Source: an optimization exercise on an open RTL-to-GDS flow (aim: small area, a short achievable clock period and few clock cycles per item). Production flows keep margins and buffers that such runs may drop. Function was checked by simulation only, so behaviour that the tests miss may differ from the original. The series may have gaps, and a smaller design here may also do less where the tests do not look.

### run.sh
#!/bin/bash
# synth_recipe.tcl (not shown) runs the flow's synth.tcl, then flattens the netlist and writes it again
# the make line also repeats each setting of config.mk as NAME=value (left out here)
make -C /OpenROAD-flow-scripts/flow DESIGN_CONFIG=/design/flow/config.mk WORK_HOME=/design/flow/orfs CLKGATE_MAP_FILE= SYNTH_SCRIPT=/design/flow/synth_recipe.tcl finish
### config.mk
export PLATFORM = sky130hd
export DESIGN_NAME = sha512_signer
export DESIGN_NICKNAME = sha512_signer
export VERILOG_FILES = /design/flow/design.v
export SDC_FILE = /design/flow/constraint.sdc
export NUM_CORES = 4
export LEC_CHECK = 0
export CAP_MARGIN = 40
export CORE_MARGIN = 2
export CORE_UTILIZATION = 40
export SLEW_MARGIN = 40
export SYNTH_MEMORY_MAX_BITS = 16384
### constraint.sdc
create_clock -name core_clock -period 11.0 [get_ports {clk}]
set_input_delay 2.2000 -clock core_clock [delete_from_list [all_inputs] [get_ports {clk}]]
set_output_delay 2.2000 -clock core_clock [all_outputs]
set_load 0.01 [all_outputs]
### design.v
module replace_last_packet_with_sha
(
    input logic clock,
    input logic reset,
    input logic [511:0] inp_data,
    input logic inp_valid,
    output logic inp_ready,
    input logic [63:0] inp_keep,
    input logic [5:0] inp_id,
    input logic inp_last,
    input logic [511:0] chk_data,
    input logic chk_valid,
    output logic chk_ready,
    input logic [63:0] chk_keep,
    input logic [5:0] chk_id,
    input logic chk_last,
    output logic [511:0] out,
    output logic out_valid,
    input logic out_ready,
    output logic [63:0] out_keep,
    output logic [5:0] out_id,
    output logic out_last
);
localparam [0:0]
    S0 = 1'b0,
    S1 = 1'b1;
reg [0:0] current_state, next_state;
always @(posedge clock)
    begin
        if(reset == 1'b0) 
            begin
                current_state <= S0;
            end
        else
            begin
                current_state <= next_state;
            end
    end
always @(*)
	begin
		next_state = current_state;
        case (current_state)
            S0: begin
                    if (inp_valid && inp_last)
                        next_state = S1;
                end
            S1: begin
                    if (chk_valid && inp_valid)
                        next_state = S0;
                end
        endcase
	end
always @*
    begin
        out = 0;
        out_valid = 0;
        inp_ready = 0;
        chk_ready = 0;
        out_keep = 0;
        out_id = 0;
        out_last = 0;
        case (current_state)
            S0: begin
                    if (inp_valid && !inp_last) 
                        begin
                            inp_ready = 1;
                            out = inp_data;
                            out_valid = inp_valid;
                            out_keep = inp_keep;
                            out_id = inp_id;
                            out_last = 0;  
                        end
                end
            S1: begin
                    if (chk_valid && inp_valid && inp_last) 
                        begin
                            chk_ready = 1;
                            inp_ready = 1;
                            out = chk_data;
                            out_valid = 1;
                            out_keep = chk_keep;
                            out_id = chk_id;
                            out_last = 1;
                        end
                end
        endcase
    end
endmodule
module sha512_signer (
    input  wire         clk,
    input  wire         rst_n,
    input  wire [511:0] s_tdata,
    input  wire [63:0]  s_tkeep,
    input  wire [5:0]   s_tid,
    input  wire         s_tlast,
    input  wire         s_tvalid,
    output wire         s_tready,
    output reg  [511:0] m_tdata,
    output reg  [63:0]  m_tkeep,
    output reg  [5:0]   m_tid,
    output reg          m_tlast,
    output reg          m_tvalid,
    input  wire         m_tready
);
localparam [1:0] ST_ABSORB = 2'd0,
                 ST_ROUND  = 2'd1,
                 ST_ADD    = 2'd2,
                 ST_DONE   = 2'd3;
localparam [63:0] IV0 = 64'h6a09e667f3bcc908, IV1 = 64'hbb67ae8584caa73b,
                  IV2 = 64'h3c6ef372fe94f82b, IV3 = 64'ha54ff53a5f1d36f1,
                  IV4 = 64'h510e527fade682d1, IV5 = 64'h9b05688c2b3e6c1f,
                  IV6 = 64'h1f83d9abfb41bd6b, IV7 = 64'h5be0cd19137e2179;
reg [1:0]  state;
reg        fin;        
reg        half;       
reg [11:0] nbeats;     
reg [6:0]  t;
reg [63:0] w [0:15];
reg [63:0] h0, h1, h2, h3, h4, h5, h6, h7;
reg [63:0] va, vb, vc, vd, ve, vf, vg, vh;
reg [63:0] k;
always @(*) begin
    case (t)
            7'd0: k = 64'h428a2f98d728ae22;
            7'd1: k = 64'h7137449123ef65cd;
            7'd2: k = 64'hb5c0fbcfec4d3b2f;
            7'd3: k = 64'he9b5dba58189dbbc;
            7'd4: k = 64'h3956c25bf348b538;
            7'd5: k = 64'h59f111f1b605d019;
            7'd6: k = 64'h923f82a4af194f9b;
            7'd7: k = 64'hab1c5ed5da6d8118;
            7'd8: k = 64'hd807aa98a3030242;
            7'd9: k = 64'h12835b0145706fbe;
            7'd10: k = 64'h243185be4ee4b28c;
            7'd11: k = 64'h550c7dc3d5ffb4e2;
            7'd12: k = 64'h72be5d74f27b896f;
            7'd13: k = 64'h80deb1fe3b1696b1;
            7'd14: k = 64'h9bdc06a725c71235;
            7'd15: k = 64'hc19bf174cf692694;
            7'd16: k = 64'he49b69c19ef14ad2;
            7'd17: k = 64'hefbe4786384f25e3;
            7'd18: k = 64'h0fc19dc68b8cd5b5;
            7'd19: k = 64'h240ca1cc77ac9c65;
            7'd20: k = 64'h2de92c6f592b0275;
            7'd21: k = 64'h4a7484aa6ea6e483;
            7'd22: k = 64'h5cb0a9dcbd41fbd4;
            7'd23: k = 64'h76f988da831153b5;
            7'd24: k = 64'h983e5152ee66dfab;
            7'd25: k = 64'ha831c66d2db43210;
            7'd26: k = 64'hb00327c898fb213f;
            7'd27: k = 64'hbf597fc7beef0ee4;
            7'd28: k = 64'hc6e00bf33da88fc2;
            7'd29: k = 64'hd5a79147930aa725;
            7'd30: k = 64'h06ca6351e003826f;
            7'd31: k = 64'h142929670a0e6e70;
            7'd32: k = 64'h27b70a8546d22ffc;
            7'd33: k = 64'h2e1b21385c26c926;
            7'd34: k = 64'h4d2c6dfc5ac42aed;
            7'd35: k = 64'h53380d139d95b3df;
            7'd36: k = 64'h650a73548baf63de;
            7'd37: k = 64'h766a0abb3c77b2a8;
            7'd38: k = 64'h81c2c92e47edaee6;
            7'd39: k = 64'h92722c851482353b;
            7'd40: k = 64'ha2bfe8a14cf10364;
            7'd41: k = 64'ha81a664bbc423001;
            7'd42: k = 64'hc24b8b70d0f89791;
            7'd43: k = 64'hc76c51a30654be30;
            7'd44: k = 64'hd192e819d6ef5218;
            7'd45: k = 64'hd69906245565a910;
            7'd46: k = 64'hf40e35855771202a;
            7'd47: k = 64'h106aa07032bbd1b8;
            7'd48: k = 64'h19a4c116b8d2d0c8;
            7'd49: k = 64'h1e376c085141ab53;
            7'd50: k = 64'h2748774cdf8eeb99;
            7'd51: k = 64'h34b0bcb5e19b48a8;
            7'd52: k = 64'h391c0cb3c5c95a63;
            7'd53: k = 64'h4ed8aa4ae3418acb;
            7'd54: k = 64'h5b9cca4f7763e373;
            7'd55: k = 64'h682e6ff3d6b2b8a3;
            7'd56: k = 64'h748f82ee5defb2fc;
            7'd57: k = 64'h78a5636f43172f60;
            7'd58: k = 64'h84c87814a1f0ab72;
            7'd59: k = 64'h8cc702081a6439ec;
            7'd60: k = 64'h90befffa23631e28;
            7'd61: k = 64'ha4506cebde82bde9;
            7'd62: k = 64'hbef9a3f7b2c67915;
            7'd63: k = 64'hc67178f2e372532b;
            7'd64: k = 64'hca273eceea26619c;
            7'd65: k = 64'hd186b8c721c0c207;
            7'd66: k = 64'heada7dd6cde0eb1e;
            7'd67: k = 64'hf57d4f7fee6ed178;
            7'd68: k = 64'h06f067aa72176fba;
            7'd69: k = 64'h0a637dc5a2c898a6;
            7'd70: k = 64'h113f9804bef90dae;
            7'd71: k = 64'h1b710b35131c471b;
            7'd72: k = 64'h28db77f523047d84;
            7'd73: k = 64'h32caab7b40c72493;
            7'd74: k = 64'h3c9ebe0a15c9bebc;
            7'd75: k = 64'h431d67c49c100d4c;
            7'd76: k = 64'h4cc5d4becb3e42b6;
            7'd77: k = 64'h597f299cfc657e2a;
            7'd78: k = 64'h5fcb6fab3ad6faec;
            7'd79: k = 64'h6c44198c4a475817;
            default: k = 64'h0;
    endcase
end
wire [63:0] bsig0 = {va[27:0], va[63:28]} ^ {va[33:0], va[63:34]} ^ {va[38:0], va[63:39]};
wire [63:0] bsig1 = {ve[13:0], ve[63:14]} ^ {ve[17:0], ve[63:18]} ^ {ve[40:0], ve[63:41]};
wire [63:0] ch    = (ve & vf) ^ (~ve & vg);
wire [63:0] maj   = (va & vb) ^ (va & vc) ^ (vb & vc);
wire [63:0] t1    = vh + bsig1 + ch + k + w[0];
wire [63:0] t2    = bsig0 + maj;
wire [63:0] ssig0 = {w[1][0], w[1][63:1]} ^ {w[1][7:0], w[1][63:8]} ^ (w[1] >> 7);
wire [63:0] ssig1 = {w[14][18:0], w[14][63:19]} ^ {w[14][60:0], w[14][63:61]} ^ (w[14] >> 6);
wire [63:0] wnext = ssig1 + w[9] + ssig0 + w[0];
wire out_free = !m_tvalid || m_tready;
wire gate     = out_free && (state == ST_ABSORB || state == ST_DONE);
wire g_valid  = s_tvalid && gate;
wire         rl_inp_ready;
wire         rl_chk_ready;
wire [511:0] rl_out;
wire         rl_out_valid;
wire [63:0]  rl_out_keep;
wire [5:0]   rl_out_id;
wire         rl_out_last;
replace_last_packet_with_sha merge (
    .clock    (clk),
    .reset    (rst_n),
    .inp_data (s_tdata),
    .inp_valid(g_valid),
    .inp_ready(rl_inp_ready),
    .inp_keep (s_tkeep),
    .inp_id   (s_tid),
    .inp_last (s_tlast),
    .chk_data ({h0, h1, h2, h3, h4, h5, h6, h7}),
    .chk_valid(state == ST_DONE),
    .chk_ready(rl_chk_ready),
    .chk_keep (s_tkeep),
    .chk_id   (s_tid),
    .chk_last (1'b1),
    .out      (rl_out),
    .out_valid(rl_out_valid),
    .out_ready(out_free),
    .out_keep (rl_out_keep),
    .out_id   (rl_out_id),
    .out_last (rl_out_last)
);
assign s_tready = rl_inp_ready;
always @(posedge clk) begin
    if (!rst_n) begin
        m_tvalid <= 1'b0;
    end else if (rl_out_valid) begin
        m_tvalid <= 1'b1;
        m_tdata  <= rl_out;
        m_tkeep  <= rl_out_keep;
        m_tid    <= rl_out_id;
        m_tlast  <= rl_out_last;
    end else if (m_tready) begin
        m_tvalid <= 1'b0;
    end
end
wire beat_take = g_valid && !s_tlast && state == ST_ABSORB;
wire last_seen = g_valid &&  s_tlast && state == ST_ABSORB;
integer i;
always @(posedge clk) begin
    if (!rst_n) begin
        state  <= ST_ABSORB;
        fin    <= 1'b0;
        half   <= 1'b0;
        nbeats <= 12'd0;
        h0 <= IV0; h1 <= IV1; h2 <= IV2; h3 <= IV3;
        h4 <= IV4; h5 <= IV5; h6 <= IV6; h7 <= IV7;
    end else begin
        case (state)
        ST_ABSORB: begin
            if (beat_take) begin
                nbeats <= nbeats + 12'd1;
                half   <= !half;
                for (i = 0; i < 8; i = i + 1) begin
                    if (half) w[8 + i] <= s_tdata[(7 - i) * 64 +: 64];
                    else      w[i]     <= s_tdata[(7 - i) * 64 +: 64];
                end
                if (half) begin
                    state <= ST_ROUND;
                    t  <= 7'd0;
                    va <= h0; vb <= h1; vc <= h2; vd <= h3;
                    ve <= h4; vf <= h5; vg <= h6; vh <= h7;
                end
            end else if (last_seen) begin
                for (i = 0; i < 15; i = i + 1) begin
                    if (!half || i >= 8) w[i] <= 64'h0;
                end
                if (half) w[8] <= 64'h8000000000000000;
                else      w[0] <= 64'h8000000000000000;
                w[15] <= {43'h0, nbeats, 9'h0};
                half  <= 1'b0;
                fin   <= 1'b1;
                state <= ST_ROUND;
                t  <= 7'd0;
                va <= h0; vb <= h1; vc <= h2; vd <= h3;
                ve <= h4; vf <= h5; vg <= h6; vh <= h7;
            end
        end
        ST_ROUND: begin
            vh <= vg; vg <= vf; vf <= ve; ve <= vd + t1;
            vd <= vc; vc <= vb; vb <= va; va <= t1 + t2;
            for (i = 0; i < 15; i = i + 1) w[i] <= w[i + 1];
            w[15] <= wnext;
            t <= t + 7'd1;
            if (t == 7'd79) state <= ST_ADD;
        end
        ST_ADD: begin
            h0 <= h0 + va; h1 <= h1 + vb; h2 <= h2 + vc; h3 <= h3 + vd;
            h4 <= h4 + ve; h5 <= h5 + vf; h6 <= h6 + vg; h7 <= h7 + vh;
            state <= fin ? ST_DONE : ST_ABSORB;
        end
        ST_DONE: begin
            if (rl_chk_ready) begin
                state  <= ST_ABSORB;
                fin    <= 1'b0;
                nbeats <= 12'd0;
                h0 <= IV0; h1 <= IV1; h2 <= IV2; h3 <= IV3;
                h4 <= IV4; h5 <= IV5; h6 <= IV6; h7 <= IV7;
            end
        end
        endcase
    end
end
endmodule
==> flow_summary.yaml, run 1 <==
global_route:
  grt.met3_usage: 0.0946
  globalRouteTotalUtil: 0.395
  first_pass_grt_wire_length_um: 1160000
  grt_max_degree: 192
synth:
  synthFlopType: "sky130_fd_sc_hd__edfxtp_1"
timing:
  layout_worst_path_cycle_share: 0.953
  timing.setup.tns_ns: 0
  finalSetupViolations: 0
cells_and_area:
  multi_input_area_share: 0.436
  layout.cells.largest_class: "multi-input combinational cells"
  multi_input_area_um2: 85700
  layout.buffer.nonclock.area_share: 0.0758
  drive_gt1_frac: 0.0915
  clockNetworkAreaShare: 0.0533
  num-nonclk-buffers: 1489
clocking:
  post_cts.repair.setup_buffers: 0
flow_run:
  max_cap_viol_count: 0
placement:
  gp_congestion: 1.09
floorplanning:
  starting_density_of_the_core: 0.402
hold_path:
  timing.hold.worst.class: "flop to flop"
outcome:
  outcome: "complete, no violations"
route:
  wirelength_met1_um: 338000
Testbench counts for the RTL of run 1, summed over its fixed seeds: cycles 73,266, beats 1,720.
[run 1: worst max-delay path: cells and delay by family (launching register included)]
kind	cells	cell delay [ns]
DFF	1	0.68
muxes	1	0.26
and+or+nand+nor	10	2.93
AOI/OAI and AO/OA	9	2.50
xor gates and xnor gates	4	1.14
buffers and inverters	3	0.25
adders and majority gates	6	2.46
[run 1: through the flow]
step                       util  cell area, um^2
after CTS                 0.470           196000
final                     0.472           197000
after detailed placement  0.445           185000
after floorplan               -           167000
after global placement    0.443           185000
after global routing      0.472           196000
[run 1: logic make-up (layout without fill, tap and decap cells)]
kind of cell               count (synthesis)  count (layout)  synth area share
xor gates and xnor gates                1200            1200            0.0629
DFF                                     2720            2720             0.452
adders and majority gates               1215            1215             0.108
AOI/OAI and AO/OA                       5085            5085             0.213
other                                      0              64                 0
muxes                                    577             577            0.0387
buffers and inverters                   1744            2792            0.0393
and+or+nand+nor                         3045            3045            0.0855
[run 1: worst paths after layout]
| kind | from | end | cells after the start |
|---|---|---|---|
| min | h1[63] | h1[63] | 2 |
| max | ve[44] | va[62] | 33 |
| min reg2reg | h1[63] | h1[63] | 2 |
| max reg2reg | ve[44] | va[62] | 33 |
Run 1, the whole layout, all layers:
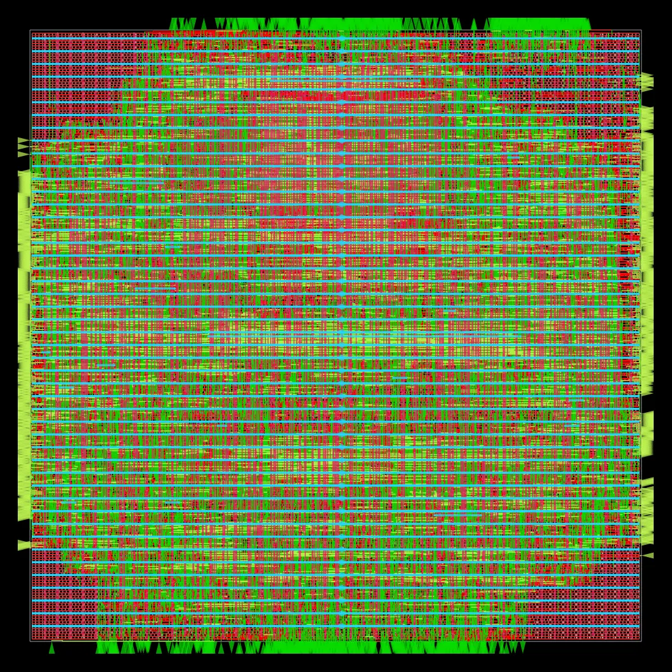
row count: 237
final non-filler cell area: 197000 um^2
I/O pin cnt: 1172
vertical die dimension: 651 um
Die Wd: 651 um

Run 1, signal wires on met1:
The bar under the picture is 200 um long. Supply wires on this layer in gray. Cells faint in the background.
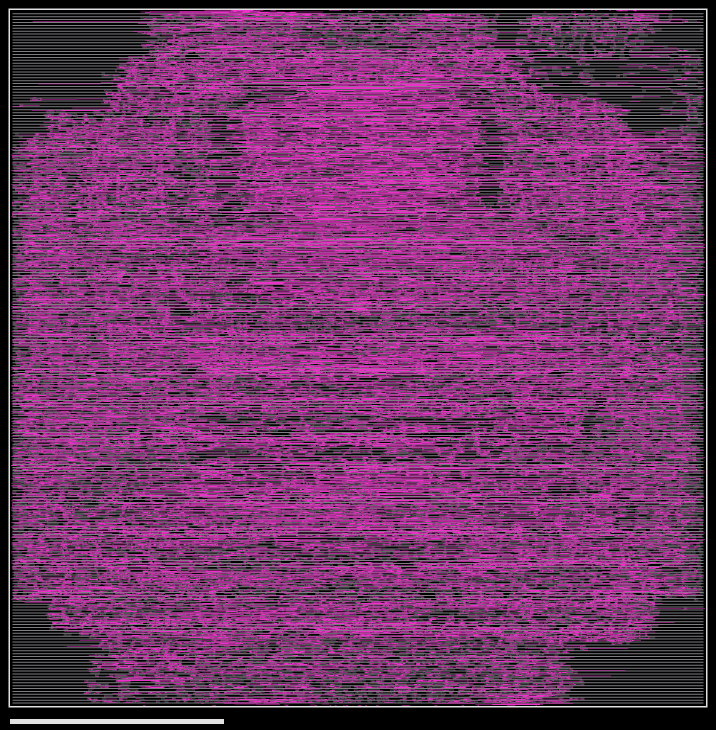
- longest straight run: 197 um
- main direction: horizontal
- nets with wire on the layer: 17396
- wire length on this layer: 338 mm
- share of all routed wire: 39%
vias post-DR: 142k
Global Route met1 Usage: 0.507

Run 1, register map, names as in the netlist:
The bar under the picture is 200 um long. Other sequential cells in the stronger gray, the rest of the logic in the fainter gray.
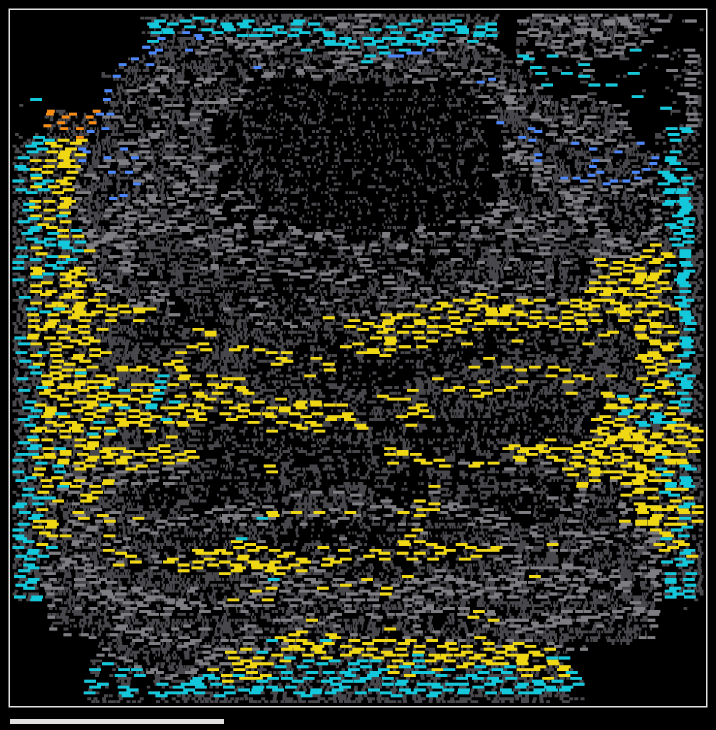
- `h6`: blue (sequential cells 64; where a band across the top)
- `m_tdata`: cyan (sequential cells 512; where spread over the die)
- `w`: yellow (sequential cells 1024)
- `nbeats`: orange (sequential cells 12; where top left)
- not colored: 1108

Run 1, cell classes on the final placement:
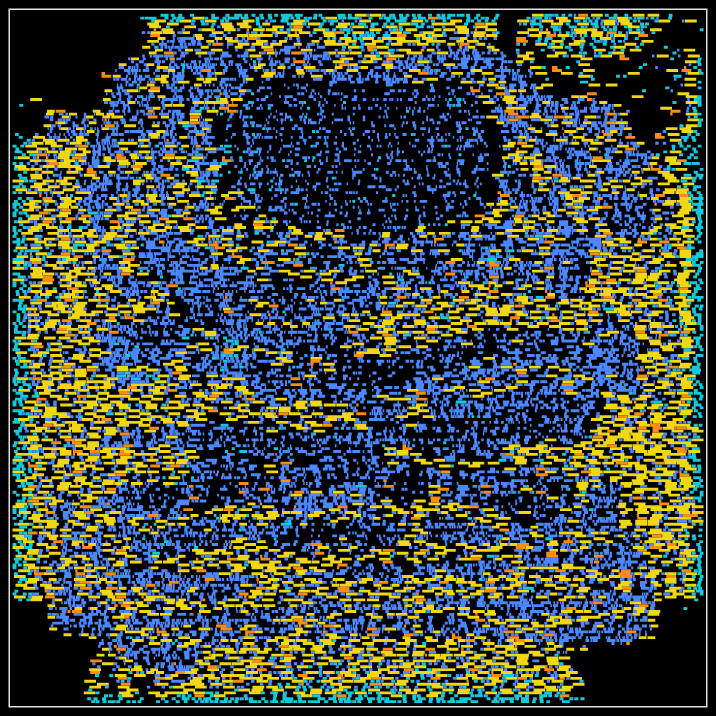

## Run 2: files that changed since run 1, shown whole
==> design.v <==
module sha512_signer (
    input  wire         clk,
    input  wire         rst_n,
    input  wire [511:0] s_tdata,
    input  wire [63:0]  s_tkeep,
    input  wire [5:0]   s_tid,
    input  wire         s_tlast,
    input  wire         s_tvalid,
    output wire         s_tready,
    output wire [511:0] m_tdata,
    output wire [63:0]  m_tkeep,
    output wire [5:0]   m_tid,
    output wire         m_tlast,
    output wire         m_tvalid,
    input  wire         m_tready
);
localparam integer R  = 1;           
localparam integer NC = 80 / R;      
localparam integer CW = 7;
localparam [511:0] IV = {64'h6a09e667f3bcc908, 64'hbb67ae8584caa73b,
                         64'h3c6ef372fe94f82b, 64'ha54ff53a5f1d36f1,
                         64'h510e527fade682d1, 64'h9b05688c2b3e6c1f,
                         64'h1f83d9abfb41bd6b, 64'h5be0cd19137e2179};
function [63:0] kconst(input [6:0] n);
    case (n)
    7'd0: kconst = 64'h428a2f98d728ae22; 7'd1: kconst = 64'h7137449123ef65cd;
    7'd2: kconst = 64'hb5c0fbcfec4d3b2f; 7'd3: kconst = 64'he9b5dba58189dbbc;
    7'd4: kconst = 64'h3956c25bf348b538; 7'd5: kconst = 64'h59f111f1b605d019;
    7'd6: kconst = 64'h923f82a4af194f9b; 7'd7: kconst = 64'hab1c5ed5da6d8118;
    7'd8: kconst = 64'hd807aa98a3030242; 7'd9: kconst = 64'h12835b0145706fbe;
    7'd10: kconst = 64'h243185be4ee4b28c; 7'd11: kconst = 64'h550c7dc3d5ffb4e2;
    7'd12: kconst = 64'h72be5d74f27b896f; 7'd13: kconst = 64'h80deb1fe3b1696b1;
    7'd14: kconst = 64'h9bdc06a725c71235; 7'd15: kconst = 64'hc19bf174cf692694;
    7'd16: kconst = 64'he49b69c19ef14ad2; 7'd17: kconst = 64'hefbe4786384f25e3;
    7'd18: kconst = 64'h0fc19dc68b8cd5b5; 7'd19: kconst = 64'h240ca1cc77ac9c65;
    7'd20: kconst = 64'h2de92c6f592b0275; 7'd21: kconst = 64'h4a7484aa6ea6e483;
    7'd22: kconst = 64'h5cb0a9dcbd41fbd4; 7'd23: kconst = 64'h76f988da831153b5;
    7'd24: kconst = 64'h983e5152ee66dfab; 7'd25: kconst = 64'ha831c66d2db43210;
    7'd26: kconst = 64'hb00327c898fb213f; 7'd27: kconst = 64'hbf597fc7beef0ee4;
    7'd28: kconst = 64'hc6e00bf33da88fc2; 7'd29: kconst = 64'hd5a79147930aa725;
    7'd30: kconst = 64'h06ca6351e003826f; 7'd31: kconst = 64'h142929670a0e6e70;
    7'd32: kconst = 64'h27b70a8546d22ffc; 7'd33: kconst = 64'h2e1b21385c26c926;
    7'd34: kconst = 64'h4d2c6dfc5ac42aed; 7'd35: kconst = 64'h53380d139d95b3df;
    7'd36: kconst = 64'h650a73548baf63de; 7'd37: kconst = 64'h766a0abb3c77b2a8;
    7'd38: kconst = 64'h81c2c92e47edaee6; 7'd39: kconst = 64'h92722c851482353b;
    7'd40: kconst = 64'ha2bfe8a14cf10364; 7'd41: kconst = 64'ha81a664bbc423001;
    7'd42: kconst = 64'hc24b8b70d0f89791; 7'd43: kconst = 64'hc76c51a30654be30;
    7'd44: kconst = 64'hd192e819d6ef5218; 7'd45: kconst = 64'hd69906245565a910;
    7'd46: kconst = 64'hf40e35855771202a; 7'd47: kconst = 64'h106aa07032bbd1b8;
    7'd48: kconst = 64'h19a4c116b8d2d0c8; 7'd49: kconst = 64'h1e376c085141ab53;
    7'd50: kconst = 64'h2748774cdf8eeb99; 7'd51: kconst = 64'h34b0bcb5e19b48a8;
    7'd52: kconst = 64'h391c0cb3c5c95a63; 7'd53: kconst = 64'h4ed8aa4ae3418acb;
    7'd54: kconst = 64'h5b9cca4f7763e373; 7'd55: kconst = 64'h682e6ff3d6b2b8a3;
    7'd56: kconst = 64'h748f82ee5defb2fc; 7'd57: kconst = 64'h78a5636f43172f60;
    7'd58: kconst = 64'h84c87814a1f0ab72; 7'd59: kconst = 64'h8cc702081a6439ec;
    7'd60: kconst = 64'h90befffa23631e28; 7'd61: kconst = 64'ha4506cebde82bde9;
    7'd62: kconst = 64'hbef9a3f7b2c67915; 7'd63: kconst = 64'hc67178f2e372532b;
    7'd64: kconst = 64'hca273eceea26619c; 7'd65: kconst = 64'hd186b8c721c0c207;
    7'd66: kconst = 64'heada7dd6cde0eb1e; 7'd67: kconst = 64'hf57d4f7fee6ed178;
    7'd68: kconst = 64'h06f067aa72176fba; 7'd69: kconst = 64'h0a637dc5a2c898a6;
    7'd70: kconst = 64'h113f9804bef90dae; 7'd71: kconst = 64'h1b710b35131c471b;
    7'd72: kconst = 64'h28db77f523047d84; 7'd73: kconst = 64'h32caab7b40c72493;
    7'd74: kconst = 64'h3c9ebe0a15c9bebc; 7'd75: kconst = 64'h431d67c49c100d4c;
    7'd76: kconst = 64'h4cc5d4becb3e42b6; 7'd77: kconst = 64'h597f299cfc657e2a;
    7'd78: kconst = 64'h5fcb6fab3ad6faec; 7'd79: kconst = 64'h6c44198c4a475817;
    default: kconst = 64'h0;
    endcase
endfunction
function [63:0] rotr(input [63:0] x, input integer n);
    rotr = (x >> n) | (x << (64 - n));
endfunction
reg          run;       
reg          add;       
reg          dig;       
reg          fin;       
reg          pad;       
reg          pend;      
reg [CW-1:0] c;         
reg [3:0]    j;         
reg [3:0]    rot;       
reg [11:0]   nbeats;
reg [63:0]   w [0:15];
reg [63:0]   H [0:7];
reg [63:0]   v [0:7];   
wire ld_idle  = !run && !add && !dig;
wire want     = ld_idle || (run && !fin && c >= 7'd65) || (add && !fin);
wire aligned  = (rot == 4'd0) || (ld_idle && j == 4'd0);
wire ins_slot = want && !pend && aligned;
wire beat_end = (j[2:0] == 3'd7);                     
wire dlw      = ins_slot && beat_end;                  
wire can_ins  = ins_slot && s_tvalid;
wire adv      = run && rot == 4'd0 && (!want || can_ins);
wire data_cap = can_ins && !s_tlast && beat_end;
wire blk_full = can_ins && j == 4'd15;
assign m_tvalid = s_tvalid && (dig || pend || (dlw && !s_tlast));
assign s_tready = m_tvalid && m_tready;
assign m_tdata  = dig ? {H[0], H[1], H[2], H[3], H[4], H[5], H[6], H[7]} : s_tdata;
assign m_tkeep  = s_tkeep;
assign m_tid    = s_tid;
assign m_tlast  = s_tlast;
reg [63:0] inw;
always @(*) begin
    if (s_tlast) inw = !pad ? 64'h8000000000000000 : (j == 4'd15) ? {43'h0, nbeats, 9'h0} : 64'h0;
    else         inw = s_tdata[(7 - j[2:0]) * 64 +: 64];
end
function [127:0] csa(input [63:0] x, input [63:0] y, input [63:0] z);
    csa = {((x & y) | (x & z) | (y & z)) << 1, x ^ y ^ z};
endfunction
function [63:0] bsig0(input [63:0] x);
    bsig0 = rotr(x, 28) ^ rotr(x, 34) ^ rotr(x, 39);
endfunction
function [63:0] bsig1(input [63:0] x);
    bsig1 = rotr(x, 14) ^ rotr(x, 18) ^ rotr(x, 41);
endfunction
function [63:0] ssig0(input [63:0] x);
    ssig0 = rotr(x, 1) ^ rotr(x, 8) ^ (x >> 7);
endfunction
function [63:0] ssig1(input [63:0] x);
    ssig1 = rotr(x, 19) ^ rotr(x, 61) ^ (x >> 6);
endfunction
function [63:0] chf(input [63:0] x, input [63:0] y, input [63:0] z);
    chf = (x & y) | (~x & z);
endfunction
function [63:0] majf(input [63:0] x, input [63:0] y, input [63:0] z);
    majf = (x & y) | (x & z) | (y & z);
endfunction
wire [63:0] a0 = v[0], b0 = v[1], c0 = v[2], d0 = v[3];
wire [63:0] e0 = v[4], f0 = v[5], g0 = v[6], h0 = v[7];
wire [63:0] k0 = kconst(c);
wire [127:0] p1  = csa(h0, w[0], k0);
wire [63:0]  s1e = bsig1(e0), ch1 = chf(e0, f0, g0);
wire [63:0]  s0a = bsig0(a0), mj1 = majf(a0, b0, c0);
wire [127:0] x1  = csa(ch1, mj1, s1e);
wire [127:0] y1  = csa(p1[63:0], p1[127:64], s0a);
wire [127:0] z1  = csa(y1[63:0], y1[127:64], x1[63:0]);
wire [127:0] u1  = csa(z1[63:0], z1[127:64], x1[127:64]);
wire [63:0]  a1  = u1[63:0] + u1[127:64];
wire [127:0] q1  = csa(p1[63:0], p1[127:64], d0);
wire [127:0] r1  = csa(q1[63:0], q1[127:64], ch1);
wire [127:0] t1e = csa(r1[63:0], r1[127:64], s1e);
wire [63:0]  e1  = t1e[63:0] + t1e[127:64];
reg [63:0] nv [0:7];
always @(*) begin
    nv[0] = a1; nv[1] = a0; nv[2] = b0; nv[3] = c0;
    nv[4] = e1; nv[5] = e0; nv[6] = f0; nv[7] = g0;
end
wire [127:0] m0a = csa(ssig1(w[14]), w[9], ssig0(w[1]));
wire [127:0] m0b = csa(m0a[63:0], m0a[127:64], w[0]);
wire [63:0]  wn  = m0b[63:0] + m0b[127:64];
wire ff = add || (adv && c >= NC - 3);
reg [63:0] nH [0:7];
integer q, r;
always @(*) begin
    for (q = 0; q < 2; q = q + 1) begin
        for (r = 0; r < 4; r = r + 1) begin
            if (r < R) nH[4 * q + r] = H[4 * q + 4 - R + r] + v[4 * q + r];
            else       nH[4 * q + r] = H[4 * q + r - R];
        end
    end
end
wire dig_out = dig && s_tvalid && m_tready;
integer i;
always @(posedge clk) begin
    for (i = 0; i < 15; i = i + 1) w[i] <= w[i + 1];
    w[15] <= can_ins ? inw : adv ? wn : w[0];
    if (!rst_n) begin
        run <= 1'b0; add <= 1'b0; dig <= 1'b0; fin <= 1'b0; pad <= 1'b0;
        pend <= 1'b0; j <= 4'd0; rot <= 4'd0; nbeats <= 12'd0;
        for (i = 0; i < 8; i = i + 1) begin
            H[i] <= IV[(7 - i) * 64 +: 64];
            v[i] <= IV[(7 - i) * 64 +: 64];
        end
    end else begin
        if (can_ins && ld_idle && j == 4'd0) rot <= 4'd0;
        else if (!can_ins && !adv)          rot <= rot + 4'd1;
        if (can_ins) begin
            j <= j + 4'd1;
            if (s_tlast) pad <= 1'b1;
        end
        if (data_cap) begin
            nbeats <= nbeats + 12'd1;
            if (!m_tready) pend <= 1'b1;
        end
        if (pend && s_tvalid && m_tready) pend <= 1'b0;
        if (adv) begin
            for (i = 0; i < 8; i = i + 1) v[i] <= nv[i];
            c <= c + 1'b1;
            if (c == NC - 1) begin
                run <= 1'b0;
                add <= 1'b1;
            end
        end
        if (ff) begin
            for (i = 0; i < 8; i = i + 1) H[i] <= nH[i];
        end
        if (add) begin
            for (i = 0; i < 8; i = i + 1) v[i] <= nH[i];
            add <= 1'b0;
            if (fin) dig <= 1'b1;
        end
        if (blk_full) begin
            pad <= 1'b0;
            run <= 1'b1;
            fin <= pad || s_tlast;
            c   <= 0;
        end
        if (dig_out) begin
            dig <= 1'b0;
            fin <= 1'b0;
            nbeats <= 12'd0;
            for (i = 0; i < 8; i = i + 1) begin
                H[i] <= IV[(7 - i) * 64 +: 64];
                v[i] <= IV[(7 - i) * 64 +: 64];
            end
        end
    end
end
endmodule
Run 2, cell classes on the final placement:
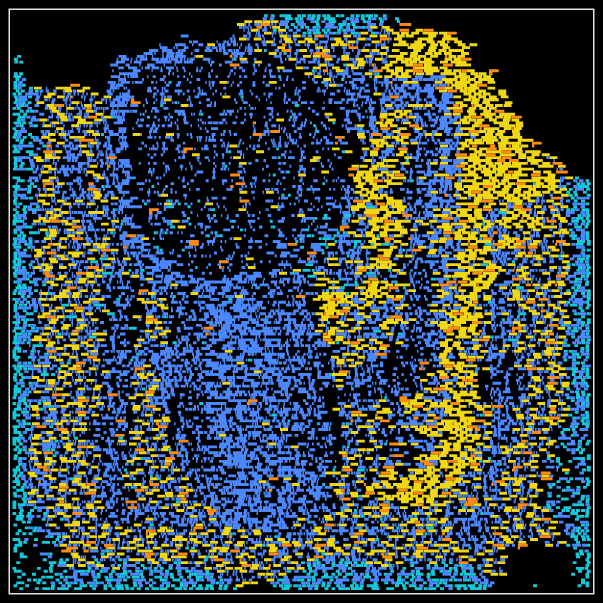
- remaining buffers and delay cells: cyan (cells 1252; share of their area 9.2%)
- registers: yellow (cells 2145; share of their area 32%)
- remaining logic cells: blue (cells 10348; share of their area 53%)
- clock drivers and dummy loads: orange (cells 412; share of their area 5.8%)
utilization after layout: 0.477
area of the core region: 294000 um^2
row count: 199
final non-filler cell area: 141000 um^2
Seq area share: 0.306

==> flow_summary.yaml, run 2 <==
synth:
  combinational_family_with_the_most_area_after_synthesis: "simple AND/OR/NAND/NOR gates"
  synth_compound_area_frac: 0.143
  synthFlopType: "sky130_fd_sc_hd__dfxtp_1"
global_route:
  first_pass_grt_wire_length_um: 821000
  globalRouteTotalUtil: 0.391
cells_and_area:
  clockNetworkAreaShare: 0.0556
  drive_gt1_frac: 0.103
  num-nonclk-buffers: 1252
  multi_input_area_share: 0.494
  layout.cells.largest_class: "multi-input combinational cells"
  layout.buffer.nonclock.area_share: 0.0884
hold_path:
  timing.hold.worst.class: "flop to flop"
  worst_hold_path.num_cells: 0
critical_path:
  critical_path.reg2reg.startpoint: "w[0][1]"
  crit_buf_inv: 2
  reg2reg_end: "v[4][63]"
route:
  routed-via-count: 107000
  wirelength_met1_um: 249000
floorplanning:
  die_x_um: 548
  fp.dieH_um: 548
  starting_density_of_the_core: 0.402
  ioPinCount: 1172
placement:
  dpl_cell_area_um2: 132000
timing:
  layout_worst_path_cycle_share: 0.728
  timing.setup.tns_ns: 0
clocking:
  post_cts.repair.setup_buffers: 0
outcome:
  outcome: "complete, no violations"
flow_run:
  max_cap_viol_count: 0
Testbench counts for the RTL of run 2, summed over its fixed seeds: cycles 73,074, beats 1,720.
Run 2, register map, names as in the netlist:
The bar under the picture is 200 um long. Other sequential cells in the stronger gray, the rest of the logic in the fainter gray.
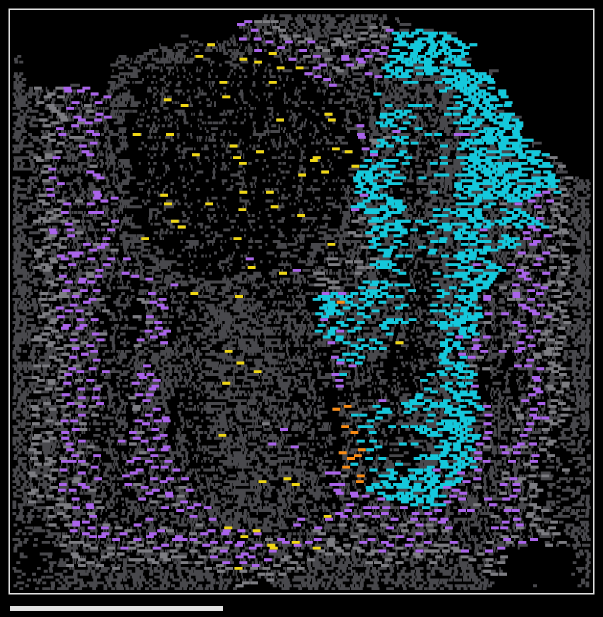
- `nbeats`: orange (sequential cells 12; where bottom middle)
- `v`: purple (sequential cells 512; where spread over the die)
- `w`: cyan (sequential cells 1024; where a column on the right)
- `k0`: yellow (sequential cells 64)
- not colored: 533

run 2: cell count changes in the layout (fill, tap and decap cells not counted), sizes merged, moves of 244 or more:
cell / before / now
a21o: 531 / 199
a22o: 1422 / 1
dfxtp: 594 / 2138
edfxtp: 2126 / 7
ha: 781 / 345
nand2: 1065 / 2502
nand3: 289 / 569
xor2: 410 / 166
run 2: per-layer routing:
metal  GRT usage  vias to the layer above
met1       0.530                    52700
met4       0.241                       22
met3       0.108                     1183
met5           0                        -
li1            -                    46600
met2       0.549                     6236
run 2: how the worst max path moves through the flow:
| stage | startpoint | to | slack [ns] | cells after the start |
|---|---|---|---|---|
| floorplan | v[4][2] | v[0][62] | 5.13 | 21 |
| global placement | s_tvalid | k0[15] | 2.49 | 15 |
| detailed placement | rst_n | k0[7] | 3.09 | 14 |
| CTS | s_tvalid | s_tready | 3.14 | 9 |
| global route | s_tvalid | s_tready | 2.93 | 9 |
| finish | s_tvalid | s_tready | 2.99 | 9 |
Run 2, signal wires on met1:
The bar under the picture is 200 um long. Supply wires on this layer in gray. Cells faint in the background.
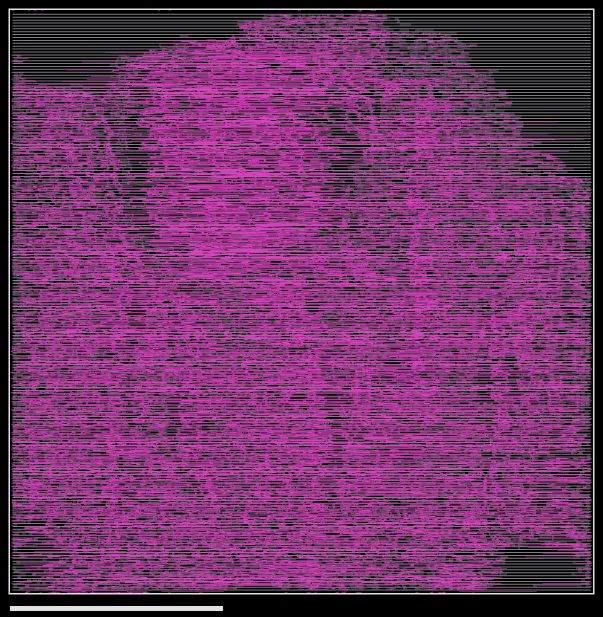

## Run 3: what changed since run 2
--- a/design.v
+++ b/design.v
@@ -108,2 +108,23 @@
 endfunction
+function [63:0] add64(input [63:0] x, input [63:0] y);
+    reg [63:0] g, p, gn, pn;
+    integer l, b;
+    begin
+        g = x & y;
+        p = x ^ y;
+        for (l = 0; l < 6; l = l + 1) begin
+            gn = g;
+            pn = p;
+            for (b = 0; b < 64; b = b + 1) begin
+                if (b & (1 << l)) begin
+                    gn[b] = g[b] | (p[b] & g[((b >> l) << l) - 1]);
+                    pn[b] = p[b] & p[((b >> l) << l) - 1];
+                end
+            end
+            g = gn;
+            p = pn;
+        end
+        add64 = x ^ y ^ {g[62:0], 1'b0};
+    end
+endfunction
 function [63:0] bsig0(input [63:0] x);
@@ -136,3 +157,3 @@
 wire [127:0] u1  = csa(z1[63:0], z1[127:64], x1[127:64]);
-wire [63:0]  a1  = u1[63:0] + u1[127:64];
+wire [63:0]  a1  = add64(u1[63:0], u1[127:64]);
 wire [127:0] q1  = csa(p1[63:0], p1[127:64], d0);
@@ -140,3 +161,3 @@
 wire [127:0] t1e = csa(r1[63:0], r1[127:64], s1e);
-wire [63:0]  e1  = t1e[63:0] + t1e[127:64];
+wire [63:0]  e1  = add64(t1e[63:0], t1e[127:64]);
 reg [63:0] nv [0:7];
@@ -148,3 +169,3 @@
 wire [127:0] m0b = csa(m0a[63:0], m0a[127:64], w[0]);
-wire [63:0]  wn  = m0b[63:0] + m0b[127:64];
+wire [63:0]  wn  = add64(m0b[63:0], m0b[127:64]);
 wire ff = add || (adv && c >= NC - 3);
@@ -155,3 +176,3 @@
         for (r = 0; r < 4; r = r + 1) begin
-            if (r < R) nH[4 * q + r] = H[4 * q + 4 - R + r] + v[4 * q + r];
+            if (r < R) nH[4 * q + r] = add64(H[4 * q + 4 - R + r], v[4 * q + r]);
             else       nH[4 * q + r] = H[4 * q + r - R];
--- a/config.mk
+++ b/config.mk
@@ -9,3 +9,4 @@
 export CORE_MARGIN = 2
-export CORE_UTILIZATION = 40
+export CORE_UTILIZATION = 50
+export SETUP_SLACK_MARGIN = 5
 export SLEW_MARGIN = 40
Run 3, signal wires on met1:
The bar under the picture is 100 um long. Supply wires on this layer in gray. Cells faint in the background.
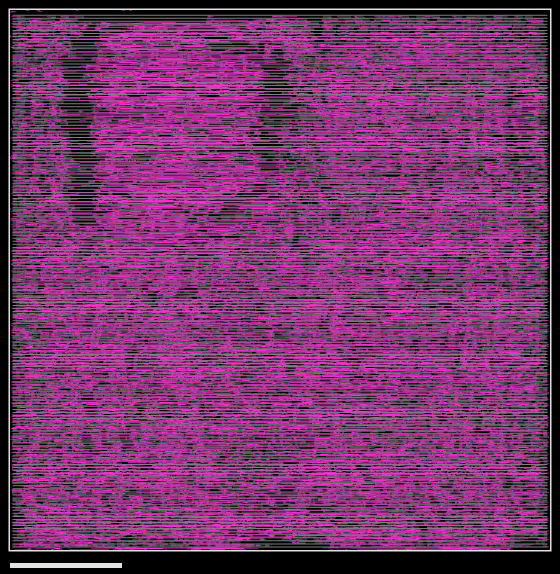
vias post-DR: 102k
Global Route met1 Usage: 0.626
routed wire length: 574000 um

Run 3, register map, names as in the netlist:
The bar under the picture is 100 um long. Other sequential cells in the stronger gray, the rest of the logic in the fainter gray.
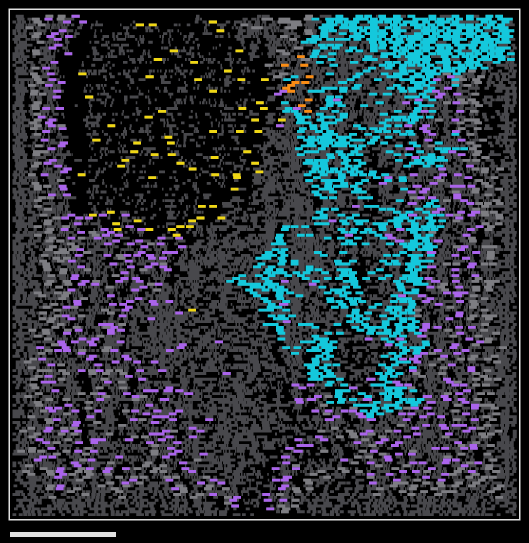
- `w`: cyan (sequential cells 1024)
- `k0`: yellow (sequential cells 64)
- `nbeats`: orange (sequential cells 12; where top middle)
- `v`: purple (sequential cells 512; where spread over the die)
- not colored: 533
utilization after layout: 0.602
Seq area share: 0.319
register area: 43200 um^2

==> flow_summary.yaml, run 3 <==
placement:
  dpl_cell_area_um2: 126000
  gp_congestion: 1.11
floorplanning:
  fp.dieH_um: 481
  starting_density_of_the_core: 0.504
  ioPinCount: 1172
  die_x_um: 481
  fp.coreArea_um2: 225000
  floorplan.rows: 174
timing:
  layout_worst_path_cycle_share: 0.560
  timing.setup.tns_ns: 0
  finalSetupViolations: 0
cells_and_area:
  drive_gt1_frac: 0.129
  layout.cell_area.non_filler_um2: 136000
synth:
  post_synth_xor_area_fraction: 0.0632
  synth_compound_area_frac: 0.121
  combinational_family_with_the_most_area_after_synthesis: "adder cells"
  synthFlopType: "sky130_fd_sc_hd__dfxtp_1"
  synthMuxAreaShare: 0.0891
  synth-adder-area-share: 0.155
global_route:
  globalRouteMet2Util: 0.642
  grt_busiest_layer: "met2"
  grt_max_degree: 187
  first_pass_grt_wire_length_um: 774000
  globalRouteTotalUtil: 0.483
route:
  wirelength_met1_um: 215000
outcome:
  outcome: "complete, no violations"
critical_path:
  crit_buf_inv: 4
hold_path:
  timing.hold.worst.class: "flop to flop"
Testbench counts for the RTL of run 3, summed over its fixed seeds: cycles 73,074, beats 1,720.
==> run 3: area by class of cell <==
type,count,area (um^2)
fillers,19100,89600
multi-input cells,8672,65800
repair buffers,1227,12400
inverters,672,2530
diodes,49,123
flip-flops and latches,2145,43200
clock inverters,119,1880
well taps,2992,3740
clock buffers,278,5960
==> run 3: timing repair <==
item,4_1_cts,5_1_grt
gates resized for setup,274,107
pin swaps,37,15
gates cloned,3,1
endpoints found under the setup margin,495,189
setup buffers,28,3
hold buffers,0,0
==> run 3: metrics by stage <==
stage / setup WS [ns] / std cells / utilization
6_report: 4.84 / 16200 / 0.602
5_1_grt: 4.80 / 16100 / 0.602
4_1_cts: 4.83 / 16100 / 0.599
3_5_place_dp: 3.47 / 15700 / 0.559
3_3_place_gp: 3.18 / 15700 / 0.556
2_1_floorplan: 5.07 / 12400 / -
==> run 3: worst paths after layout <==
check | slack, ns | end | cells after the start | start
setup reg to reg | 4.84 | v[0][53] | 22 | v[0][48]
setup / recovery | 4.84 | v[0][53] | 22 | v[0][48]
hold reg to reg | 0.28 | w[7][32] | 0 | w[8][32]
hold / removal | 0.28 | w[7][32] | 0 | w[8][32]
Run 3, cell classes on the final placement:
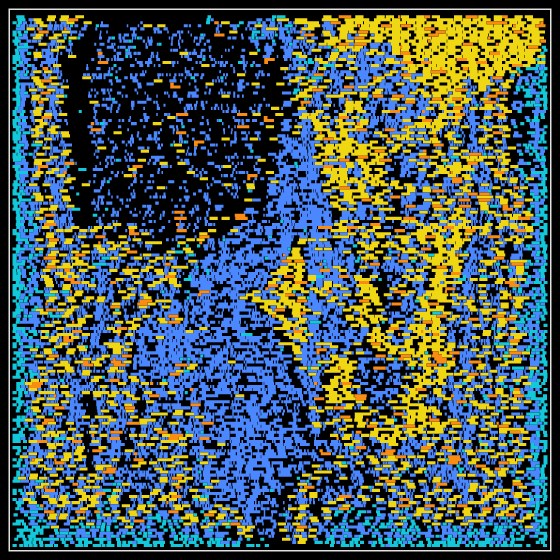

## Run 4: what changed since run 3
--- a/design.v
+++ b/design.v
@@ -81,2 +81,4 @@
 reg [11:0]   nbeats;
+reg          ok_dat;    
+reg          ok_out;    
 reg [63:0]   w [0:15];
@@ -94,3 +96,3 @@
 wire blk_full = can_ins && j == 4'd15;
-assign m_tvalid = s_tvalid && (dig || pend || (dlw && !s_tlast));
+assign m_tvalid = s_tvalid && (ok_out || (ok_dat && !s_tlast));
 assign s_tready = m_tvalid && m_tready;
@@ -129,2 +131,35 @@
 endfunction
+function [63:0] add64f(input [63:0] x, input [63:0] y);
+    reg [63:0] g, p, gn, pn;
+    integer l, b, k, base, blk;
+    begin
+        g = x & y;
+        p = x ^ y;
+        for (l = 0; l < 3; l = l + 1) begin
+            gn = g;
+            pn = p;
+            blk = 1 << (2 * l);
+            for (b = 0; b < 64; b = b + 1) begin
+                k = (b >> (2 * l)) & 3;
+                base = (b >> (2 * l + 2)) << (2 * l + 2);
+                if (k >= 1) begin
+                    gn[b] = g[b] | (p[b] & g[base + k * blk - 1]);
+                    pn[b] = p[b] & p[base + k * blk - 1];
+                end
+                if (k >= 2) begin
+                    gn[b] = gn[b] | (p[b] & p[base + k * blk - 1] & g[base + (k - 1) * blk - 1]);
+                    pn[b] = pn[b] & p[base + (k - 1) * blk - 1];
+                end
+                if (k >= 3) begin
+                    gn[b] = gn[b] | (p[b] & p[base + k * blk - 1] & p[base + (k - 1) * blk - 1]
+                                     & g[base + (k - 2) * blk - 1]);
+                    pn[b] = pn[b] & p[base + (k - 2) * blk - 1];
+                end
+            end
+            g = gn;
+            p = pn;
+        end
+        add64f = x ^ y ^ {g[62:0], 1'b0};
+    end
+endfunction
 function [63:0] bsig0(input [63:0] x);
@@ -149,3 +184,3 @@
 wire [63:0] e0 = v[4], f0 = v[5], g0 = v[6], h0 = v[7];
-wire [63:0] k0 = kconst(c);
+reg  [63:0] k0;
 wire [127:0] p1  = csa(h0, w[0], k0);
@@ -157,3 +192,3 @@
 wire [127:0] u1  = csa(z1[63:0], z1[127:64], x1[127:64]);
-wire [63:0]  a1  = add64(u1[63:0], u1[127:64]);
+wire [63:0]  a1  = add64f(u1[63:0], u1[127:64]);
 wire [127:0] q1  = csa(p1[63:0], p1[127:64], d0);
@@ -161,3 +196,3 @@
 wire [127:0] t1e = csa(r1[63:0], r1[127:64], s1e);
-wire [63:0]  e1  = add64(t1e[63:0], t1e[127:64]);
+wire [63:0]  e1  = add64f(t1e[63:0], t1e[127:64]);
 reg [63:0] nv [0:7];
@@ -182,2 +217,50 @@
 wire dig_out = dig && s_tvalid && m_tready;
+reg          run_n, add_n, dig_n, fin_n, pad_n, pend_n;
+reg [CW-1:0] c_n;
+reg [3:0]    j_n, rot_n;
+reg [11:0]   nbeats_n;
+always @(*) begin
+    run_n = run; add_n = add; dig_n = dig; fin_n = fin; pad_n = pad;
+    pend_n = pend; c_n = c; j_n = j; rot_n = rot; nbeats_n = nbeats;
+    if (can_ins && ld_idle && j == 4'd0) rot_n = 4'd0;
+    else if (!can_ins && !adv)          rot_n = rot + 4'd1;
+    if (can_ins) begin
+        j_n = j + 4'd1;
+        if (s_tlast) pad_n = 1'b1;
+    end
+    if (data_cap) begin
+        nbeats_n = nbeats + 12'd1;
+        if (!m_tready) pend_n = 1'b1;
+    end
+    if (pend && s_tvalid && m_tready) pend_n = 1'b0;
+    if (adv) begin
+        c_n = c + 1'b1;
+        if (c == NC - 1) begin
+            run_n = 1'b0;
+            add_n = 1'b1;
+        end
+    end
+    if (add) begin
+        add_n = 1'b0;
+        if (fin) dig_n = 1'b1;
+    end
+    if (blk_full) begin
+        pad_n = 1'b0;
+        run_n = 1'b1;
+        fin_n = pad || s_tlast;
+        c_n   = 0;
+    end
+    if (dig_out) begin
+        dig_n = 1'b0;
+        fin_n = 1'b0;
+        nbeats_n = 12'd0;
+    end
+    if (!rst_n) begin
+        run_n = 1'b0; add_n = 1'b0; dig_n = 1'b0; fin_n = 1'b0; pad_n = 1'b0;
+        pend_n = 1'b0; j_n = 4'd0; rot_n = 4'd0; nbeats_n = 12'd0;
+    end
+end
+wire ld_idle_n = !run_n && !add_n && !dig_n;
+wire want_n    = ld_idle_n || (run_n && !fin_n && c_n >= 7'd65) || (add_n && !fin_n);
+wire aligned_n = (rot_n == 4'd0) || (ld_idle_n && j_n == 4'd0);
 integer i;
@@ -186,52 +269,16 @@
     w[15] <= can_ins ? inw : adv ? wn : w[0];
-    if (!rst_n) begin
-        run <= 1'b0; add <= 1'b0; dig <= 1'b0; fin <= 1'b0; pad <= 1'b0;
-        pend <= 1'b0; j <= 4'd0; rot <= 4'd0; nbeats <= 12'd0;
-        for (i = 0; i < 8; i = i + 1) begin
-            H[i] <= IV[(7 - i) * 64 +: 64];
-            v[i] <= IV[(7 - i) * 64 +: 64];
-        end
-    end else begin
-        if (can_ins && ld_idle && j == 4'd0) rot <= 4'd0;
-        else if (!can_ins && !adv)          rot <= rot + 4'd1;
-        if (can_ins) begin
-            j <= j + 4'd1;
-            if (s_tlast) pad <= 1'b1;
-        end
-        if (data_cap) begin
-            nbeats <= nbeats + 12'd1;
-            if (!m_tready) pend <= 1'b1;
-        end
-        if (pend && s_tvalid && m_tready) pend <= 1'b0;
-        if (adv) begin
-            for (i = 0; i < 8; i = i + 1) v[i] <= nv[i];
-            c <= c + 1'b1;
-            if (c == NC - 1) begin
-                run <= 1'b0;
-                add <= 1'b1;
-            end
-        end
-        if (ff) begin
-            for (i = 0; i < 8; i = i + 1) H[i] <= nH[i];
-        end
-        if (add) begin
-            for (i = 0; i < 8; i = i + 1) v[i] <= nH[i];
-            add <= 1'b0;
-            if (fin) dig <= 1'b1;
-        end
-        if (blk_full) begin
-            pad <= 1'b0;
-            run <= 1'b1;
-            fin <= pad || s_tlast;
-            c   <= 0;
-        end
-        if (dig_out) begin
-            dig <= 1'b0;
-            fin <= 1'b0;
-            nbeats <= 12'd0;
-            for (i = 0; i < 8; i = i + 1) begin
-                H[i] <= IV[(7 - i) * 64 +: 64];
-                v[i] <= IV[(7 - i) * 64 +: 64];
-            end
-        end
+    if (adv)           k0 <= kconst(c + 7'd1);
+    else if (blk_full) k0 <= kconst(7'd0);
+    run <= run_n; add <= add_n; dig <= dig_n; fin <= fin_n; pad <= pad_n;
+    pend <= pend_n; c <= c_n; j <= j_n; rot <= rot_n; nbeats <= nbeats_n;
+    ok_dat <= want_n && !pend_n && aligned_n && (j_n[2:0] == 3'd7);
+    ok_out <= dig_n || pend_n;
+    for (i = 0; i < 8; i = i + 1) begin
+        if (adv && rst_n)             v[i] <= nv[i];
+        else if (!rst_n || dig_out)   v[i] <= IV[(7 - i) * 64 +: 64];
+        else if (add)                 v[i] <= nH[i];
+    end
+    for (i = 0; i < 8; i = i + 1) begin
+        if (!rst_n || dig_out)        H[i] <= IV[(7 - i) * 64 +: 64];
+        else if (ff)                  H[i] <= nH[i];
     end
==> flow/run.sh (new file) <==
#!/bin/bash
# The standard layout, with small fast port buffers and timing repair
# aimed below the clock period (the constraints are unchanged).
export BUFFER_PORTS_ARGS="-buffer_cell sky130_fd_sc_hd__buf_2"
export SETUP_SLACK_MARGIN=6
bash standard.sh > standard.log 2>&1
==> standard.sh (new file) <==
#!/bin/bash
# synth_recipe.tcl (not shown) runs the flow's synth.tcl, then flattens the netlist and writes it again
# the make line also repeats each setting of config.mk as NAME=value (left out here)
make -C /OpenROAD-flow-scripts/flow DESIGN_CONFIG=/design/flow/config.mk WORK_HOME=/design/flow/orfs CLKGATE_MAP_FILE= SYNTH_SCRIPT=/design/flow/synth_recipe.tcl "${@:-finish}"
--- a/config.mk
+++ b/config.mk
@@ -9,4 +9,3 @@
 export CORE_MARGIN = 2
-export CORE_UTILIZATION = 50
-export SETUP_SLACK_MARGIN = 5
+export CORE_UTILIZATION = 55
 export SLEW_MARGIN = 40
removed: run.sh
Run 4, cell classes on the final placement:
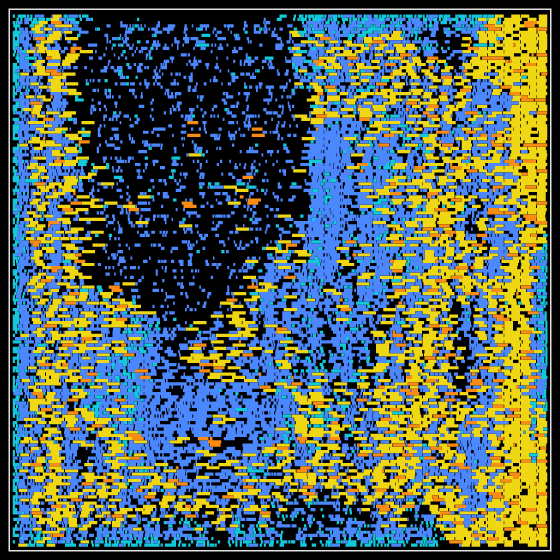
- registers: yellow (cells 2147; share of their area 37%)
- remaining logic cells: blue (cells 7392; share of their area 49%)
- clock drivers and dummy loads: orange (cells 396; share of their area 5.7%)
- remaining buffers and delay cells: cyan (cells 1588; share of their area 8.0%)

Run 4, signal wires on met1:
The bar under the picture is 100 um long. Supply wires on this layer in gray. Cells faint in the background.
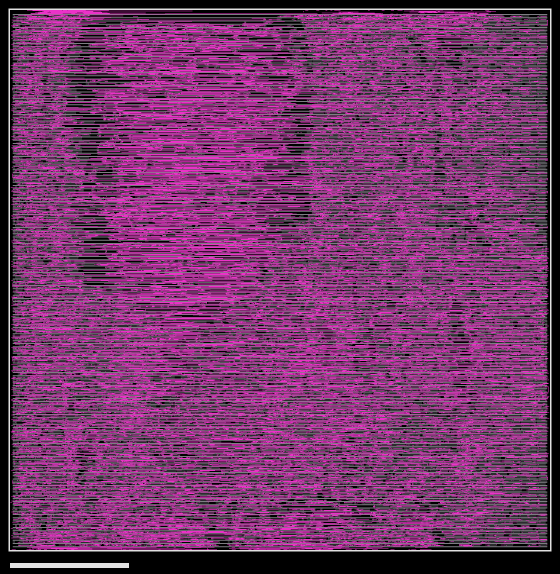
- main direction: horizontal
- share of all routed wire: 34%
- wire length on this layer: 193 mm
- nets with wire on the layer: 12150
- longest straight run: 230 um

==> flow_summary.yaml, run 4 <==
critical_path:
  critical_path.startpoint: "v[0][48]"
  critical_path.reg2reg.startpoint: "v[0][48]"
  reg2reg_depth: 22
  crit_buf_inv: 7
  timing.critical_path.depth: 22
global_route:
  globalRouteMet2Util: 0.712
  grt_busiest_layer: "met2"
cells_and_area:
  drive_gt1_frac: 0.298
  layout.buffer.nonclock.area_share: 0.0775
  layout.sequential_cells: 2147
  post_route_insts_no_fill: 14300
  final_util: 0.670
  num-clock-buffers: 281
  multi_input_area_um2: 63300
  multi_input_area_share: 0.467
  number_of_logic_inverters_in_the_finished_layout: 444
synth:
  synth-adder-area-share: 0.160
  combinational_family_with_the_most_area_after_synthesis: "adder cells"
  post_synth_xor_area_fraction: 0.0614
  post_synth_and_or_nand_nor_area_fraction: 0.0847
hold_path:
  timing.hold.worst.class: "flop to flop"
placement:
  gp_congestion: 1.11
  placed_cells_incl_taps: 13400
outcome:
  outcome: "complete, no violations"
route:
  wirelength_met1_um: 193000
timing:
  timing.setup.tns_ns: 0
  postLayoutSetupSlackWorst_ns: 5.09
  layout_worst_path_cycle_share: 0.537
Testbench counts for the RTL of run 4, summed over its fixed seeds: cycles 73,074, beats 1,720.
-- run 4: worst register-to-register path, stage by stage, from the launching register on --
cell                       delay, ns
sky130_fd_sc_hd__edfxtp_1       0.40
sky130_fd_sc_hd__buf_4          0.18
sky130_fd_sc_hd__xnor2_2        0.27
sky130_fd_sc_hd__xnor2_1        0.18
sky130_fd_sc_hd__buf_6          0.22
sky130_fd_sc_hd__fa_1           0.52
sky130_fd_sc_hd__fa_1           0.58
sky130_fd_sc_hd__inv_1          0.06
sky130_fd_sc_hd__fa_1           0.56
sky130_fd_sc_hd__inv_1          0.06
sky130_fd_sc_hd__ha_1           0.36
sky130_fd_sc_hd__and3_2         0.25
sky130_fd_sc_hd__and4_1         0.20
sky130_fd_sc_hd__a32o_2         0.27
sky130_fd_sc_hd__o21ai_4        0.16
sky130_fd_sc_hd__buf_12         0.18
sky130_fd_sc_hd__buf_6          0.13
sky130_fd_sc_hd__a211oi_2       0.05
sky130_fd_sc_hd__a211o_1        0.31
sky130_fd_sc_hd__a21o_1         0.22
sky130_fd_sc_hd__buf_4          0.15
sky130_fd_sc_hd__xnor2_2        0.18
sky130_fd_sc_hd__o22ai_1        0.11
Run 4, register map, names as in the netlist:
The bar under the picture is 100 um long. Other sequential cells in the stronger gray, the rest of the logic in the fainter gray.
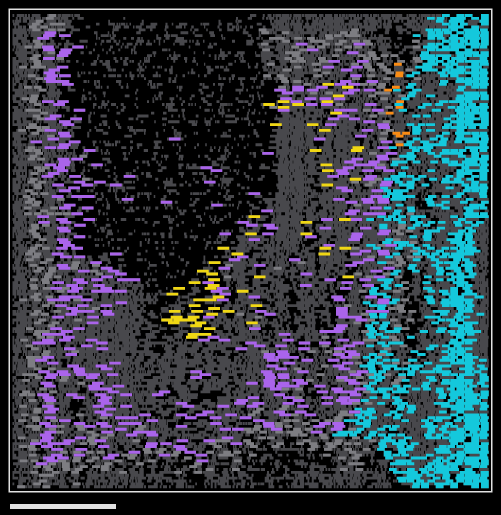

## Run 5: what changed since run 4
--- a/design.v
+++ b/design.v
@@ -16,4 +16,2 @@
 );
-localparam integer R  = 1;           
-localparam integer NC = 80 / R;      
 localparam integer CW = 7;
@@ -72,3 +70,2 @@
 reg          run;       
-reg          add;       
 reg          dig;       
@@ -83,2 +80,3 @@
 reg          ok_out;    
+reg          lastc;     
 reg [63:0]   w [0:15];
@@ -86,4 +84,6 @@
 reg [63:0]   v [0:7];   
-wire ld_idle  = !run && !add && !dig;
-wire want     = ld_idle || (run && !fin && c >= 7'd65) || (add && !fin);
+reg [63:0]   kr;        
+reg [63:0]   qr;        
+wire ld_idle  = !run && !dig;
+wire want     = ld_idle || (run && !fin && c >= 7'd66);
 wire aligned  = (rot == 4'd0) || (ld_idle && j == 4'd0);
@@ -97,3 +97,3 @@
 assign m_tvalid = s_tvalid && (ok_out || (ok_dat && !s_tlast));
-assign s_tready = m_tvalid && m_tready;
+assign s_tready = m_tready && (ok_out || (ok_dat && !s_tlast));
 assign m_tdata  = dig ? {H[0], H[1], H[2], H[3], H[4], H[5], H[6], H[7]} : s_tdata;
@@ -182,22 +182,15 @@
 endfunction
-wire [63:0] a0 = v[0], b0 = v[1], c0 = v[2], d0 = v[3];
-wire [63:0] e0 = v[4], f0 = v[5], g0 = v[6], h0 = v[7];
-reg  [63:0] k0;
-wire [127:0] p1  = csa(h0, w[0], k0);
-wire [63:0]  s1e = bsig1(e0), ch1 = chf(e0, f0, g0);
-wire [63:0]  s0a = bsig0(a0), mj1 = majf(a0, b0, c0);
-wire [127:0] x1  = csa(ch1, mj1, s1e);
-wire [127:0] y1  = csa(p1[63:0], p1[127:64], s0a);
-wire [127:0] z1  = csa(y1[63:0], y1[127:64], x1[63:0]);
-wire [127:0] u1  = csa(z1[63:0], z1[127:64], x1[127:64]);
-wire [63:0]  a1  = add64f(u1[63:0], u1[127:64]);
-wire [127:0] q1  = csa(p1[63:0], p1[127:64], d0);
-wire [127:0] r1  = csa(q1[63:0], q1[127:64], ch1);
-wire [127:0] t1e = csa(r1[63:0], r1[127:64], s1e);
+wire [63:0]  ea = v[4], eb = v[5], ec = v[6];
+wire [63:0]  s1e = bsig1(ea), ch1 = chf(ea, eb, ec);
+wire [127:0] t1e = csa(qr, ch1, s1e);
 wire [63:0]  e1  = add64f(t1e[63:0], t1e[127:64]);
-reg [63:0] nv [0:7];
-always @(*) begin
-    nv[0] = a1; nv[1] = a0; nv[2] = b0; nv[3] = c0;
-    nv[4] = e1; nv[5] = e0; nv[6] = f0; nv[7] = g0;
-end
+wire [63:0]  hq  = lastc ? H[7] : run ? v[6] : IV[63:0];
+wire [63:0]  dq  = lastc ? H[2] : run ? v[1] : IV[319:256];
+wire [127:0] qa  = csa(hq, w[1], (run && !lastc) ? kr : kconst(7'd0));
+wire [127:0] qb  = csa(qa[63:0], qa[127:64], dq);
+wire [63:0]  qn  = add64f(qb[63:0], qb[127:64]);
+wire [63:0]  aa = v[0], ab = v[1], ac = v[2], ad = v[3];
+wire [127:0] x1  = csa(ea, ~ad, majf(aa, ab, ac));
+wire [127:0] y1  = csa(x1[63:0], x1[127:64] | 64'd1, bsig0(aa));
+wire [63:0]  a1  = add64f(y1[63:0], y1[127:64]);
 wire [127:0] m0a = csa(ssig1(w[14]), w[9], ssig0(w[1]));
@@ -205,3 +198,7 @@
 wire [63:0]  wn  = add64(m0b[63:0], m0b[127:64]);
-wire ff = add || (adv && c >= NC - 3);
+wire e_step  = c <= 7'd79;                            
+wire a_step  = c <= 7'd80;                            
+wire last    = c == 7'd81;
+wire ff_e    = c >= 7'd77 && c <= 7'd80;
+wire ff_a    = c >= 7'd78;
 reg [63:0] nH [0:7];
@@ -210,6 +207,4 @@
     for (q = 0; q < 2; q = q + 1) begin
-        for (r = 0; r < 4; r = r + 1) begin
-            if (r < R) nH[4 * q + r] = add64(H[4 * q + 4 - R + r], v[4 * q + r]);
-            else       nH[4 * q + r] = H[4 * q + r - R];
-        end
+        nH[4 * q] = add64(H[4 * q + 3], v[4 * q]);
+        for (r = 1; r < 4; r = r + 1) nH[4 * q + r] = H[4 * q + r - 1];
     end
@@ -217,3 +212,3 @@
 wire dig_out = dig && s_tvalid && m_tready;
-reg          run_n, add_n, dig_n, fin_n, pad_n, pend_n;
+reg          run_n, dig_n, fin_n, pad_n, pend_n;
 reg [CW-1:0] c_n;
@@ -222,3 +217,3 @@
 always @(*) begin
-    run_n = run; add_n = add; dig_n = dig; fin_n = fin; pad_n = pad;
+    run_n = run; dig_n = dig; fin_n = fin; pad_n = pad;
     pend_n = pend; c_n = c; j_n = j; rot_n = rot; nbeats_n = nbeats;
@@ -237,10 +232,6 @@
         c_n = c + 1'b1;
-        if (c == NC - 1) begin
+        if (last) begin
             run_n = 1'b0;
-            add_n = 1'b1;
+            if (fin) dig_n = 1'b1;
         end
-    end
-    if (add) begin
-        add_n = 1'b0;
-        if (fin) dig_n = 1'b1;
     end
@@ -258,3 +249,3 @@
     if (!rst_n) begin
-        run_n = 1'b0; add_n = 1'b0; dig_n = 1'b0; fin_n = 1'b0; pad_n = 1'b0;
+        run_n = 1'b0; dig_n = 1'b0; fin_n = 1'b0; pad_n = 1'b0;
         pend_n = 1'b0; j_n = 4'd0; rot_n = 4'd0; nbeats_n = 12'd0;
@@ -262,4 +253,4 @@
 end
-wire ld_idle_n = !run_n && !add_n && !dig_n;
-wire want_n    = ld_idle_n || (run_n && !fin_n && c_n >= 7'd65) || (add_n && !fin_n);
+wire ld_idle_n = !run_n && !dig_n;
+wire want_n    = ld_idle_n || (run_n && !fin_n && c_n >= 7'd66);
 wire aligned_n = (rot_n == 4'd0) || (ld_idle_n && j_n == 4'd0);
@@ -269,5 +260,6 @@
     w[15] <= can_ins ? inw : adv ? wn : w[0];
-    if (adv)           k0 <= kconst(c + 7'd1);
-    else if (blk_full) k0 <= kconst(7'd0);
-    run <= run_n; add <= add_n; dig <= dig_n; fin <= fin_n; pad <= pad_n;
+    if (adv)             kr <= kconst(c + 7'd2);
+    if (blk_full)        kr <= kconst(7'd1);
+    if (adv || blk_full) qr <= qn;
+    run <= run_n; dig <= dig_n; fin <= fin_n; pad <= pad_n;
     pend <= pend_n; c <= c_n; j <= j_n; rot <= rot_n; nbeats <= nbeats_n;
@@ -275,10 +267,16 @@
     ok_out <= dig_n || pend_n;
+    lastc  <= run_n && c_n == 7'd81;
+    for (i = 0; i < 4; i = i + 1) begin
+        if (adv && rst_n && a_step)       v[i] <= (i > 0) ? v[i - 1] : (c == 7'd0) ? H[0] : a1;
+        else if (!rst_n || dig_out)       v[i] <= (i < 3) ? IV[(6 - i) * 64 +: 64] : 64'h0;
+        else if (adv && last)             v[i] <= (i < 3) ? nH[i + 1] : v[i];
+    end
+    for (i = 4; i < 8; i = i + 1) begin
+        if (adv && rst_n && e_step)       v[i] <= (i == 4) ? e1 : v[i - 1];
+        else if (!rst_n || dig_out)       v[i] <= IV[(7 - i) * 64 +: 64];
+        else if (adv && last)             v[i] <= H[i];
+    end
     for (i = 0; i < 8; i = i + 1) begin
-        if (adv && rst_n)             v[i] <= nv[i];
-        else if (!rst_n || dig_out)   v[i] <= IV[(7 - i) * 64 +: 64];
-        else if (add)                 v[i] <= nH[i];
-    end
-    for (i = 0; i < 8; i = i + 1) begin
-        if (!rst_n || dig_out)        H[i] <= IV[(7 - i) * 64 +: 64];
-        else if (ff)                  H[i] <= nH[i];
+        if (!rst_n || dig_out)            H[i] <= IV[(7 - i) * 64 +: 64];
+        else if (adv && (i < 4 ? ff_a : ff_e)) H[i] <= nH[i];
     end
Run 5, register map, names as in the netlist:
The bar under the picture is 100 um long. Other sequential cells in the stronger gray, the rest of the logic in the fainter gray.
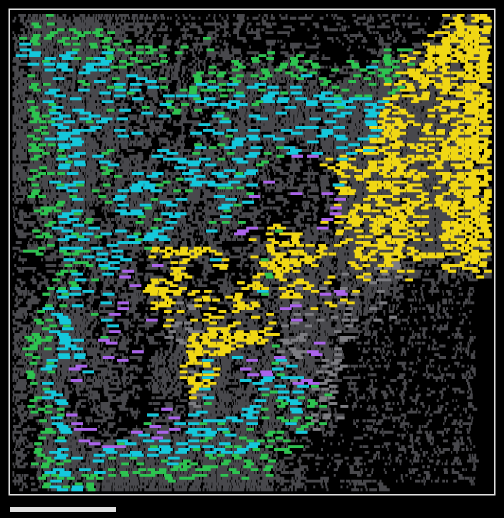
- `v`: cyan (sequential cells 448)
- `w`: yellow (sequential cells 1024)
- `qr`: purple (sequential cells 64)
- `H`: green (sequential cells 512)

Run 5, signal wires on met1:
The bar under the picture is 100 um long. Supply wires on this layer in gray. Cells faint in the background.
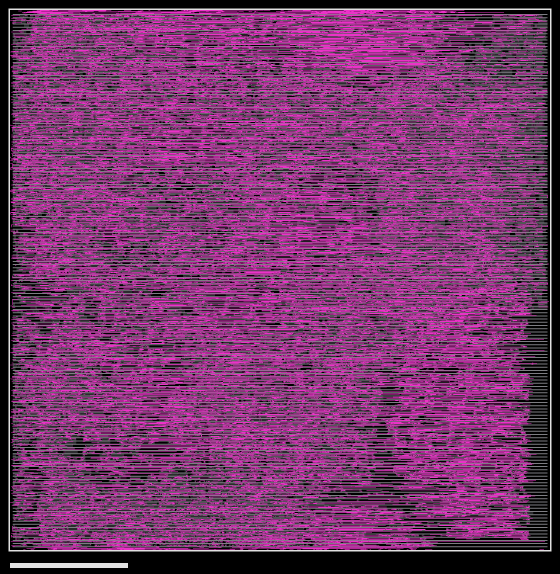
- longest straight run: 139 um
- nets with wire on the layer: 13216
routed wire length: 654000 um
vias post-DR: 110k
Global Route met1 Usage: 0.636

==> flow_summary.yaml, run 5 <==
critical_path:
  timing.critical_path.max_delay_family: "compound AO/OA/AOI/OAI gates"
  reg2reg_depth: 20
  reg2reg_end: "qr[63]"
  timing.critical_path.depth: 20
  critical_path.startpoint: "run"
  worst-r2r-setup-slack_ns: 5.25
  timing.critical_path.to: "qr[63]"
placement:
  gp_congestion: 1.19
  dpl_cell_area_um2: 121000
  pre_cts_ws_ns: 4.11
cells_and_area:
  seqCellArea_um2: 48300
  layout.cell_area.non_filler_um2: 136000
  post_route_insts_no_fill: 15600
  drive_gt1_frac: 0.247
  fillerInstances: 14900
  final_util: 0.665
hold_path:
  min_to: "w[7][7]"
  hold_path_startpoint: "w[8][7]"
  timing.hold.worst.class: "flop to flop"
  worst_hold_path.num_cells: 0
global_route:
  globalRouteTotalUtil: 0.593
  grt_max_degree: 188
  first_pass_grt_wire_length_um: 852000
flow_run:
  max_cap_viol_count: 0
floorplanning:
  starting_density_of_the_core: 0.554
  floorplan.rows: 166
  fp.dieH_um: 458
  fp.coreArea_um2: 205000
  die_x_um: 458
timing:
  finalSetupViolations: 0
  postLayoutSetupSlackWorst_ns: 5.25
outcome:
  outcome: "complete, no violations"
clocking:
  holdBufCountCts: 0
Testbench counts for the RTL of run 5, summed over its fixed seeds: cycles 73,956, beats 1,720.
run 5: area by class of cell:
type                    count  area share
diodes                    285     0.00523
clock buffers             290      0.0455
clock inverters           112      0.0101
inverters                 640      0.0180
multi-input cells        7881       0.460
flip-flops and latches   2147       0.355
well taps                2688      0.0247
repair buffers           1554      0.0821
run 5: kinds of logic (layout without fill, tap and decap cells):
family | Yosys count | count (layout) | synth area share
simple gates | 3238 | 3244 | 0.126
mux | 778 | 778 | 0.0886
fa+ha+maj | 914 | 914 | 0.131
xor+xnor | 840 | 840 | 0.0649
other cells | 0 | 285 | 0
buf+inv | 1471 | 2596 | 0.0511
flops | 2147 | 2147 | 0.424
compound gates | 2105 | 2105 | 0.114
run 5: timing repair:
item | in CTS | in global routing
pin swaps | 120 | 136
setup endpoints to repair | 837 | 598
buffers inserted | 208 | 105
gates cloned | 19 | 3
gates resized for setup | 592 | 337
run 5: per-layer routing:
layer	global-route usage	part of all wire
met5	0.0765	0.0033
met4	0.615	0.14
met3	0.312	0.17
met2	0.799	0.38
met1	0.636	0.30
Run 5, cell classes on the final placement:
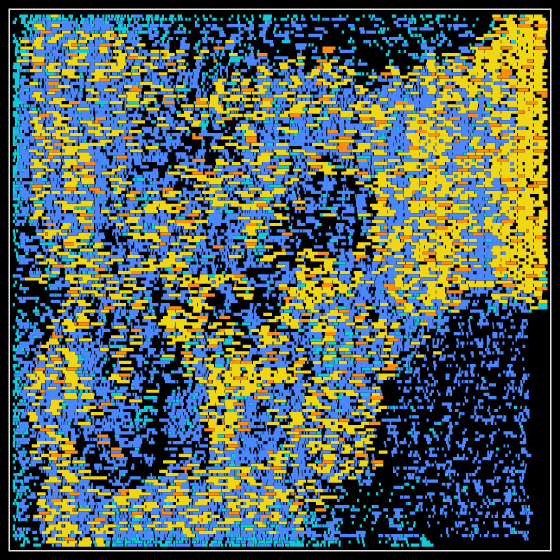

## Run 6: what changed since run 5
--- a/design.v
+++ b/design.v
@@ -197,3 +197,3 @@
 wire [127:0] m0b = csa(m0a[63:0], m0a[127:64], w[0]);
-wire [63:0]  wn  = add64(m0b[63:0], m0b[127:64]);
+wire [63:0]  wn  = add64f(m0b[63:0], m0b[127:64]);
 wire e_step  = c <= 7'd79;                            
Run 6, cell classes on the final placement:
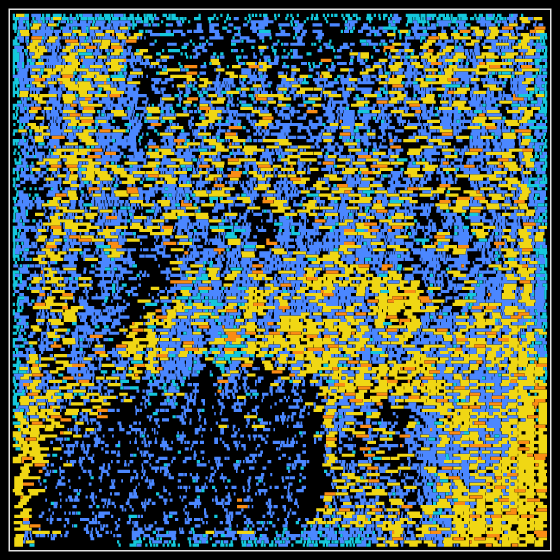
- registers: yellow (cells 2147; share of their area 37%)
- remaining logic cells: blue (cells 8336; share of their area 49%)
- clock drivers and dummy loads: orange (cells 399; share of their area 5.7%)
- remaining buffers and delay cells: cyan (cells 1529; share of their area 8.3%)
Seq area share: 0.355
area of the core region: 204000 um^2

==> flow_summary.yaml, run 6 <==
outcome:
  outcome: "complete, but fails checks"
  layout.failed_checks: "max-capacitance violations, max-slew violations"
cells_and_area:
  num-clock-buffers: 304
  layout.sequential_cells: 2147
  clockNetworkAreaShare: 0.0555
  layout.buffer.nonclock.area_share: 0.0809
  multi_input_area_share: 0.461
  fillerInstances: 15200
  multi_input_area_um2: 62500
  post_route_insts_no_fill: 15300
critical_path:
  crit_buf_inv: 1
timing:
  layout_worst_path_cycle_share: 0.524
  slew_viol_final: 4
synth:
  post_synth_xor_area_fraction: 0.0650
  synth-adder-area-share: 0.130
  synthFlopType: "sky130_fd_sc_hd__dfxtp_1"
flow_run:
  max_cap_viol_count: 2
floorplanning:
  ioPinCount: 1172
  floorplan.rows: 166
  starting_density_of_the_core: 0.553
Testbench counts for the RTL of run 6, summed over its fixed seeds: cycles 73,956, beats 1,720.
Run 6, the whole layout, all layers:
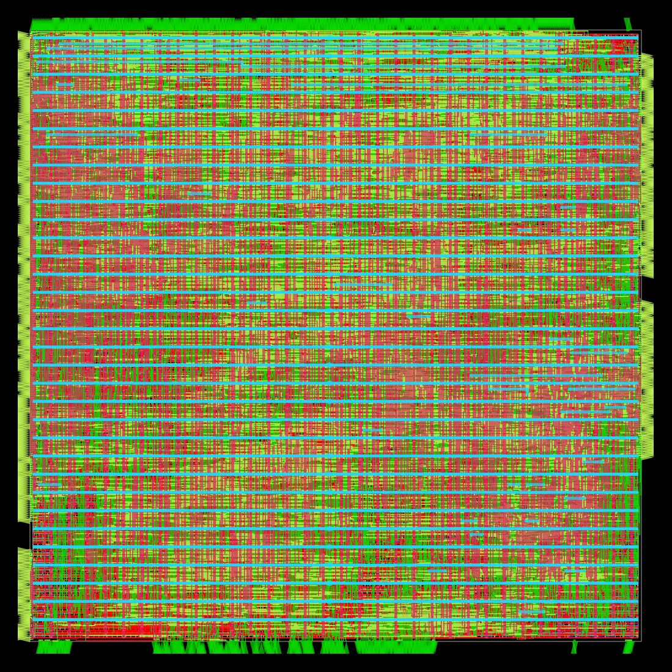
Die Wd: 457 um
utilization after layout: 0.664
area enclosed by the die boundary: 209000 um^2

run 6: changes by cell type after synthesis, moves of 44 or more:
cell / previous run / this run
sky130_fd_sc_hd__nand2_1: 1454 / 1329
sky130_fd_sc_hd__nor2_1: 660 / 584
sky130_fd_sc_hd__and2_1: 109 / 45
sky130_fd_sc_hd__and3_1: 55 / 111
sky130_fd_sc_hd__a31oi_1: 99 / 51
sky130_fd_sc_hd__a22o_1: 7 / 51
sky130_fd_sc_hd__o22a_1: 1 / 45
run 6: layer usage:
metal,GRT usage,vias to the layer above,part of all wire
li1,-,41200,-
met1,0.660,51700,0.32
met2,0.753,11100,0.38
met3,0.308,3183,0.18
met4,0.523,68,0.12
met5,0.0524,-,0.0033
run 6: worst paths after layout:
path	end	start	depth (start not counted)	slack (ns)
hold / removal	w[10][11]	w[11][11]	0	0.24
hold reg to reg	w[10][11]	w[11][11]	0	0.24
setup / recovery	w[15][39]	w[14][18]	18	5.24
setup reg to reg	w[15][39]	w[14][18]	18	5.24
run 6: what timing repair did:
action                                  in CTS  in global routing
gates resized for setup                    509                354
cloned                                      20                  3
endpoints found under the setup margin     709                234
hold buffers                                 0                  0
buffers inserted                           130                116
pin swaps                                   85                159
Run 6, signal wires on met1:
The bar under the picture is 100 um long. Supply wires on this layer in gray. Cells faint in the background.
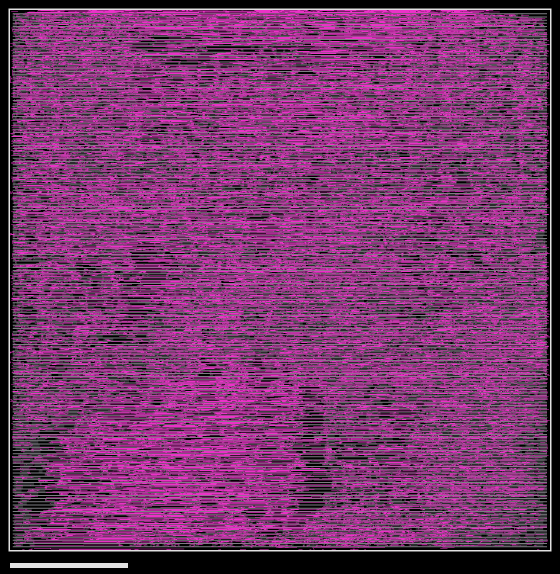

## Run 7: what changed since run 6
--- a/design.v
+++ b/design.v
@@ -186,4 +186,4 @@
 wire [63:0]  e1  = add64f(t1e[63:0], t1e[127:64]);
-wire [63:0]  hq  = lastc ? H[7] : run ? v[6] : IV[63:0];
-wire [63:0]  dq  = lastc ? H[2] : run ? v[1] : IV[319:256];
+wire [63:0]  hq  = !run ? v[7] : lastc ? H[7] : v[6];
+wire [63:0]  dq  = !run ? v[2] : lastc ? H[2] : v[1];
 wire [127:0] qa  = csa(hq, w[1], (run && !lastc) ? kr : kconst(7'd0));
@@ -192,4 +192,4 @@
 wire [63:0]  aa = v[0], ab = v[1], ac = v[2], ad = v[3];
-wire [127:0] x1  = csa(ea, ~ad, majf(aa, ab, ac));
-wire [127:0] y1  = csa(x1[63:0], x1[127:64] | 64'd1, bsig0(aa));
+wire [127:0] x1  = csa(ea, ~ad, bsig0(aa));
+wire [127:0] y1  = csa(x1[63:0], x1[127:64] | 64'd1, majf(aa, ab, ac));
 wire [63:0]  a1  = add64f(y1[63:0], y1[127:64]);
@@ -197,3 +197,3 @@
 wire [127:0] m0b = csa(m0a[63:0], m0a[127:64], w[0]);
-wire [63:0]  wn  = add64f(m0b[63:0], m0b[127:64]);
+wire [63:0]  wn  = add64(m0b[63:0], m0b[127:64]);
 wire e_step  = c <= 7'd79;                            
Run 7, signal wires on met1:
The bar under the picture is 100 um long. Supply wires on this layer in gray. Cells faint in the background.
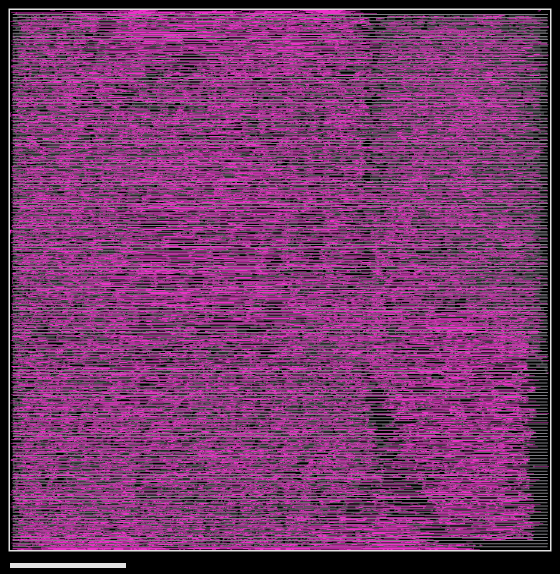
vias post-DR: 109k
Global Route met1 Usage: 0.633

==> flow_summary.yaml, run 7 <==
timing:
  postLayoutSetupSlackWorst_ns: 5.59
  slew_viol_final: 0
  layout_worst_path_cycle_share: 0.492
  timing.setup.tns_ns: 0
placement:
  placed_cells_incl_taps: 15200
  pre_cts_ws_ns: 4.47
  dpl_cell_area_um2: 125000
  gp_congestion: 1.10
floorplanning:
  ioPinCount: 1172
  design.die.area_um2: 217000
  die_x_um: 466
  fp.dieH_um: 466
flow_run:
  max_cap_viol_count: 0
cells_and_area:
  layout.cells.largest_class: "multi-input combinational cells"
  layout.sequential_cells: 2211
  post_route_insts_no_fill: 16200
  layout.buffer.nonclock.area_share: 0.0775
  drive_gt1_frac: 0.241
  multi_input_area_share: 0.461
  clockNetworkAreaShare: 0.0556
  num-nonclk-buffers: 1563
route:
  dr_wl_met3_um: 106000
  routed_wire_length_um: 630000
global_route:
  grt.met3_usage: 0.289
  globalRouteMet2Util: 0.746
  grt_max_degree: 171
  grt_busiest_layer: "met2"
  globalRouteTotalUtil: 0.555
critical_path:
  timing.critical_path.max_delay_family: "compound AO/OA/AOI/OAI gates"
outcome:
  outcome: "complete, no violations"
clocking:
  post_cts_resized: 446
Testbench counts for the RTL of run 7, summed over its fixed seeds: cycles 73,956, beats 1,720.
Run 7, register map, names as in the netlist:
The bar under the picture is 100 um long. Other sequential cells in the stronger gray, the rest of the logic in the fainter gray.
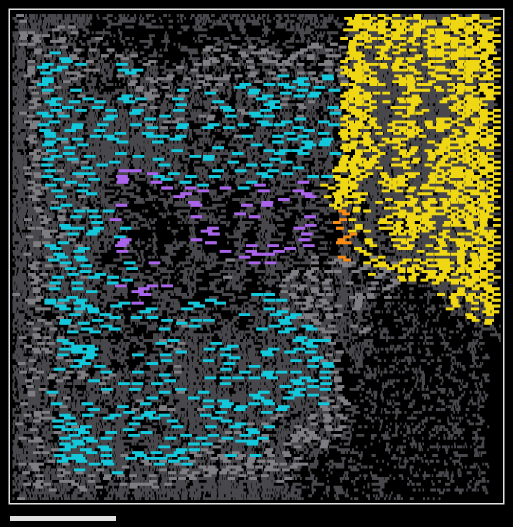
utilization after layout: 0.661
register area: 50200 um^2
Seq area share: 0.358

==> run 7: path summary, 6_finish.rpt <==
check                               from        end  cells after the start
worst max-delay path            w[14][3]  w[15][63]                     17
worst min-delay path             w[3][7]    w[2][7]                      0
worst max register to register  w[14][3]  w[15][63]                     17
worst min register to register   w[3][7]    w[2][7]                      0
==> run 7: logic make-up (layout without fill, tap and decap cells) <==
logic type               count (synthesis)  after routing  synth area share
AND/OR/NAND/NOR                       3557           3559             0.131
XOR/XNOR                               851            851            0.0634
other                                    0            216                 0
flip-flops                            2211           2211             0.426
adder cells (fa/ha/maj)                877            877             0.123
AO/OA/AOI/OAI                         2084           2086             0.109
multiplexers                           908            908            0.0968
buffers and inverters                 1526           2638            0.0511

==> screenshots <==
The whole layout, all layers.
panel A
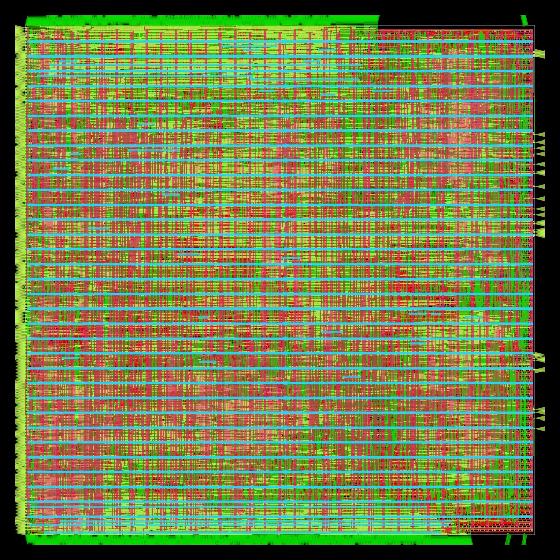
panel B
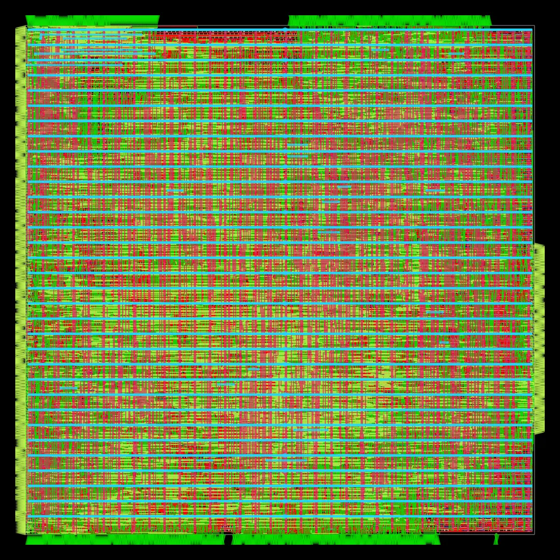
panel C
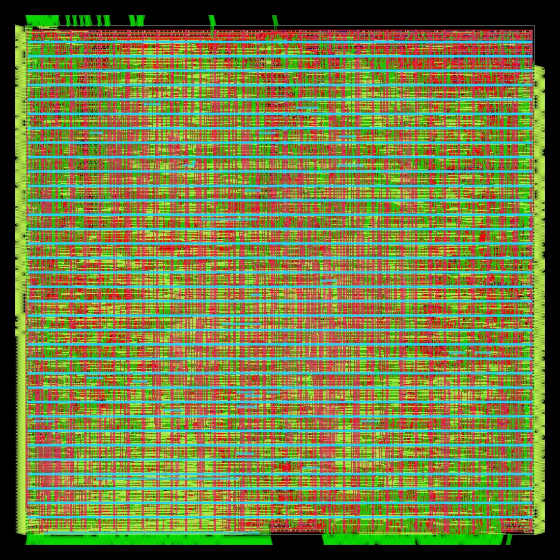
panel D
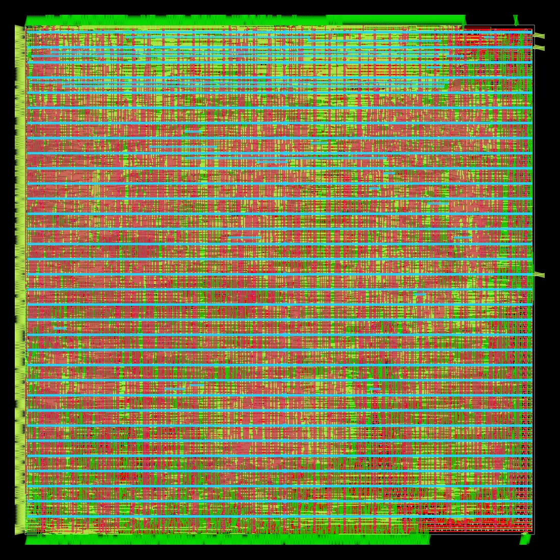
panel E
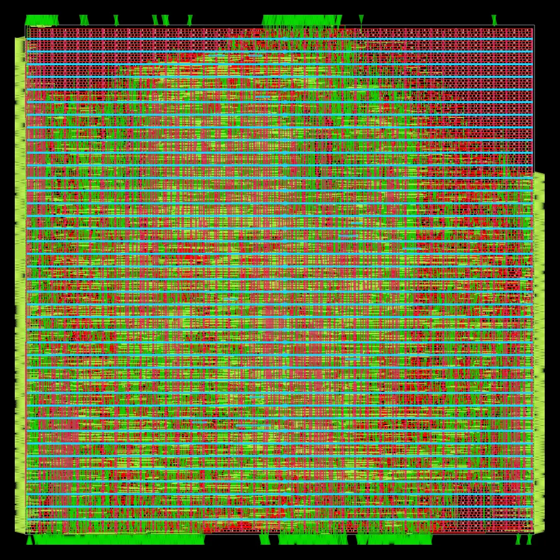
panel E: run 2
panel B: run 4
panel C: run 3
panel A: run 7
panel D: run 5

-- separate check: timing with driven ports --
The results above use ideal ports. As a check the final layouts listed here were re-extracted and re-timed, cells and wires unchanged. Step 1 sets driving cells, clkbuf_16 on the clock port and buf_2 on the other inputs (assumed; they add their load-dependent delay and slew). Step 2 moves the port delays by t, midway between the first and last clock arrival at a register: inputs arrive t later, outputs are due t later. That takes back most of the time a late clock gives input paths. a / b / c = ideal / step 1 / step 2; a / b = the first two.
run	t, ns	setup WS [ns]	hold slack, ns	worst setup path after step 2	pins driven straight from the clock port
run 1	1.087	0.520 / 0.520 / 0.520	0.489 / 0.489 / 0.489	register to register	1
run 2	0.989	2.995 / 2.675 / 2.510	0.267 / 0.267 / 0.267	input to register	1
run 3	1.017	4.841 / 4.743 / 3.726	0.276 / 0.276 / 0.276	input to register	1
run 4	1.010	5.091 / 5.091 / 5.091	0.261 / 0.261 / 0.261	register to register	1
run 5	1.029	5.248 / 5.248 / 4.931	0.241 / 0.241 / 0.241	input to register	1
run 6	1.016	5.237 / 5.237 / 4.933	0.237 / 0.237 / 0.237	input to register	1
run 7	1.010	5.586 / 5.586 / 5.151	0.246 / 0.246 / 0.246	input to register	1
For run 3, which loses most, drivers alone change the setup slack by -0.098 ns; drivers and shift together by -1.115 ns.
